Background: an optimization exercise with open tools, aiming at small area and a short achievable clock period. Do not read the settings as production practice.
Where RTL was checked, it was by simulation tests only, not by an equivalence proof against the original.
Some runs may be left out. An edit can pass the tests and still lose a function that they never use.
For runs 2 to 4, only the layout was checked, not whether the RTL still works.

===== flow/run.sh =====
#!/bin/bash
# synth_recipe.tcl (not shown) runs the flow's synth.tcl, then flattens the netlist and writes it again
# the make line also repeats each setting of config.mk as NAME=value (left out here)
make -C /OpenROAD-flow-scripts/flow DESIGN_CONFIG=/design/flow/config.mk WORK_HOME=/design/flow/orfs CLKGATE_MAP_FILE= SYNTH_SCRIPT=/design/flow/synth_recipe.tcl finish

===== flow/config.mk =====
export PLATFORM = sky130hd
export DESIGN_NAME = bitonic_top
export DESIGN_NICKNAME = bitonic_top
export VERILOG_FILES = /design/flow/design.v
export SDC_FILE = /design/flow/constraint.sdc
export NUM_CORES = 4
export LEC_CHECK = 0
export CAP_MARGIN = 20
export CORE_MARGIN = 2
export CORE_UTILIZATION = 40
export SLEW_MARGIN = 20

===== flow/constraint.sdc =====
create_clock -name core_clock -period 3.0 [get_ports {clk}]
set_input_delay 0.6000 -clock core_clock [delete_from_list [all_inputs] [get_ports {clk}]]
set_output_delay 0.6000 -clock core_clock [all_outputs]
set_load 0.01 [all_outputs]

===== flow/design.v =====
module bitonic_comp #(parameter DATA_WIDTH = 8, POLARITY = 0)
(clk, reset, valid, A, B, H, L, done);
input clk;
input reset;
input valid;
input [DATA_WIDTH-1:0] A;
input [DATA_WIDTH-1:0] B;
output [DATA_WIDTH-1:0] H;
output [DATA_WIDTH-1:0] L;
output done;
reg [DATA_WIDTH-1:0] H_r;
reg [DATA_WIDTH-1:0] L_r;
reg done_r;
wire comp;
assign comp = A < B;
assign H = H_r;
assign L = L_r;
assign done = done_r;
always @(posedge clk) begin
	if(reset) begin
		H_r <= 0;
		L_r <= 0;
		done_r <= 0;
	end else if(valid) begin
		if(POLARITY) begin
			H_r <= comp ? B : A;
			L_r <= comp ? A : B;
		end else begin
			H_r <= comp ? A : B;
			L_r <= comp ? B : A;
		end
		done_r <= 1;
	end else begin
		H_r <= 0;
		L_r <= 0;
		done_r <= 0;
	end
end
endmodule
module bitonic_node #(parameter DATA_WIDTH = 8, NODE_ORDER = 1, NODE_DWIDTH = 8, POLARITY = 1)
(clk, reset, valid, data_in, done, data_out);
input clk;
input reset;
input valid;
input [NODE_DWIDTH-1:0] data_in;
output done;
output [NODE_DWIDTH-1:0] data_out;
localparam NUM_COMP = 2**(NODE_ORDER-1);
genvar i_comp;
wire [NUM_COMP-1:0] nodes_done;
assign done = &nodes_done;
generate for(i_comp = 0; i_comp < NUM_COMP; i_comp = i_comp + 1) begin : comp_gen
	wire [DATA_WIDTH-1:0] A;
	wire [DATA_WIDTH-1:0] B;
	wire [DATA_WIDTH-1:0] H;
	wire [DATA_WIDTH-1:0] L;
	assign A = data_in[DATA_WIDTH*(i_comp + 1)-1-:DATA_WIDTH];
	assign B = data_in[DATA_WIDTH*(i_comp + 1 + NUM_COMP)-1-:DATA_WIDTH];
	assign data_out[DATA_WIDTH*(i_comp + 1)-1-:DATA_WIDTH] = H;
	assign data_out[DATA_WIDTH*(i_comp + 1 + NUM_COMP)-1-:DATA_WIDTH] = L;
	bitonic_comp #(.DATA_WIDTH(DATA_WIDTH), .POLARITY(POLARITY)) comp_constr (.clk(clk), .reset(reset), .valid(valid), .A(A), .B(B), .H(H), .L(L), .done(nodes_done[i_comp]));
end endgenerate
endmodule
module bitonic_block
#(parameter DATA_WIDTH = 8, BLOCK_DEPTH = 1, POLARITY = 0)
(clk, reset, data_in, valid, done, data_out);
input clk;
input reset;
input [2**BLOCK_DEPTH*DATA_WIDTH-1:0] data_in;
input valid;
output done;
output [2**BLOCK_DEPTH*DATA_WIDTH-1:0] data_out;
localparam T_WIDTH = 2**BLOCK_DEPTH*DATA_WIDTH;
localparam STATE_NUMS = $clog2(BLOCK_DEPTH + 1);
wire [T_WIDTH-1:0] bstage_outs [BLOCK_DEPTH:0];
wire [BLOCK_DEPTH:0] bstage_ready;
assign bstage_outs[0] = data_in;
assign bstage_ready[0] = valid;
assign done = bstage_ready[BLOCK_DEPTH] == 1;
assign data_out = done ? bstage_outs[BLOCK_DEPTH] : 0;
genvar i_bstage;
genvar i_node;
generate for(i_bstage = 0; i_bstage < BLOCK_DEPTH; i_bstage = i_bstage + 1) begin : bstage_gen
	localparam n_nodes = 2**i_bstage;
	wire [n_nodes-1:0] nodes_ready;
	assign bstage_ready[i_bstage + 1] = &nodes_ready;
	for(i_node = 0; i_node < n_nodes; i_node = i_node + 1) begin : node_gen
		localparam NODE_DWIDTH = DATA_WIDTH * 2**(BLOCK_DEPTH - i_bstage);
		wire [NODE_DWIDTH-1:0] node_data_in;
		assign node_data_in = bstage_outs[i_bstage][NODE_DWIDTH*(i_node+1)-1-:NODE_DWIDTH];
		wire [NODE_DWIDTH-1:0] node_data_out;
		bitonic_node #(.DATA_WIDTH(DATA_WIDTH), .NODE_ORDER(BLOCK_DEPTH - i_bstage), .NODE_DWIDTH(NODE_DWIDTH), .POLARITY(POLARITY)) node_constr (.clk(clk), .reset(reset), .valid(bstage_ready[i_bstage]), .data_in(node_data_in), .done(nodes_ready[i_node]), .data_out(node_data_out));
		assign bstage_outs[i_bstage+1][NODE_DWIDTH*(i_node+1)-1-:NODE_DWIDTH] = node_data_out;
	end
end endgenerate
endmodule
module bitonic_top
#(parameter NUM_INPUT = 16, DATA_WIDTH = 8)
(clk, reset, data_in, valid, done, data_out);
input clk;
input reset;
input [NUM_INPUT * DATA_WIDTH - 1:0] data_in;
input valid;
output done;
output [NUM_INPUT * DATA_WIDTH - 1:0] data_out;
localparam STAGES = $clog2(NUM_INPUT);
localparam ALL_WIDTH = NUM_INPUT * DATA_WIDTH;
wire [ALL_WIDTH - 1:0] stage_data [STAGES:0];
wire [STAGES:0] stage_ready;
assign stage_data[0] = data_in;
assign stage_ready[0] = valid;
assign done = stage_ready[STAGES] == 1;
assign data_out = stage_data[STAGES];
genvar i_stage;
genvar i_block;
generate for(i_stage = 0; i_stage < STAGES; i_stage = i_stage + 1) begin : stages_gen
	localparam BLOCK_COUNT = NUM_INPUT/(2**(i_stage+1));
	localparam BLOCK_DWIDTH = DATA_WIDTH*2**(i_stage+1);
	localparam BLOCK_DEPTH = i_stage + 1;
	wire [BLOCK_COUNT - 1:0] blks_done;
	assign stage_ready[i_stage+1] = &blks_done;
	for(i_block = 0; i_block < BLOCK_COUNT; i_block = i_block + 1) begin
		wire [BLOCK_DWIDTH-1:0] block_in;
		wire [BLOCK_DWIDTH-1:0] block_out;
		assign block_in = stage_data[i_stage][BLOCK_DWIDTH*(i_block+1)-1-:BLOCK_DWIDTH];
		assign stage_data[i_stage+1][BLOCK_DWIDTH*(i_block+1)-1-:BLOCK_DWIDTH] = block_out;
		bitonic_block #(.DATA_WIDTH(DATA_WIDTH), .BLOCK_DEPTH(BLOCK_DEPTH), .POLARITY(i_block%2)) blk_const (.clk(clk), .reset(reset), .data_in(block_in), .data_out(block_out), .done(blks_done[i_block]), .valid(stage_ready[i_stage]));
	end
end endgenerate
endmodule

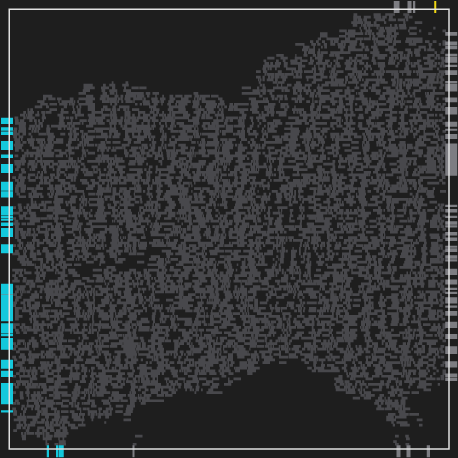
run_1/pinout.png
Drawn at 1 px/um. Pins as bars across the die edge, other pins in grey.
Key: `data_in` = cyan [pins 128, direction input, edge 122 left, 6 bottom]; `clk` = yellow [pins 1, direction input, edge top]

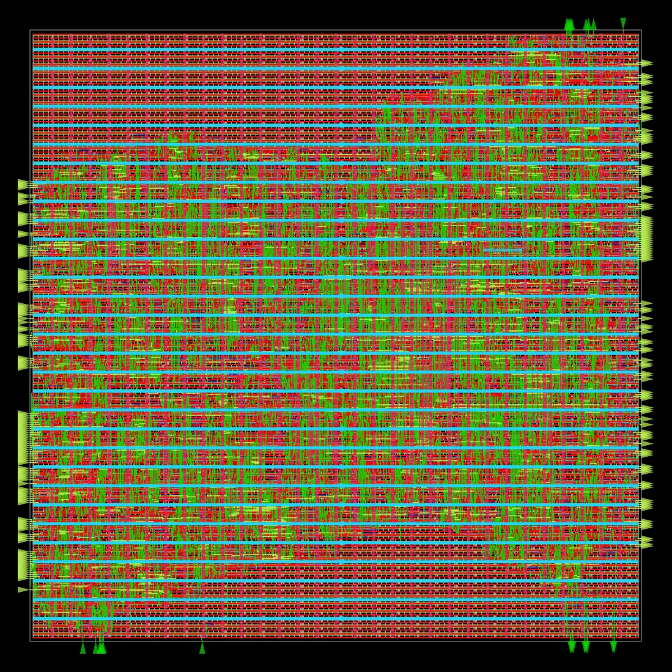
run_1/chip.png
vertical die dimension: 438 um
Final Non-Filler Cells: 11114
Post-Route WL: 206000 um
final design area excluding fillers: 0.0850 mm2
top-level port count: 260

==> qor.yml, run 1 <==
outcome:
  outcome: "no timing/DRC/antenna violations"
cells_and_area:
  fillCellCount: 17872
  most_common_cell_after_layout_fill_and_taps_aside: "sky130_fd_sc_hd__dfxtp_1"
  post_route_cells_drive_above_1_share_pct: 11.5
  area_growth_syn_to_layout_pct: 12.7
  layout.nets: 9190
  layout_common_cells: "1286 x sky130_fd_sc_hd__dfxtp_1, 1199 x sky130_fd_sc_hd__nand3_1, 600 x sky130_fd_sc_hd__nand2_1, 559 x sky130_fd_sc_hd__ha_1, 533 x sky130_fd_sc_hd__o211ai_1"
drt:
  routed-via-count: 64747
  drtIter0Drc: 5216
  drc: 0
  drt-vias-per-instance: 5.83
  wire_length_per_cell_um: 18.5
  detail-route-antenna-nets: 0
timing:
  count_of_endpoints_failing_hold_in_the_final_timing_report: 0
  skew_ns: 0.0262
  share_of_the_clock_period_used_by_the_worst_path_after_layout_pct: 93.2
  max_freq_mhz: 358
  timing.final.max_slew_violations: 0
  setup_violations: 0
  total_neg_setup_slack_ns: 0
  max_slew.worst_pin.slew_ns: 1.04
  min_period_ns: 2.80
  grt_setup_unrepaired: "false"
  timing.slew.headroom_pct: 30.4
global_route:
  grt_antenna_before_repair: 2
  grt.total_usage_pct: 20.7
  globalRouteOverflowTotal: 0
  pin_count_of_the_biggest_net_entering_global_routing: 130
  first_global_vias: 59474
  first_pass_grt_wire_length_um: 329000
setup_path:
  critPathLaunchType: "flip-flop"
  timing.critical_path.required_ns: 2.40
  timing_worst_setup_path_type: "flip-flop to output port"
clock_network:
  cts_tree: "yes"
  clock_sink_count: 1290
  clock_insertion_delay_worst_skew_ns: 0.80
  max-clock-path-buffers: 3
  tritoncts.num_buffers: 144
  cts.hold.buffers_added: 0
  post_cts.repair.setup_buffers: 0
  post_cts.resized_instances: 0
  h-tree-depth: 4
  clock_tree.root_cell: "sky130_fd_sc_hd__clkbuf_16"
die:
  die-width_um: 438
  design.core.area_mm2: 0.188
  fp.dieArea_mm2: 0.192
  row_cnt: 159
  initial_core_util_pct: 40.2
hold_path:
  hold_path_class: "input pin to flip-flop"
logic_synthesis:
  netlist-cell-type-count: 52
  edff_count_synth: 0
  synth-seq-area-share_pct: 34.2
  synthArstFlopShare_pct: 0
  post_synth.cell_area_avg_um2: 8.85
  synth_top_flop_cell: "sky130_fd_sc_hd__dfxtp_1"
  ys_seq_elements: 1290
  mapped_area_mm2: 0.0755
  syn-instance-count: 8527
flow_run:
  maxCapViolCount: 0
place:
  dpl-instance-area_mm2: 0.0799
  gp_routability_congestion: 0.933
  dpl.cell_count: 10848
  post-dp-hpwl_um: 155000
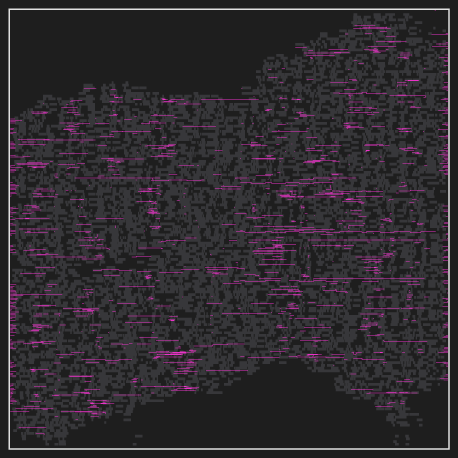
run_1/m3.png
Drawn at 1 px/um.
The longest straight run is 111 um. The wires run mostly horizontal. The layer carries 10200 um of wire.

-- run 1: final timing paths --
check	from	end	slack (ns)	depth (start not counted)
min	data_in[61]	flip-flop	0.44	3
max	flip-flop	data_out[125]	0.20	3
min reg2reg	flip-flop	flip-flop	0.48	2
max reg2reg	flip-flop	flip-flop	0.27	7
-- run 1: cell families after synthesis --
logic type	count (synthesis)	share of synthesized area [%]
simple gates	2912	22.1
flops	1290	34.2
compound gates	2045	18.8
buf+inv	1135	7.29
mux	585	8.25
fa+ha+maj	560	9.29
-- run 1: cell type report --
class                           count  area (um2)  share of cell area, %
Inverter                          424        1620                   1.91
Timing Repair Buffer              537        5170                   6.08
Clock inverter                     78        1140                   1.34
Antenna cell                        1        2.50                0.00294
Clock buffer                      187        3980                   4.68
Sequential cell                  1290       25800                   30.4
Tap cell                         2495        3120                   3.67
Multi-Input combinational cell   6102       44200                   52.0
-- run 1: cells in the mapped netlist, drive strengths merged (34+ instances only) --
library cell  instances  area (um2)
nand4b              311        2890
a32oi               297        2600
buf                 276        2280
and2                296        1850
a21o                 64         480
mux2i               354        3540
mux2                231        2680
or3                 241        1510
a221o                34         340
and3                 34         303
nand4                44         275
nand3              1199        6000
o211ai              588        4690
a31oi                48         802
dfxtp              1290       25800
ha                  560        7010
nand2               600        2250
o21ai               456        2420
inv                 420        1580
clkbuf              435        1630
nor2b                50         313
a21oi               532        2660
-- run 1: per-stage QoR --
step / utilization [%] / worst slack (ns)
floorplan: - / 0.303
global placement: 42.6 / 0.144
detailed placement: 42.6 / 0.0877
CTS: 45.3 / 0.0859
global route: 45.3 / 0.0132
finish: 45.3 / 0.204
-- run 1: layer usage --
layer  up-vias  routed length, um  track usage (%)  share of wire (%)
li1      31650                  -                -                  -
met1     30728              92300             27.5                 45
met2      2045              95800             34.0                 47
met3       322              10200             2.58                4.9
met4         2               7510             7.96                3.6
met5         -                 25                0              0.012
-- run 1: worst max-delay path, cell delays in order (launching register included) --
cell	delay (ns)
sky130_fd_sc_hd__dfxtp_2	0.34
sky130_fd_sc_hd__buf_12	0.30
sky130_fd_sc_hd__and2_1	0.20
sky130_fd_sc_hd__clkdlybuf4s50_1	0.53
==> run 2: a larger rewrite; changed files in full <==
==> flow/design.v <==
module bitonic_comp (A, B, lt);
input [7:0] A;
input [7:0] B;
output lt;
wire [7:0] g1 = A & ~B;
wire [7:0] p1 = A | ~B;
wire [3:0] g2, p2;
wire [1:0] g3, p3;
genvar i;
generate for (i = 0; i < 4; i = i + 1) begin : t2
	assign g2[i] = g1[2*i+1] | (p1[2*i+1] & g1[2*i]);
	assign p2[i] = g1[2*i+1] | (p1[2*i+1] & p1[2*i]);
end
for (i = 0; i < 2; i = i + 1) begin : t3
	assign g3[i] = g2[2*i+1] | (p2[2*i+1] & g2[2*i]);
	assign p3[i] = g2[2*i+1] | (p2[2*i+1] & p2[2*i]);
end endgenerate
assign lt = g3[1] | (p3[1] & g3[0]);
endmodule
module bitonic_top #(parameter NUM_INPUT = 16, DATA_WIDTH = 8)
(clk, reset, data_in, valid, done, data_out);
input clk;
input reset;
input [127:0] data_in;
input valid;
output done;
output [127:0] data_out;
reg [7:0] r0_0, r0_1, r0_2, r0_3, r0_4, r0_5, r0_6, r0_7, r0_8, r0_9, r0_10, r0_11, r0_12, r0_13, r0_14, r0_15;
always @(posedge clk) begin
	r0_0 <= data_in[7:0];
	r0_1 <= data_in[15:8];
	r0_2 <= data_in[23:16];
	r0_3 <= data_in[31:24];
	r0_4 <= data_in[39:32];
	r0_5 <= data_in[47:40];
	r0_6 <= data_in[55:48];
	r0_7 <= data_in[63:56];
	r0_8 <= data_in[71:64];
	r0_9 <= data_in[79:72];
	r0_10 <= data_in[87:80];
	r0_11 <= data_in[95:88];
	r0_12 <= data_in[103:96];
	r0_13 <= data_in[111:104];
	r0_14 <= data_in[119:112];
	r0_15 <= data_in[127:120];
end
wire c1_0_13;
bitonic_comp u1_0_13 (.A(r0_0), .B(r0_13), .lt(c1_0_13));
wire [7:0] w1_0 = c1_0_13 ? r0_13 : r0_0;
wire [7:0] w1_13 = c1_0_13 ? r0_0 : r0_13;
wire c1_1_12;
bitonic_comp u1_1_12 (.A(r0_1), .B(r0_12), .lt(c1_1_12));
wire [7:0] w1_1 = c1_1_12 ? r0_12 : r0_1;
wire [7:0] w1_12 = c1_1_12 ? r0_1 : r0_12;
wire c1_2_15;
bitonic_comp u1_2_15 (.A(r0_2), .B(r0_15), .lt(c1_2_15));
wire [7:0] w1_2 = c1_2_15 ? r0_15 : r0_2;
wire [7:0] w1_15 = c1_2_15 ? r0_2 : r0_15;
wire c1_3_14;
bitonic_comp u1_3_14 (.A(r0_3), .B(r0_14), .lt(c1_3_14));
wire [7:0] w1_3 = c1_3_14 ? r0_14 : r0_3;
wire [7:0] w1_14 = c1_3_14 ? r0_3 : r0_14;
wire c1_4_8;
bitonic_comp u1_4_8 (.A(r0_4), .B(r0_8), .lt(c1_4_8));
wire [7:0] w1_4 = c1_4_8 ? r0_8 : r0_4;
wire [7:0] w1_8 = c1_4_8 ? r0_4 : r0_8;
wire c1_5_6;
bitonic_comp u1_5_6 (.A(r0_5), .B(r0_6), .lt(c1_5_6));
wire [7:0] w1_5 = c1_5_6 ? r0_6 : r0_5;
wire [7:0] w1_6 = c1_5_6 ? r0_5 : r0_6;
wire c1_7_11;
bitonic_comp u1_7_11 (.A(r0_7), .B(r0_11), .lt(c1_7_11));
wire [7:0] w1_7 = c1_7_11 ? r0_11 : r0_7;
wire [7:0] w1_11 = c1_7_11 ? r0_7 : r0_11;
wire c1_9_10;
bitonic_comp u1_9_10 (.A(r0_9), .B(r0_10), .lt(c1_9_10));
wire [7:0] w1_9 = c1_9_10 ? r0_10 : r0_9;
wire [7:0] w1_10 = c1_9_10 ? r0_9 : r0_10;
wire c2_0_5;
bitonic_comp u2_0_5 (.A(w1_0), .B(w1_5), .lt(c2_0_5));
wire [7:0] w2_0 = c2_0_5 ? w1_5 : w1_0;
wire [7:0] w2_5 = c2_0_5 ? w1_0 : w1_5;
wire c2_1_7;
bitonic_comp u2_1_7 (.A(w1_1), .B(w1_7), .lt(c2_1_7));
wire [7:0] w2_1 = c2_1_7 ? w1_7 : w1_1;
wire [7:0] w2_7 = c2_1_7 ? w1_1 : w1_7;
wire c2_2_9;
bitonic_comp u2_2_9 (.A(w1_2), .B(w1_9), .lt(c2_2_9));
wire [7:0] w2_2 = c2_2_9 ? w1_9 : w1_2;
wire [7:0] w2_9 = c2_2_9 ? w1_2 : w1_9;
wire c2_3_4;
bitonic_comp u2_3_4 (.A(w1_3), .B(w1_4), .lt(c2_3_4));
wire [7:0] w2_3 = c2_3_4 ? w1_4 : w1_3;
wire [7:0] w2_4 = c2_3_4 ? w1_3 : w1_4;
wire c2_6_13;
bitonic_comp u2_6_13 (.A(w1_6), .B(w1_13), .lt(c2_6_13));
wire [7:0] w2_6 = c2_6_13 ? w1_13 : w1_6;
wire [7:0] w2_13 = c2_6_13 ? w1_6 : w1_13;
wire c2_8_14;
bitonic_comp u2_8_14 (.A(w1_8), .B(w1_14), .lt(c2_8_14));
wire [7:0] w2_8 = c2_8_14 ? w1_14 : w1_8;
wire [7:0] w2_14 = c2_8_14 ? w1_8 : w1_14;
wire c2_10_15;
bitonic_comp u2_10_15 (.A(w1_10), .B(w1_15), .lt(c2_10_15));
wire [7:0] w2_10 = c2_10_15 ? w1_15 : w1_10;
wire [7:0] w2_15 = c2_10_15 ? w1_10 : w1_15;
wire c2_11_12;
bitonic_comp u2_11_12 (.A(w1_11), .B(w1_12), .lt(c2_11_12));
wire [7:0] w2_11 = c2_11_12 ? w1_12 : w1_11;
wire [7:0] w2_12 = c2_11_12 ? w1_11 : w1_12;
reg [7:0] r2_0, r2_1, r2_2, r2_3, r2_4, r2_5, r2_6, r2_7, r2_8, r2_9, r2_10, r2_11, r2_12, r2_13, r2_14, r2_15;
always @(posedge clk) begin
	r2_0 <= w2_0;
	r2_1 <= w2_1;
	r2_2 <= w2_2;
	r2_3 <= w2_3;
	r2_4 <= w2_4;
	r2_5 <= w2_5;
	r2_6 <= w2_6;
	r2_7 <= w2_7;
	r2_8 <= w2_8;
	r2_9 <= w2_9;
	r2_10 <= w2_10;
	r2_11 <= w2_11;
	r2_12 <= w2_12;
	r2_13 <= w2_13;
	r2_14 <= w2_14;
	r2_15 <= w2_15;
end
wire c3_0_1;
bitonic_comp u3_0_1 (.A(r2_0), .B(r2_1), .lt(c3_0_1));
wire [7:0] w3_0 = c3_0_1 ? r2_1 : r2_0;
wire [7:0] w3_1 = c3_0_1 ? r2_0 : r2_1;
wire c3_2_3;
bitonic_comp u3_2_3 (.A(r2_2), .B(r2_3), .lt(c3_2_3));
wire [7:0] w3_2 = c3_2_3 ? r2_3 : r2_2;
wire [7:0] w3_3 = c3_2_3 ? r2_2 : r2_3;
wire c3_4_5;
bitonic_comp u3_4_5 (.A(r2_4), .B(r2_5), .lt(c3_4_5));
wire [7:0] w3_4 = c3_4_5 ? r2_5 : r2_4;
wire [7:0] w3_5 = c3_4_5 ? r2_4 : r2_5;
wire c3_6_8;
bitonic_comp u3_6_8 (.A(r2_6), .B(r2_8), .lt(c3_6_8));
wire [7:0] w3_6 = c3_6_8 ? r2_8 : r2_6;
wire [7:0] w3_8 = c3_6_8 ? r2_6 : r2_8;
wire c3_7_9;
bitonic_comp u3_7_9 (.A(r2_7), .B(r2_9), .lt(c3_7_9));
wire [7:0] w3_7 = c3_7_9 ? r2_9 : r2_7;
wire [7:0] w3_9 = c3_7_9 ? r2_7 : r2_9;
wire c3_10_11;
bitonic_comp u3_10_11 (.A(r2_10), .B(r2_11), .lt(c3_10_11));
wire [7:0] w3_10 = c3_10_11 ? r2_11 : r2_10;
wire [7:0] w3_11 = c3_10_11 ? r2_10 : r2_11;
wire c3_12_13;
bitonic_comp u3_12_13 (.A(r2_12), .B(r2_13), .lt(c3_12_13));
wire [7:0] w3_12 = c3_12_13 ? r2_13 : r2_12;
wire [7:0] w3_13 = c3_12_13 ? r2_12 : r2_13;
wire c3_14_15;
bitonic_comp u3_14_15 (.A(r2_14), .B(r2_15), .lt(c3_14_15));
wire [7:0] w3_14 = c3_14_15 ? r2_15 : r2_14;
wire [7:0] w3_15 = c3_14_15 ? r2_14 : r2_15;
wire c4_0_2;
bitonic_comp u4_0_2 (.A(w3_0), .B(w3_2), .lt(c4_0_2));
wire [7:0] w4_0 = c4_0_2 ? w3_2 : w3_0;
wire [7:0] w4_2 = c4_0_2 ? w3_0 : w3_2;
wire c4_1_3;
bitonic_comp u4_1_3 (.A(w3_1), .B(w3_3), .lt(c4_1_3));
wire [7:0] w4_1 = c4_1_3 ? w3_3 : w3_1;
wire [7:0] w4_3 = c4_1_3 ? w3_1 : w3_3;
wire c4_4_10;
bitonic_comp u4_4_10 (.A(w3_4), .B(w3_10), .lt(c4_4_10));
wire [7:0] w4_4 = c4_4_10 ? w3_10 : w3_4;
wire [7:0] w4_10 = c4_4_10 ? w3_4 : w3_10;
wire c4_5_11;
bitonic_comp u4_5_11 (.A(w3_5), .B(w3_11), .lt(c4_5_11));
wire [7:0] w4_5 = c4_5_11 ? w3_11 : w3_5;
wire [7:0] w4_11 = c4_5_11 ? w3_5 : w3_11;
wire c4_6_7;
bitonic_comp u4_6_7 (.A(w3_6), .B(w3_7), .lt(c4_6_7));
wire [7:0] w4_6 = c4_6_7 ? w3_7 : w3_6;
wire [7:0] w4_7 = c4_6_7 ? w3_6 : w3_7;
wire c4_8_9;
bitonic_comp u4_8_9 (.A(w3_8), .B(w3_9), .lt(c4_8_9));
wire [7:0] w4_8 = c4_8_9 ? w3_9 : w3_8;
wire [7:0] w4_9 = c4_8_9 ? w3_8 : w3_9;
wire c4_12_14;
bitonic_comp u4_12_14 (.A(w3_12), .B(w3_14), .lt(c4_12_14));
wire [7:0] w4_12 = c4_12_14 ? w3_14 : w3_12;
wire [7:0] w4_14 = c4_12_14 ? w3_12 : w3_14;
wire c4_13_15;
bitonic_comp u4_13_15 (.A(w3_13), .B(w3_15), .lt(c4_13_15));
wire [7:0] w4_13 = c4_13_15 ? w3_15 : w3_13;
wire [7:0] w4_15 = c4_13_15 ? w3_13 : w3_15;
reg [7:0] r4_0, r4_1, r4_2, r4_3, r4_4, r4_5, r4_6, r4_7, r4_8, r4_9, r4_10, r4_11, r4_12, r4_13, r4_14, r4_15;
always @(posedge clk) begin
	r4_0 <= w4_0;
	r4_1 <= w4_1;
	r4_2 <= w4_2;
	r4_3 <= w4_3;
	r4_4 <= w4_4;
	r4_5 <= w4_5;
	r4_6 <= w4_6;
	r4_7 <= w4_7;
	r4_8 <= w4_8;
	r4_9 <= w4_9;
	r4_10 <= w4_10;
	r4_11 <= w4_11;
	r4_12 <= w4_12;
	r4_13 <= w4_13;
	r4_14 <= w4_14;
	r4_15 <= w4_15;
end
wire c5_1_2;
bitonic_comp u5_1_2 (.A(r4_1), .B(r4_2), .lt(c5_1_2));
wire [7:0] w5_1 = c5_1_2 ? r4_2 : r4_1;
wire [7:0] w5_2 = c5_1_2 ? r4_1 : r4_2;
wire c5_3_12;
bitonic_comp u5_3_12 (.A(r4_3), .B(r4_12), .lt(c5_3_12));
wire [7:0] w5_3 = c5_3_12 ? r4_12 : r4_3;
wire [7:0] w5_12 = c5_3_12 ? r4_3 : r4_12;
wire c5_4_6;
bitonic_comp u5_4_6 (.A(r4_4), .B(r4_6), .lt(c5_4_6));
wire [7:0] w5_4 = c5_4_6 ? r4_6 : r4_4;
wire [7:0] w5_6 = c5_4_6 ? r4_4 : r4_6;
wire c5_5_7;
bitonic_comp u5_5_7 (.A(r4_5), .B(r4_7), .lt(c5_5_7));
wire [7:0] w5_5 = c5_5_7 ? r4_7 : r4_5;
wire [7:0] w5_7 = c5_5_7 ? r4_5 : r4_7;
wire c5_8_10;
bitonic_comp u5_8_10 (.A(r4_8), .B(r4_10), .lt(c5_8_10));
wire [7:0] w5_8 = c5_8_10 ? r4_10 : r4_8;
wire [7:0] w5_10 = c5_8_10 ? r4_8 : r4_10;
wire c5_9_11;
bitonic_comp u5_9_11 (.A(r4_9), .B(r4_11), .lt(c5_9_11));
wire [7:0] w5_9 = c5_9_11 ? r4_11 : r4_9;
wire [7:0] w5_11 = c5_9_11 ? r4_9 : r4_11;
wire c5_13_14;
bitonic_comp u5_13_14 (.A(r4_13), .B(r4_14), .lt(c5_13_14));
wire [7:0] w5_13 = c5_13_14 ? r4_14 : r4_13;
wire [7:0] w5_14 = c5_13_14 ? r4_13 : r4_14;
wire c6_1_4;
bitonic_comp u6_1_4 (.A(w5_1), .B(w5_4), .lt(c6_1_4));
wire [7:0] w6_1 = c6_1_4 ? w5_4 : w5_1;
wire [7:0] w6_4 = c6_1_4 ? w5_1 : w5_4;
wire c6_2_6;
bitonic_comp u6_2_6 (.A(w5_2), .B(w5_6), .lt(c6_2_6));
wire [7:0] w6_2 = c6_2_6 ? w5_6 : w5_2;
wire [7:0] w6_6 = c6_2_6 ? w5_2 : w5_6;
wire c6_5_8;
bitonic_comp u6_5_8 (.A(w5_5), .B(w5_8), .lt(c6_5_8));
wire [7:0] w6_5 = c6_5_8 ? w5_8 : w5_5;
wire [7:0] w6_8 = c6_5_8 ? w5_5 : w5_8;
wire c6_7_10;
bitonic_comp u6_7_10 (.A(w5_7), .B(w5_10), .lt(c6_7_10));
wire [7:0] w6_7 = c6_7_10 ? w5_10 : w5_7;
wire [7:0] w6_10 = c6_7_10 ? w5_7 : w5_10;
wire c6_9_13;
bitonic_comp u6_9_13 (.A(w5_9), .B(w5_13), .lt(c6_9_13));
wire [7:0] w6_9 = c6_9_13 ? w5_13 : w5_9;
wire [7:0] w6_13 = c6_9_13 ? w5_9 : w5_13;
wire c6_11_14;
bitonic_comp u6_11_14 (.A(w5_11), .B(w5_14), .lt(c6_11_14));
wire [7:0] w6_11 = c6_11_14 ? w5_14 : w5_11;
wire [7:0] w6_14 = c6_11_14 ? w5_11 : w5_14;
reg [7:0] r6_0, r6_1, r6_2, r6_3, r6_4, r6_5, r6_6, r6_7, r6_8, r6_9, r6_10, r6_11, r6_12, r6_13, r6_14, r6_15;
always @(posedge clk) begin
	r6_0 <= r4_0;
	r6_1 <= w6_1;
	r6_2 <= w6_2;
	r6_3 <= w5_3;
	r6_4 <= w6_4;
	r6_5 <= w6_5;
	r6_6 <= w6_6;
	r6_7 <= w6_7;
	r6_8 <= w6_8;
	r6_9 <= w6_9;
	r6_10 <= w6_10;
	r6_11 <= w6_11;
	r6_12 <= w5_12;
	r6_13 <= w6_13;
	r6_14 <= w6_14;
	r6_15 <= r4_15;
end
wire c7_2_4;
bitonic_comp u7_2_4 (.A(r6_2), .B(r6_4), .lt(c7_2_4));
wire [7:0] w7_2 = c7_2_4 ? r6_4 : r6_2;
wire [7:0] w7_4 = c7_2_4 ? r6_2 : r6_4;
wire c7_3_6;
bitonic_comp u7_3_6 (.A(r6_3), .B(r6_6), .lt(c7_3_6));
wire [7:0] w7_3 = c7_3_6 ? r6_6 : r6_3;
wire [7:0] w7_6 = c7_3_6 ? r6_3 : r6_6;
wire c7_9_12;
bitonic_comp u7_9_12 (.A(r6_9), .B(r6_12), .lt(c7_9_12));
wire [7:0] w7_9 = c7_9_12 ? r6_12 : r6_9;
wire [7:0] w7_12 = c7_9_12 ? r6_9 : r6_12;
wire c7_11_13;
bitonic_comp u7_11_13 (.A(r6_11), .B(r6_13), .lt(c7_11_13));
wire [7:0] w7_11 = c7_11_13 ? r6_13 : r6_11;
wire [7:0] w7_13 = c7_11_13 ? r6_11 : r6_13;
wire c8_3_5;
bitonic_comp u8_3_5 (.A(w7_3), .B(r6_5), .lt(c8_3_5));
wire [7:0] w8_3 = c8_3_5 ? r6_5 : w7_3;
wire [7:0] w8_5 = c8_3_5 ? w7_3 : r6_5;
wire c8_6_8;
bitonic_comp u8_6_8 (.A(w7_6), .B(r6_8), .lt(c8_6_8));
wire [7:0] w8_6 = c8_6_8 ? r6_8 : w7_6;
wire [7:0] w8_8 = c8_6_8 ? w7_6 : r6_8;
wire c8_7_9;
bitonic_comp u8_7_9 (.A(r6_7), .B(w7_9), .lt(c8_7_9));
wire [7:0] w8_7 = c8_7_9 ? w7_9 : r6_7;
wire [7:0] w8_9 = c8_7_9 ? r6_7 : w7_9;
wire c8_10_12;
bitonic_comp u8_10_12 (.A(r6_10), .B(w7_12), .lt(c8_10_12));
wire [7:0] w8_10 = c8_10_12 ? w7_12 : r6_10;
wire [7:0] w8_12 = c8_10_12 ? r6_10 : w7_12;
reg [7:0] r8_0, r8_1, r8_2, r8_3, r8_4, r8_5, r8_6, r8_7, r8_8, r8_9, r8_10, r8_11, r8_12, r8_13, r8_14, r8_15;
always @(posedge clk) begin
	r8_0 <= r6_0;
	r8_1 <= r6_1;
	r8_2 <= w7_2;
	r8_3 <= w8_3;
	r8_4 <= w7_4;
	r8_5 <= w8_5;
	r8_6 <= w8_6;
	r8_7 <= w8_7;
	r8_8 <= w8_8;
	r8_9 <= w8_9;
	r8_10 <= w8_10;
	r8_11 <= w7_11;
	r8_12 <= w8_12;
	r8_13 <= w7_13;
	r8_14 <= r6_14;
	r8_15 <= r6_15;
end
wire c9_3_4;
bitonic_comp u9_3_4 (.A(r8_3), .B(r8_4), .lt(c9_3_4));
wire [7:0] w9_3 = c9_3_4 ? r8_4 : r8_3;
wire [7:0] w9_4 = c9_3_4 ? r8_3 : r8_4;
wire c9_5_6;
bitonic_comp u9_5_6 (.A(r8_5), .B(r8_6), .lt(c9_5_6));
wire [7:0] w9_5 = c9_5_6 ? r8_6 : r8_5;
wire [7:0] w9_6 = c9_5_6 ? r8_5 : r8_6;
wire c9_7_8;
bitonic_comp u9_7_8 (.A(r8_7), .B(r8_8), .lt(c9_7_8));
wire [7:0] w9_7 = c9_7_8 ? r8_8 : r8_7;
wire [7:0] w9_8 = c9_7_8 ? r8_7 : r8_8;
wire c9_9_10;
bitonic_comp u9_9_10 (.A(r8_9), .B(r8_10), .lt(c9_9_10));
wire [7:0] w9_9 = c9_9_10 ? r8_10 : r8_9;
wire [7:0] w9_10 = c9_9_10 ? r8_9 : r8_10;
wire c9_11_12;
bitonic_comp u9_11_12 (.A(r8_11), .B(r8_12), .lt(c9_11_12));
wire [7:0] w9_11 = c9_11_12 ? r8_12 : r8_11;
wire [7:0] w9_12 = c9_11_12 ? r8_11 : r8_12;
wire c10_6_7;
bitonic_comp u10_6_7 (.A(w9_6), .B(w9_7), .lt(c10_6_7));
wire [7:0] w10_6 = c10_6_7 ? w9_7 : w9_6;
wire [7:0] w10_7 = c10_6_7 ? w9_6 : w9_7;
wire c10_8_9;
bitonic_comp u10_8_9 (.A(w9_8), .B(w9_9), .lt(c10_8_9));
wire [7:0] w10_8 = c10_8_9 ? w9_9 : w9_8;
wire [7:0] w10_9 = c10_8_9 ? w9_8 : w9_9;
reg [7:0] r10_0, r10_1, r10_2, r10_3, r10_4, r10_5, r10_6, r10_7, r10_8, r10_9, r10_10, r10_11, r10_12, r10_13, r10_14, r10_15;
always @(posedge clk) begin
	r10_0 <= r8_0;
	r10_1 <= r8_1;
	r10_2 <= r8_2;
	r10_3 <= w9_3;
	r10_4 <= w9_4;
	r10_5 <= w9_5;
	r10_6 <= w10_6;
	r10_7 <= w10_7;
	r10_8 <= w10_8;
	r10_9 <= w10_9;
	r10_10 <= w9_10;
	r10_11 <= w9_11;
	r10_12 <= w9_12;
	r10_13 <= r8_13;
	r10_14 <= r8_14;
	r10_15 <= r8_15;
end
reg [5:0] vpipe;
always @(posedge clk) begin
	if (reset) vpipe <= 0;
	else vpipe <= {vpipe[4:0], valid};
end
assign done = vpipe[5];
assign data_out = {r10_15, r10_14, r10_13, r10_12, r10_11, r10_10, r10_9, r10_8, r10_7, r10_6, r10_5, r10_4, r10_3, r10_2, r10_1, r10_0};
endmodule
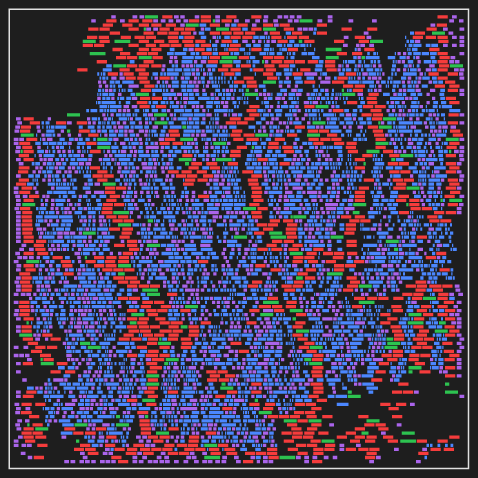
run_2/class_map.png
Drawn at 1.5 px/um.
Key: remaining logic cells = blue [cells 3005, share of their area 45%]; clock drivers and dummy loads = green [cells 151, share of their area 5.3%]; sequential cells = red [cells 774, share of their area 27%]; remaining buffers and delay cells = purple [cells 1559, share of their area 23%]
final design area excluding fillers: 0.0593 mm2
area of the core region: 0.0900 mm2
register fraction of the total cell area: 26.4%

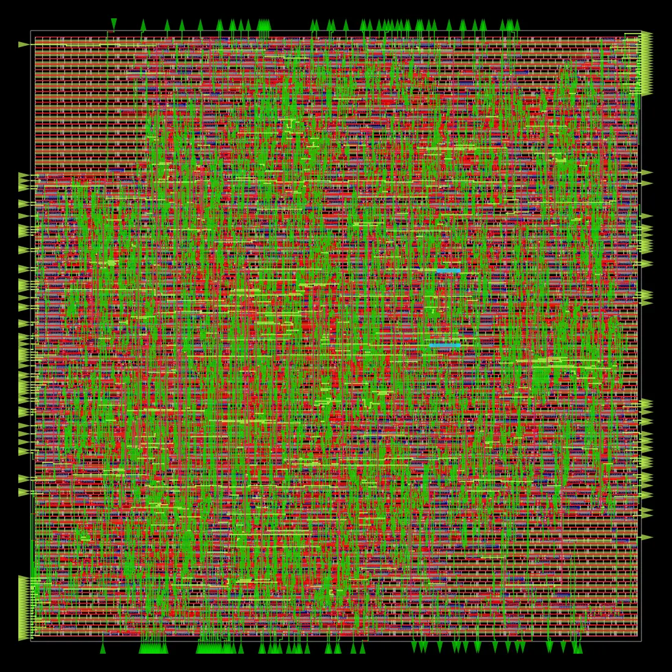
run_2/routed.png
overall fraction of global-route tracks in use: 23.8%
Met1 Routed Length: 50100 um

==> run 2 against run 1 <==
Against the previous run: the layout now fails its checks (setup timing); first-iteration DRC count shrank 67%; clock-buffer cell count shrank 82; design area shrank 30%; critical endpoint is now r8_9[4]; highest routed layer unchanged.
==> qor.yml, run 2 <==
timing:
  min_period_ns: 3.42  # was 2.80 ns
  worst_slack_ns: -0.424  # was 0.204 ns
  skew_ns: 0.0280  # was 0.0262 ns
  timing.final.max_slew_violations: 0  # unchanged
  total_neg_setup_slack_ns: -47.02  # was 0 ns
  count_of_endpoints_failing_hold_in_the_final_timing_report: 0  # unchanged
  share_of_the_clock_period_used_by_the_worst_path_after_layout_pct: 114  # was 93.2%
  setup_violations: 301  # was 0
  grt_setup_unrepaired: "true"  # was false
  timing.slew.headroom_pct: 39.3  # was 30.4%
  max_slew.worst_pin.slew_ns: 0.901  # was 1.04 ns
drt:
  drc: 0  # unchanged
  routed-via-count: 34700  # was 64747
  wire_length_per_cell_um: 17.8  # was 18.5 um
  drtIter0Drc: 1738  # was 5216
  detail-route-antenna-nets: 0  # unchanged
  drt-vias-per-instance: 5.21  # was 5.83
setup_path:
  crit-reg2reg-capture: "r8_9[4]"
  slowest_delay_ns: 0.40  # was 0.53 ns
  critPathLaunchType: "flip-flop"  # unchanged
  critPathLaunch: "r6_12[4]"
  rr_worst_depth: 11  # was 7
  worst_r2r_startpoint: "r6_12[4]"
  timing_worst_setup_path_type: "flip-flop to flip-flop"  # was flip-flop to output port
  reg2reg_setup_slack_ns: -0.42  # was 0.27 ns
  crit_slowest_cell: "sky130_fd_sc_hd__maj3_2"  # was sky130_fd_sc_hd__clkdlybuf4s50_1
global_route:
  first_global_vias: 33739  # was 59474
  globalRouteOverflowTotal: 0  # unchanged
  grt_antenna_before_repair: 3  # was 2
  pin_count_of_the_biggest_net_entering_global_routing: 17  # was 130
hold_path:
  startpoint_of_the_worst_hold_path: "r8_14[0]"  # was data_in[61]
  hold_end: "r10_14[0]"
  hold_path_depth: 0  # was 3
  hold_path_class: "flip-flop to flip-flop"  # was input pin to flip-flop
logic_synthesis:
  synth_top_flop_cell: "sky130_fd_sc_hd__dfxtp_1"  # unchanged
  ys_seq_elements: 774  # was 1290
  edff_count_synth: 0  # unchanged
  syn-instance-count: 3862  # was 8527
  yosysTopAreaCellShare_pct: 42.7  # was 34.2%
  yosysTopAreaCell: "sky130_fd_sc_hd__dfxtp_1"  # unchanged
  synth-seq-area-share_pct: 42.7  # was 34.2%
  post_synth.cell_area_avg_um2: 9.39  # was 8.85 um2
outcome:
  outcome: "complete, but fails checks"  # was no timing/DRC/antenna violations
  failed_layout_checks: "setup timing"
flow_run:
  maxCapViolCount: 0  # unchanged
cells_and_area:
  post_route_cells_drive_above_1_share_pct: 46.7  # was 11.5%
  most_common_cell_after_layout_fill_and_taps_aside: "sky130_fd_sc_hd__buf_4"  # was sky130_fd_sc_hd__dfxtp_1
  layout_common_cells: "1098 x sky130_fd_sc_hd__buf_4, 680 x sky130_fd_sc_hd__dfxtp_1, 273 x sky130_fd_sc_hd__mux2i_1, 259 x sky130_fd_sc_hd__clkdlybuf4s50_1"  # was 1286 x sky130_fd_sc_hd__dfxtp_1, 1199 x sky130_fd_sc_hd__nand3_1, 600 x sky130_fd_sc_hd__nand2_1, 559 x sky130_fd_sc_hd__ha_1, 533 x sky130_fd_sc_hd__o211ai_1
  layout.nets: 5555  # was 9190
  fillCellCount: 7125  # was 17872
  area_growth_syn_to_layout_pct: 63.6  # was 12.7%
place:
  post-dp-hpwl_um: 86600  # was 155000 um
  worst_slack_at_placement_ns: -0.607  # was 0.0877 ns
  gp_routability_congestion: 0.926  # was 0.933
die:
  fp.dieArea_mm2: 0.0931  # was 0.192 mm2
  row_cnt: 110  # was 159
  ios: 260  # unchanged
  initial_core_util_pct: 40.3  # was 40.2%
clock_network:
  clock_insertion_delay_worst_skew_ns: 0.66  # was 0.80 ns
  h-tree-depth: 3  # was 4
  clock_sink_count: 774  # was 1290
  tritoncts.num_buffers: 84  # was 144
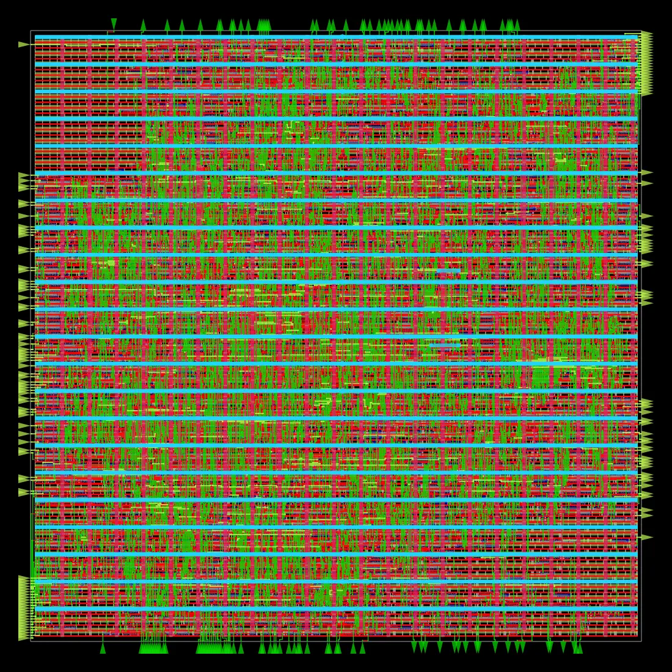
run_2/chip.png
die width: 305 um
Final Non-Filler Cells: 6666
utilization after layout: 65.9%
Post-Route WL: 119000 um

[run 2: cell types whose count changed after synthesis, sizes merged, moves of 260 or more]
cell	before	now
a21oi	532	267
a32oi	297	4
and2	296	36
clkbuf	435	42
dfxtp	1290	774
ha	560	0
nand2	600	254
nand3	1199	57
nand4b	311	0
o211ai	588	30
[run 2: repair_timing]
item / CTS / global route
resized for setup: 635 / 620
setup buffers: 176 / 108
setup endpoints to repair: 431 / 444
hold endpoints to repair: 0 / 0
gates cloned: 36 / 7
pin swaps: 239 / 296
[run 2: cells by family (layout without fill, tap and decap cells)]
logic type	Yosys count	count (layout)	share of synthesized area [%]
AOI/OAI and AO/OA	999	1000	18.2
adders and majority gates	161	175	4.47
DFF	774	774	42.7
buffers and inverters	335	1942	3.81
and+or+nand+nor	970	975	13.0
muxes	623	623	17.8
other	0	1	0
[run 2: through the flow]
step	area (um2)	util (%)	hold WS [ns]	instances
3_3_place_gp	49000	54.5	0.311	6256
5_1_grt	59300	65.9	0.324	6665
3_5_place_dp	49000	54.5	0.312	6256
6_report	59300	65.9	0.318	6666
4_1_cts	56100	62.3	0.321	6586
2_1_floorplan	37600	-	0.310	3862
[run 2: final cells by class]
class	instances	area [um2]	share of cell area, %
antenna	1	2.50	0.00422
timing repair buffer	1559	13400	22.5
clock buffer	105	2380	4.01
inverter	232	876	1.48
multi-input combinational	2773	24900	42.0
tap	1176	1470	2.48
clock inverter	46	699	1.18
sequential	774	15600	26.4
[run 2: per-layer routing]
layer	GRT usage, %	part of all wire (%)	vias up	wire length [um]
met5	0	0.019	-	23
met4	8.94	3.8	4	4470
met3	3.12	3.6	243	4240
met2	43.0	51	782	60000
met1	28.7	42	16518	50100
li1	-	-	17153	-
[run 2: worst max-delay path, delay by kind of cell (launching register included)]
kind                     cells  cell delay, ns
AND/OR/NAND/NOR              1            0.12
adder cells (fa/ha/maj)      4            1.39
flip-flops                   1            0.31
multiplexers                 2            0.62
AO/OA/AOI/OAI                4            0.87
==> run 3: too many edits to list; what changed since run 2 <==
flow/design.v: 389 -> 612 lines; modules unchanged: 0
  bitonic_comp: edited, 19 -> 18 lines
  bitonic_top: edited, 370 -> 594 lines
==> module bitonic_comp as of run 3 <==
module bitonic_comp #(parameter W = 8) (A, B, gt);
input [W-1:0] A;
input [W-1:0] B;
output gt;
function automatic [1:0] gp(input integer lo, input integer n, input [W-1:0] a, input [W-1:0] b);
	reg [1:0] h, l;
	begin
		if (n == 1) gp = {a[lo] & ~b[lo], a[lo] | ~b[lo]};
		else begin
			h = gp(lo + n/2, n - n/2, a, b);
			l = gp(lo, n/2, a, b);
			gp = {h[1] | (h[0] & l[1]), h[1] | (h[0] & l[0])};
		end
	end
endfunction
wire [1:0] r = gp(0, W, A, B);
assign gt = r[1];
endmodule
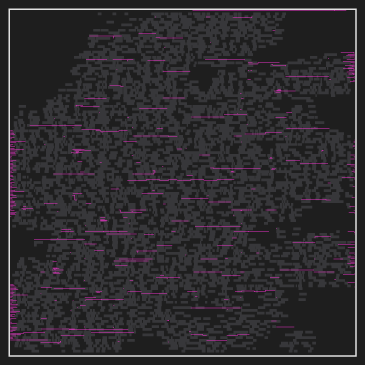
run_3/m3.png
Drawn at 1 px/um.
The longest straight run is 142 um. 265 nets have wire on it.

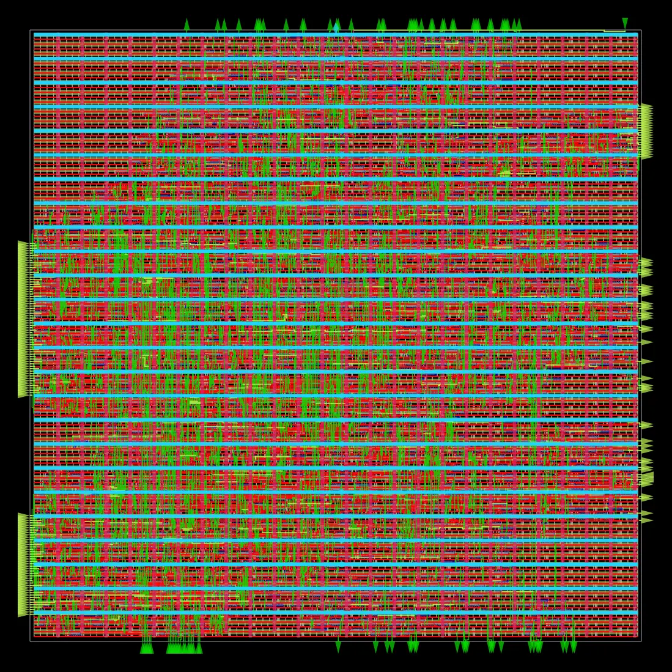
run_3/chip.png
die width: 345 um
final design area excluding fillers: 0.0558 mm2
die area: 0.119 mm2

==> run 3 against run 2 <==
Against the previous run: highest routed layer is now met4; the run now finishes clean; sequential share of layout area grew 20 points; final cell count shrank 12%; setup slack gained 1.2 ns; global-route usage shrank 7.7 points; die area grew 28%.
==> qor.yml, run 3 <==
outcome:
  outcome: "no timing/DRC/antenna violations"  # was complete, but fails checks
timing:
  worst_slack_ns: 0.747  # was -0.424 ns
  setup_violations: 0  # was 301
  timing.final.max_slew_violations: 0  # unchanged
  grt_setup_unrepaired: "false"  # was true
  max_slew.worst_pin.slew_ns: 0.755  # was 0.901 ns
  total_neg_setup_slack_ns: 0  # was -47.02 ns
  min_period_ns: 2.25  # was 3.42 ns
  skew_ns: 0.0262  # was 0.0280 ns
  timing.slew.headroom_pct: 49.5  # was 39.3%
  final.hold.worst_slack_ns: 0.312  # was 0.318 ns
  share_of_the_clock_period_used_by_the_worst_path_after_layout_pct: 75.1  # was 114%
  max_freq_mhz: 444  # was 292 MHz
  count_of_endpoints_failing_hold_in_the_final_timing_report: 0  # unchanged
clock_network:
  clock_tree.root_cell: "sky130_fd_sc_hd__clkbuf_16"  # unchanged
  post_cts.resized_instances: 0  # was 635
  tritoncts.num_buffers: 138  # was 84
  cts_tree: "yes"  # unchanged
  h-tree-depth: 4  # was 3
  post_cts.repair.setup_buffers: 0  # was 176
  clk_pin_slew_ns: 0.06  # about the same
  cts.hold.buffers_added: 0  # unchanged
  clock_sink_count: 1290  # was 774
  max-clock-path-buffers: 3  # unchanged
  clock_insertion_delay_worst_skew_ns: 0.73  # was 0.66 ns
cells_and_area:
  largest-register: "vpipe"
  final_cell_count_no_fill: 5856  # was 6666
  most_common_cell_after_layout_fill_and_taps_aside: "sky130_fd_sc_hd__dfxtp_1"  # was sky130_fd_sc_hd__buf_4
  layout.nets: 4355  # was 5555
  fin_util_pct: 48.2  # was 65.9%
  post_route_cells_drive_above_1_share_pct: 27.8  # was 46.7%
  largest_register_ffs: 10
  area_growth_syn_to_layout_pct: 19.9  # was 63.6%
  layout_common_cells: "1290 x sky130_fd_sc_hd__dfxtp_1, 615 x sky130_fd_sc_hd__mux2_2, 318 x sky130_fd_sc_hd__inv_1, 259 x sky130_fd_sc_hd__clkdlybuf4s50_1, 233 x sky130_fd_sc_hd__nor2b_1"  # was 1098 x sky130_fd_sc_hd__buf_4, 680 x sky130_fd_sc_hd__dfxtp_1, 273 x sky130_fd_sc_hd__mux2i_1, 259 x sky130_fd_sc_hd__clkdlybuf4s50_1
setup_path:
  slowest_delay_ns: 0.59  # was 0.40 ns
  critical_path_arrival_ns: 2.87  # was 3.97 ns
  timing.critical_path.required_ns: 3.61  # was 3.54 ns
  critPathLaunch: "l1_4_8_0_lo_p1[2]"  # was r6_12[4]
  worst_r2r_startpoint: "l1_4_8_0_lo_p1[2]"  # was r6_12[4]
  critPathLaunchType: "flip-flop"  # unchanged
  path_common_cell: "sky130_fd_sc_hd__a221o_1"  # was sky130_fd_sc_hd__maj3_2
  cp_max_fo: 12  # was 5
  critical_path_buf_inv_count: 1  # was 0
  worst_path_dominant_cell_family: "compound AO/OA/AOI/OAI gates"  # was adder cells
  rr_worst_depth: 5  # was 11
  setup.worst_path.end_class: "flip-flop"  # unchanged
  critical_path.cell_chain: "inv_1, a222oi_1, a221o_1, a221o_1, mux2_2"  # was nand2b_4, maj3_2, maj3_2, o211a_4, mux2_4, a2111oi_4, o2bb2a_4, o22ai_2, maj3_2, maj3_2, mux2_4
  crit-reg2reg-capture: "l2_3_4_0_hi_p2[0]"  # was r8_9[4]
  timing_worst_setup_path_type: "flip-flop to flip-flop"  # unchanged
  crit_slowest_cell: "sky130_fd_sc_hd__a221o_1"  # was sky130_fd_sc_hd__maj3_2
  reg2reg_setup_slack_ns: 0.75  # was -0.42 ns
global_route:
  grt.total_usage_pct: 16.1  # was 23.8%
  pin_count_of_the_biggest_net_entering_global_routing: 17  # unchanged
  first_global_vias: 27653  # was 33739
  first_pass_grt_wire_length_um: 153000  # was 178000 um
  grt_antenna_before_repair: 0  # was 3
  globalRouteOverflowTotal: 0  # unchanged
die:
  initial_core_util_pct: 40.2  # was 40.3%
  row_cnt: 125  # was 110
  design.core.area_mm2: 0.116  # was 0.0900 mm2
  ios: 260  # unchanged
hold_path:
  hold_path_class: "flip-flop to flip-flop"  # unchanged
  hold_end: "l7_2_4_0_lo_p9[3]"  # was r10_14[0]
  hold_path_depth: 0  # unchanged
  startpoint_of_the_worst_hold_path: "l7_2_4_0_lo_p8[3]"  # was r8_14[0]
place:
  gp_routability_congestion: 0.820  # was 0.926
  dpl-instance-area_mm2: 0.0509  # was 0.0490 mm2
  worst_slack_at_placement_ns: 0.0464  # was -0.607 ns
  place.port_buffers: 259  # unchanged
  dpl.cell_count: 5608  # was 6256
  post-dp-hpwl_um: 73900  # was 86600 um
drt:
  drtIter0Drc: 1263  # was 1738
  first_pass_iters: 5  # was 6
  drt-vias-per-instance: 4.75  # was 5.21
  detail-route-antenna-nets: 0  # unchanged
  post_route_wl_um: 97200  # was 119000 um
  routed-via-count: 27792  # was 34700
  drc: 0  # unchanged
  wire_length_per_cell_um: 16.6  # was 17.8 um
logic_synthesis:
  synth.top_cells.by_count: "1290 x sky130_fd_sc_hd__dfxtp_1, 615 x sky130_fd_sc_hd__mux2_2, 318 x sky130_fd_sc_hd__inv_1, 233 x sky130_fd_sc_hd__nor2b_1, 180 x sky130_fd_sc_hd__mux2_4"  # was 774 x sky130_fd_sc_hd__dfxtp_1, 450 x sky130_fd_sc_hd__mux2i_1, 266 x sky130_fd_sc_hd__a21oi_1, 247 x sky130_fd_sc_hd__nand2_1, 247 x sky130_fd_sc_hd__nor2_1
  ys_seq_elements: 1290  # was 774
  edff_count_synth: 0  # unchanged
  yosysTopAreaCellShare_pct: 55.4  # was 42.7%
  netlist-cell-type-count: 37  # was 90
  post_synth_main_area_contributors: "sky130_fd_sc_hd__dfxtp_1 55%, sky130_fd_sc_hd__mux2_2 15%, sky130_fd_sc_hd__mux2_4 5.8%"  # was sky130_fd_sc_hd__dfxtp_1 43%, sky130_fd_sc_hd__mux2i_1 12%, sky130_fd_sc_hd__mux2_2 4.7%
  yosysTopAreaCell: "sky130_fd_sc_hd__dfxtp_1"  # unchanged
  mappedNetlistNets: 3991  # was 3993
  yosysMostFrequentCell: "sky130_fd_sc_hd__dfxtp_1"  # unchanged
  post_synth.cell_area_avg_um2: 12.1  # was 9.39 um2
  synthArstFlopShare_pct: 0  # unchanged
  syn-instance-count: 3860  # was 3862
  synth_top_flop_cell: "sky130_fd_sc_hd__dfxtp_1"  # unchanged
  synth-seq-area-share_pct: 55.4  # was 42.7%
  synthesis.yosys.warnings: 2  # was 1
  mapped_area_mm2: 0.0466  # was 0.0363 mm2
flow_run:
  maxCapViolCount: 0  # unchanged
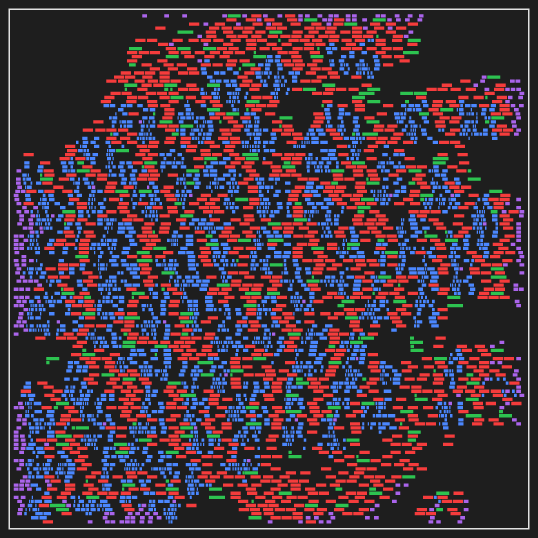
run_3/class_map.png
Drawn at 1.5 px/um.
Key: remaining buffers and delay cells = purple [cells 284, share of their area 5.1%]; clock drivers and dummy loads = green [cells 247, share of their area 9.0%]; sequential cells = red [cells 1290, share of their area 48%]; remaining logic cells = blue [cells 2510, share of their area 38%]

run 3: changes by cell type after synthesis, sizes merged, moves of 42 or more:
cell,delta
mux2,+625
inv,+86
nand2,-231
mux2i,-446
o21ai,-122
or2,+43
nor2b,+96
clkbuf,-42
dfxtp,+516
a21oi,-130
nor2,-149
a21o,-51
nor3,-62
run 3: kinds of logic after synthesis:
| logic type | count (synthesis) | synth area share (%) |
|---|---|---|
| simple gates | 674 | 8.37 |
| compound gates | 515 | 7.51 |
| fa+ha+maj | 201 | 4.41 |
| flops | 1290 | 55.4 |
| buf+inv | 378 | 3.45 |
| mux | 802 | 20.8 |
run 3: how the worst max path moves through the flow:
stage                     slack (ns)  depth (start not counted)             endpoint
final                           0.75                          5    l2_3_4_0_hi_p2[0]
after CTS                       0.59                          4  l2_11_12_0_hi_p2[1]
after global routing            0.63                          5  l10_8_9_0_hi_p10[4]
after floorplan                 0.78                          6   l1_1_12_0_hi_p1[2]
after global placement          0.10                          6   l1_1_12_0_hi_p1[1]
after detailed placement        0.05                          6   l1_1_12_0_lo_p1[3]
run 3: worst reg2reg max path, stage by stage, from the launching register on:
cell and delay (ns):
sky130_fd_sc_hd__dfxtp_1 0.48, sky130_fd_sc_hd__inv_1 0.07, sky130_fd_sc_hd__a222oi_1 0.33, sky130_fd_sc_hd__a221o_1 0.24
sky130_fd_sc_hd__a221o_1 0.59, sky130_fd_sc_hd__mux2_2 0.42
run 3: final cells by class:
class / instances / area (um2)
inverter: 318 / 1190
clock buffer: 178 / 3930
timing repair buffer: 284 / 2780
tap: 1524 / 1910
fill: 10370 / 60000
antenna: 1 / 2.50
clock inverter: 69 / 947
sequential: 1290 / 25800
multi-input combinational: 2192 / 19300
run 3: per-layer routing:
layer / global-route usage, % / part of all wire [%] / up-vias
met1: 20.4 / 46 / 13031
met4: 5.82 / 2.7 / 0
li1: - / - / 14091
met2: 27.4 / 47 / 512
met3: 2.92 / 3.7 / 158
met5: 0 / 0 / -
## Run 4: large edit since run 3, in outline
flow/design.v: 612 -> 3736 lines; modules unchanged: 1
  bitonic_top: edited, 594 -> 3718 lines
==> flow/flow/run.sh (new file) <==
#!/bin/bash
# Own layout flow: the standard layout, except that the synthesis maps the
# combinational logic with flow/abc.script (an area-recovering ABC script) in place of
# ORFS's speed script. Registers, their names and everything after synthesis are as in
# the standard flow. Ports are buffered with buf_2 cells.
set -euo pipefail
W=$(pwd)
{
  head -n 1 synth_recipe.tcl
  cat <<EOF
proc abc {args} {
  set i [lsearch -exact \$args -script]
  if { \$i >= 0 } { set args [lreplace \$args [expr {\$i+1}] [expr {\$i+1}] $W/flow/abc.script] }
  yosys abc {*}\$args
}
EOF
  tail -n +2 synth_recipe.tcl
} > my_synth.tcl
sed "s#SYNTH_SCRIPT=[^ ]*#SYNTH_SCRIPT=$W/my_synth.tcl#" standard.sh > my_standard.sh
grep -q "SYNTH_SCRIPT=$W/my_synth.tcl" my_standard.sh
bash my_standard.sh "BUFFER_PORTS_ARGS=-buffer_cell sky130_fd_sc_hd__buf_2" finish > flow.log 2>&1
==> flow/flow/abc.script (new file) <==
strash
dc2
strash
&get -n
&dch -f
&nf -R 100 -p
&put
==> flow/standard.sh (new file) <==
#!/bin/bash
# synth_recipe.tcl (not shown) runs the flow's synth.tcl, then flattens the netlist and writes it again
# the make line also repeats each setting of config.mk as NAME=value (left out here)
make -C /OpenROAD-flow-scripts/flow DESIGN_CONFIG=/design/flow/config.mk WORK_HOME=/design/flow/orfs CLKGATE_MAP_FILE= SYNTH_SCRIPT=/design/flow/synth_recipe.tcl "${@:-finish}"
--- a/flow/config.mk
+++ b/flow/config.mk
@@ -8,4 +8,7 @@
 export CAP_MARGIN = 20
 export CORE_MARGIN = 2
-export CORE_UTILIZATION = 40
+export CORE_UTILIZATION = 65
+export CTS_CLUSTER_DIAMETER = 60
+export CTS_CLUSTER_SIZE = 30
+export SETUP_SLACK_MARGIN = 1.3
 export SLEW_MARGIN = 20
removed: flow/run.sh
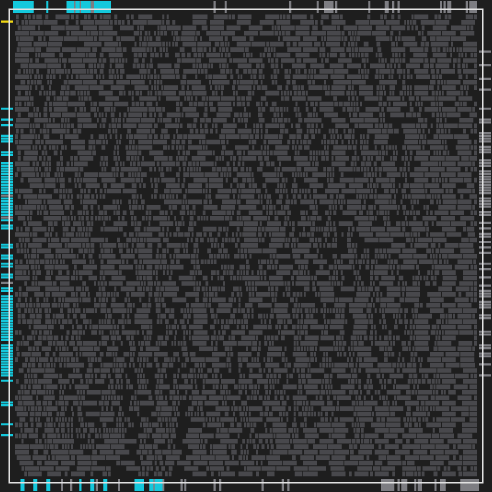
run_4/pinout.png
Drawn at 2 px/um. Pins as bars across the die edge, other pins in grey.
Key: `clk` = yellow [pins 1, direction input, edge left]; `data_in` = cyan [pins 128, direction input, edge 74 left, 32 top, 22 bottom]

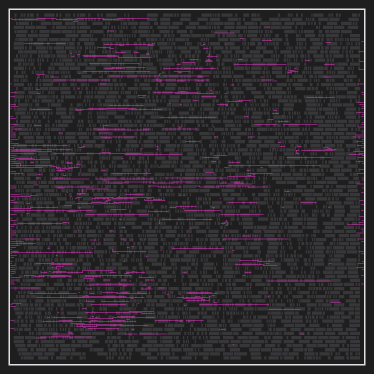
run_4/m3.png
Drawn at 1.5 px/um.
The layer carries 4650 um of wire. The layer holds 5.3% of the routed length. 436 nets have wire on it.
Post-Route WL: 88200 um
overall via count from detail_route: 29278
global routing usage on met3: 3.35%

==> run 4 against run 3 <==
Against the previous run: still clean on timing, DRC and antenna; sequential share of layout area fell by 0.77 points; fmax rose by 32%; wire length fell by 9.3%; sequential cell count fell by 399; design area fell by 30%; register-to-register slack improved by 0.54 ns; critical path type unchanged; largest cell class unchanged.
==> qor.yml, run 4 <==
setup_path:
  crit_slowest_cell: "sky130_fd_sc_hd__dfxtp_1"  # was sky130_fd_sc_hd__a221o_1
  rr_worst_depth: 5  # unchanged
  worst-path-stages: 5  # unchanged
  critPathLaunchType: "flip-flop"  # unchanged
  slowest_delay_ns: 0.43  # was 0.59 ns
  crit_path_end: "l4_1_3_4_x_p2"  # was l2_3_4_0_hi_p2[0]
  worst_path_dominant_cell_family: "compound AO/OA/AOI/OAI gates"  # unchanged
  critPathLaunch: "l3_0_1_2_y_p1"  # was l1_4_8_0_lo_p1[2]
  timing_worst_setup_path_type: "flip-flop to flip-flop"  # unchanged
  critical_path_buf_inv_count: 1  # unchanged
  critical_path.cell_chain: "clkinv_1, a21oi_1, o31a_1, nand2_1, o21ai_0"  # was inv_1, a222oi_1, a221o_1, a221o_1, mux2_2
  critical_path_arrival_ns: 2.22  # was 2.87 ns
  timing.critical_path.required_ns: 3.51  # was 3.61 ns
  worst_r2r_startpoint: "l3_0_1_2_y_p1"  # was l1_4_8_0_lo_p1[2]
  setup.worst_path.end_class: "flip-flop"  # unchanged
  cp_max_fo: 3  # was 12
  reg2reg_setup_slack_ns: 1.29  # was 0.75 ns
  crit-reg2reg-capture: "l4_1_3_4_x_p2"  # was l2_3_4_0_hi_p2[0]
place:
  dpl.cell_count: 5167  # was 5608
  worst_slack_at_placement_ns: 0.638  # was 0.0464 ns
  post-dp-hpwl_um: 70800  # was 73900 um
  place.port_buffers: 259  # unchanged
  gp_routability_congestion: 0.962  # was 0.820
global_route:
  globalRouteOverflowTotal: 0  # unchanged
  pin_count_of_the_biggest_net_entering_global_routing: 31  # was 17
  first_global_vias: 26325  # was 27653
  grt_antenna_before_repair: 10  # was 0
  grt.total_usage_pct: 30.4  # was 16.1%
  first_pass_grt_wire_length_um: 132000  # was 153000 um
clock_network:
  max-clock-path-buffers: 3  # unchanged
  cts.hold.buffers_added: 0  # unchanged
  clock_tree.root_cell: "sky130_fd_sc_hd__clkbuf_16"  # unchanged
  clock_sink_count: 891  # was 1290
  cts_tree: "yes"  # unchanged
  h-tree-depth: 2  # was 4
  clk_pin_slew_ns: 0.10  # was 0.06 ns
  tritoncts.num_buffers: 47  # was 138
  clock_insertion_delay_worst_skew_ns: 0.64  # was 0.73 ns
logic_synthesis:
  yosysTopAreaCell: "sky130_fd_sc_hd__dfxtp_1"  # unchanged
  synth-seq-area-share_pct: 51.0  # was 55.4%
  yosysTopAreaCellShare_pct: 51.0  # was 55.4%
  edff_count_synth: 0  # unchanged
  synth_top_flop_cell: "sky130_fd_sc_hd__dfxtp_1"  # unchanged
  post_synth_main_area_contributors: "sky130_fd_sc_hd__dfxtp_1 51%, sky130_fd_sc_hd__nor2_1 7.0%, sky130_fd_sc_hd__nand2_1 6.5%"  # was sky130_fd_sc_hd__dfxtp_1 55%, sky130_fd_sc_hd__mux2_2 15%, sky130_fd_sc_hd__mux2_4 5.8%
  synthesis.yosys.warnings: 1  # was 2
  synth.top_cells.by_count: "891 x sky130_fd_sc_hd__dfxtp_1, 653 x sky130_fd_sc_hd__nor2_1, 609 x sky130_fd_sc_hd__nand2_1, 418 x sky130_fd_sc_hd__a21oi_1, 383 x sky130_fd_sc_hd__clkinv_1"  # was 1290 x sky130_fd_sc_hd__dfxtp_1, 615 x sky130_fd_sc_hd__mux2_2, 318 x sky130_fd_sc_hd__inv_1, 233 x sky130_fd_sc_hd__nor2b_1, 180 x sky130_fd_sc_hd__mux2_4
  synthArstFlopShare_pct: 0  # unchanged
  yosysMostFrequentCell: "sky130_fd_sc_hd__dfxtp_1"  # unchanged
  post_synth.cell_area_avg_um2: 8.07  # was 12.1 um2
  mappedNetlistNets: 4468  # was 3991
  netlist-cell-type-count: 37  # unchanged
  mapped_area_mm2: 0.0350  # was 0.0466 mm2
die:
  initial_core_util_pct: 65.4  # was 40.2%
  ios: 260  # unchanged
  die-width_um: 236  # was 345 um
  row_cnt: 85  # was 125
  fp.dieArea_mm2: 0.0557  # was 0.119 mm2
  design.core.area_mm2: 0.0535  # was 0.116 mm2
  die_h_um: 236  # was 345 um
timing:
  skew_ns: 0.0360  # was 0.0262 ns
  share_of_the_clock_period_used_by_the_worst_path_after_layout_pct: 57.0  # was 75.1%
  total_neg_setup_slack_ns: 0  # unchanged
  timing.slew.headroom_pct: 60.4  # was 49.5%
  max_freq_mhz: 585  # was 444 MHz
  setup_violations: 0  # unchanged
  count_of_endpoints_failing_hold_in_the_final_timing_report: 0  # unchanged
  min_period_ns: 1.71  # was 2.25 ns
  grt_setup_unrepaired: "true"  # was false
  max_slew.worst_pin.slew_ns: 0.588  # was 0.755 ns
hold_path:
  hold_path_depth: 1  # was 0
  hold_path_class: "input pin to flip-flop"  # was flip-flop to flip-flop
  hold_end: "in4_6_p1"  # was l7_2_4_0_lo_p9[3]
  startpoint_of_the_worst_hold_path: "data_in[33]"  # was l7_2_4_0_lo_p8[3]
drt:
  detail-route-antenna-nets: 0  # unchanged
  drc: 0  # unchanged
  drt-vias-per-instance: 5.55  # was 4.75
  drtIter0Drc: 1880  # was 1263
  first_pass_iters: 6  # was 5
cells_and_area:
  layout.nets: 4672  # was 4355
  largest_register_ffs: 5  # was 10
  final_cell_count_no_fill: 5277  # was 5856
  post_route_cells_drive_above_1_share_pct: 13.3  # was 27.8%
  layout_common_cells: "851 x sky130_fd_sc_hd__dfxtp_1, 609 x sky130_fd_sc_hd__nor2_1, 608 x sky130_fd_sc_hd__nand2_1, 383 x sky130_fd_sc_hd__clkinv_1, 352 x sky130_fd_sc_hd__a21oi_1"  # was 1290 x sky130_fd_sc_hd__dfxtp_1, 615 x sky130_fd_sc_hd__mux2_2, 318 x sky130_fd_sc_hd__inv_1, 259 x sky130_fd_sc_hd__clkdlybuf4s50_1, 233 x sky130_fd_sc_hd__nor2b_1
  largest-register: "vpipe"  # unchanged
  most_common_cell_after_layout_fill_and_taps_aside: "sky130_fd_sc_hd__dfxtp_1"  # unchanged
outcome:
  outcome: "no timing/DRC/antenna violations"  # unchanged
flow_run:
  maxCapViolCount: 0  # unchanged
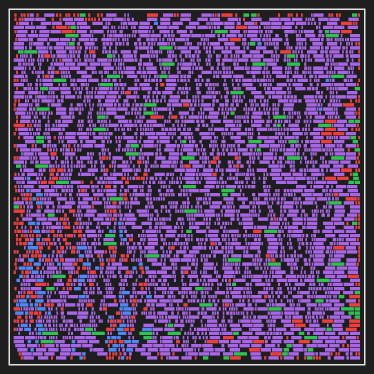
run_4/sizing.png
Drawn at 1.5 px/um.
Key: x6 and larger = green [cells 111, share 2.4%, most used clkbuf_16]; x1 and smaller = purple [cells 3967, share 87%, most used dfxtp_1]; x3 and x4 = blue [cells 88, share 1.9%, most used buf_4]; x2 = red [cells 410, share 9.0%, most used buf_2]
final design area excluding fillers: 0.0393 mm2
count of plain and timing-repair buffers in the layout: 283
synthesis-to-layout area growth: 12.4%
post-layout worst setup margin: 1.29 ns

==> run 4: changes by cell type in the layout (fill, tap and decap cells not counted), sizes merged, moves of 117 or more <==
cell           before  now
inv               325   19
maj3              201    0
mux2              798    0
dfxtp            1290  891
o22ai              61  212
o21ai             101  315
nand2              23  609
buf                25  272
clkinv             33  395
clkbuf            178   61
nor2              102  653
clkdlybuf4s50     259    0
a21oi             137  418
==> run 4: area by class of cell <==
type,count,area (um2)
fill,4124,14200
timing repair buffer,283,1730
sequential,891,17900
multi-input combinational,2935,15800
inverter,383,1440
antenna,5,12.5
clock buffer,50,1200
clock inverter,34,442
tap,696,871
==> run 4: timing repair <==
item,4_1_cts,5_1_grt
pin swaps,0,21
setup endpoints to repair,75,215
buffers inserted,0,21
gates resized for setup,41,175
cloned,0,0
==> run 4: cells by family after synthesis <==
| kind of cell | synth area share, % |
|---|---|
| buf+inv | 6.85 |
| compound gates | 21.8 |
| flops | 51.0 |
| simple gates | 20.4 |
==> run 4: per-stage QoR <==
step                hold slack (ns)  util (%)  cell area, um2
floorplan                     0.310         -           35500
detailed placement            0.312      68.7           36800
finish                       0.0565      73.5           39300
global route                 0.0357      73.5           39300
global placement              0.310      68.7           36800
CTS                          0.0295      72.1           38500
==> run 4: routing by layer <==
| layer | up-vias | GRT usage (%) | routed length (um) | share of wire (%) |
|---|---|---|---|---|
| li1 | 14946 | - | - | - |
| met1 | 13293 | 37.5 | 37200 | 42 |
| met2 | 838 | 53.5 | 42300 | 48 |
| met3 | 195 | 3.35 | 4650 | 5.3 |
| met4 | 6 | 13.7 | 3970 | 4.5 |
| met5 | - | 0 | 46 | 0.052 |
==> run 4: worst reg2reg max path, stage by stage (launching register included) <==
cell and delay [ns]:
sky130_fd_sc_hd__dfxtp_1 0.43, sky130_fd_sc_hd__clkinv_1 0.12, sky130_fd_sc_hd__a21oi_1 0.35, sky130_fd_sc_hd__o31a_1 0.26, sky130_fd_sc_hd__nand2_1 0.08, sky130_fd_sc_hd__o21ai_0 0.35

## re-timing with driven ports
No port has a modelled driver above. Below, the same layouts with a new extraction and two added sets of constraints.
Step 1 assumes that a clkbuf_16 drives the clock port and a buf_2 every other input.
Step 2 moves the port delays by t, midway between the first and last clock arrival at a register: inputs arrive t later, outputs are due t later. That takes back most of the time a late clock gives input paths.
a / b / c = no drivers / after step 1 / after step 2; a / b = the first two.
run | t, ns | setup WS [ns] | worst setup path at the end | worst register clock-pin slew, ns | cell pins on the clock port's net
run 1 | 0.888 | 0.204 / 0.109 / 0.057 | input to register | 0.07 / 0.07 | 1
run 2 | 0.726 | -0.424 / -0.424 / -0.424 | register to register | 0.08 / 0.08 | 1
run 3 | 0.784 | 0.747 / 0.726 / 0.018 | input to register | 0.06 / 0.06 | 1
run 4 | 0.684 | 1.290 / 1.229 / 0.661 | input to register | 0.11 / 0.11 | 1
For run 3, which loses most, drivers alone change the setup slack by -0.021 ns; drivers and shift together by -0.729 ns.
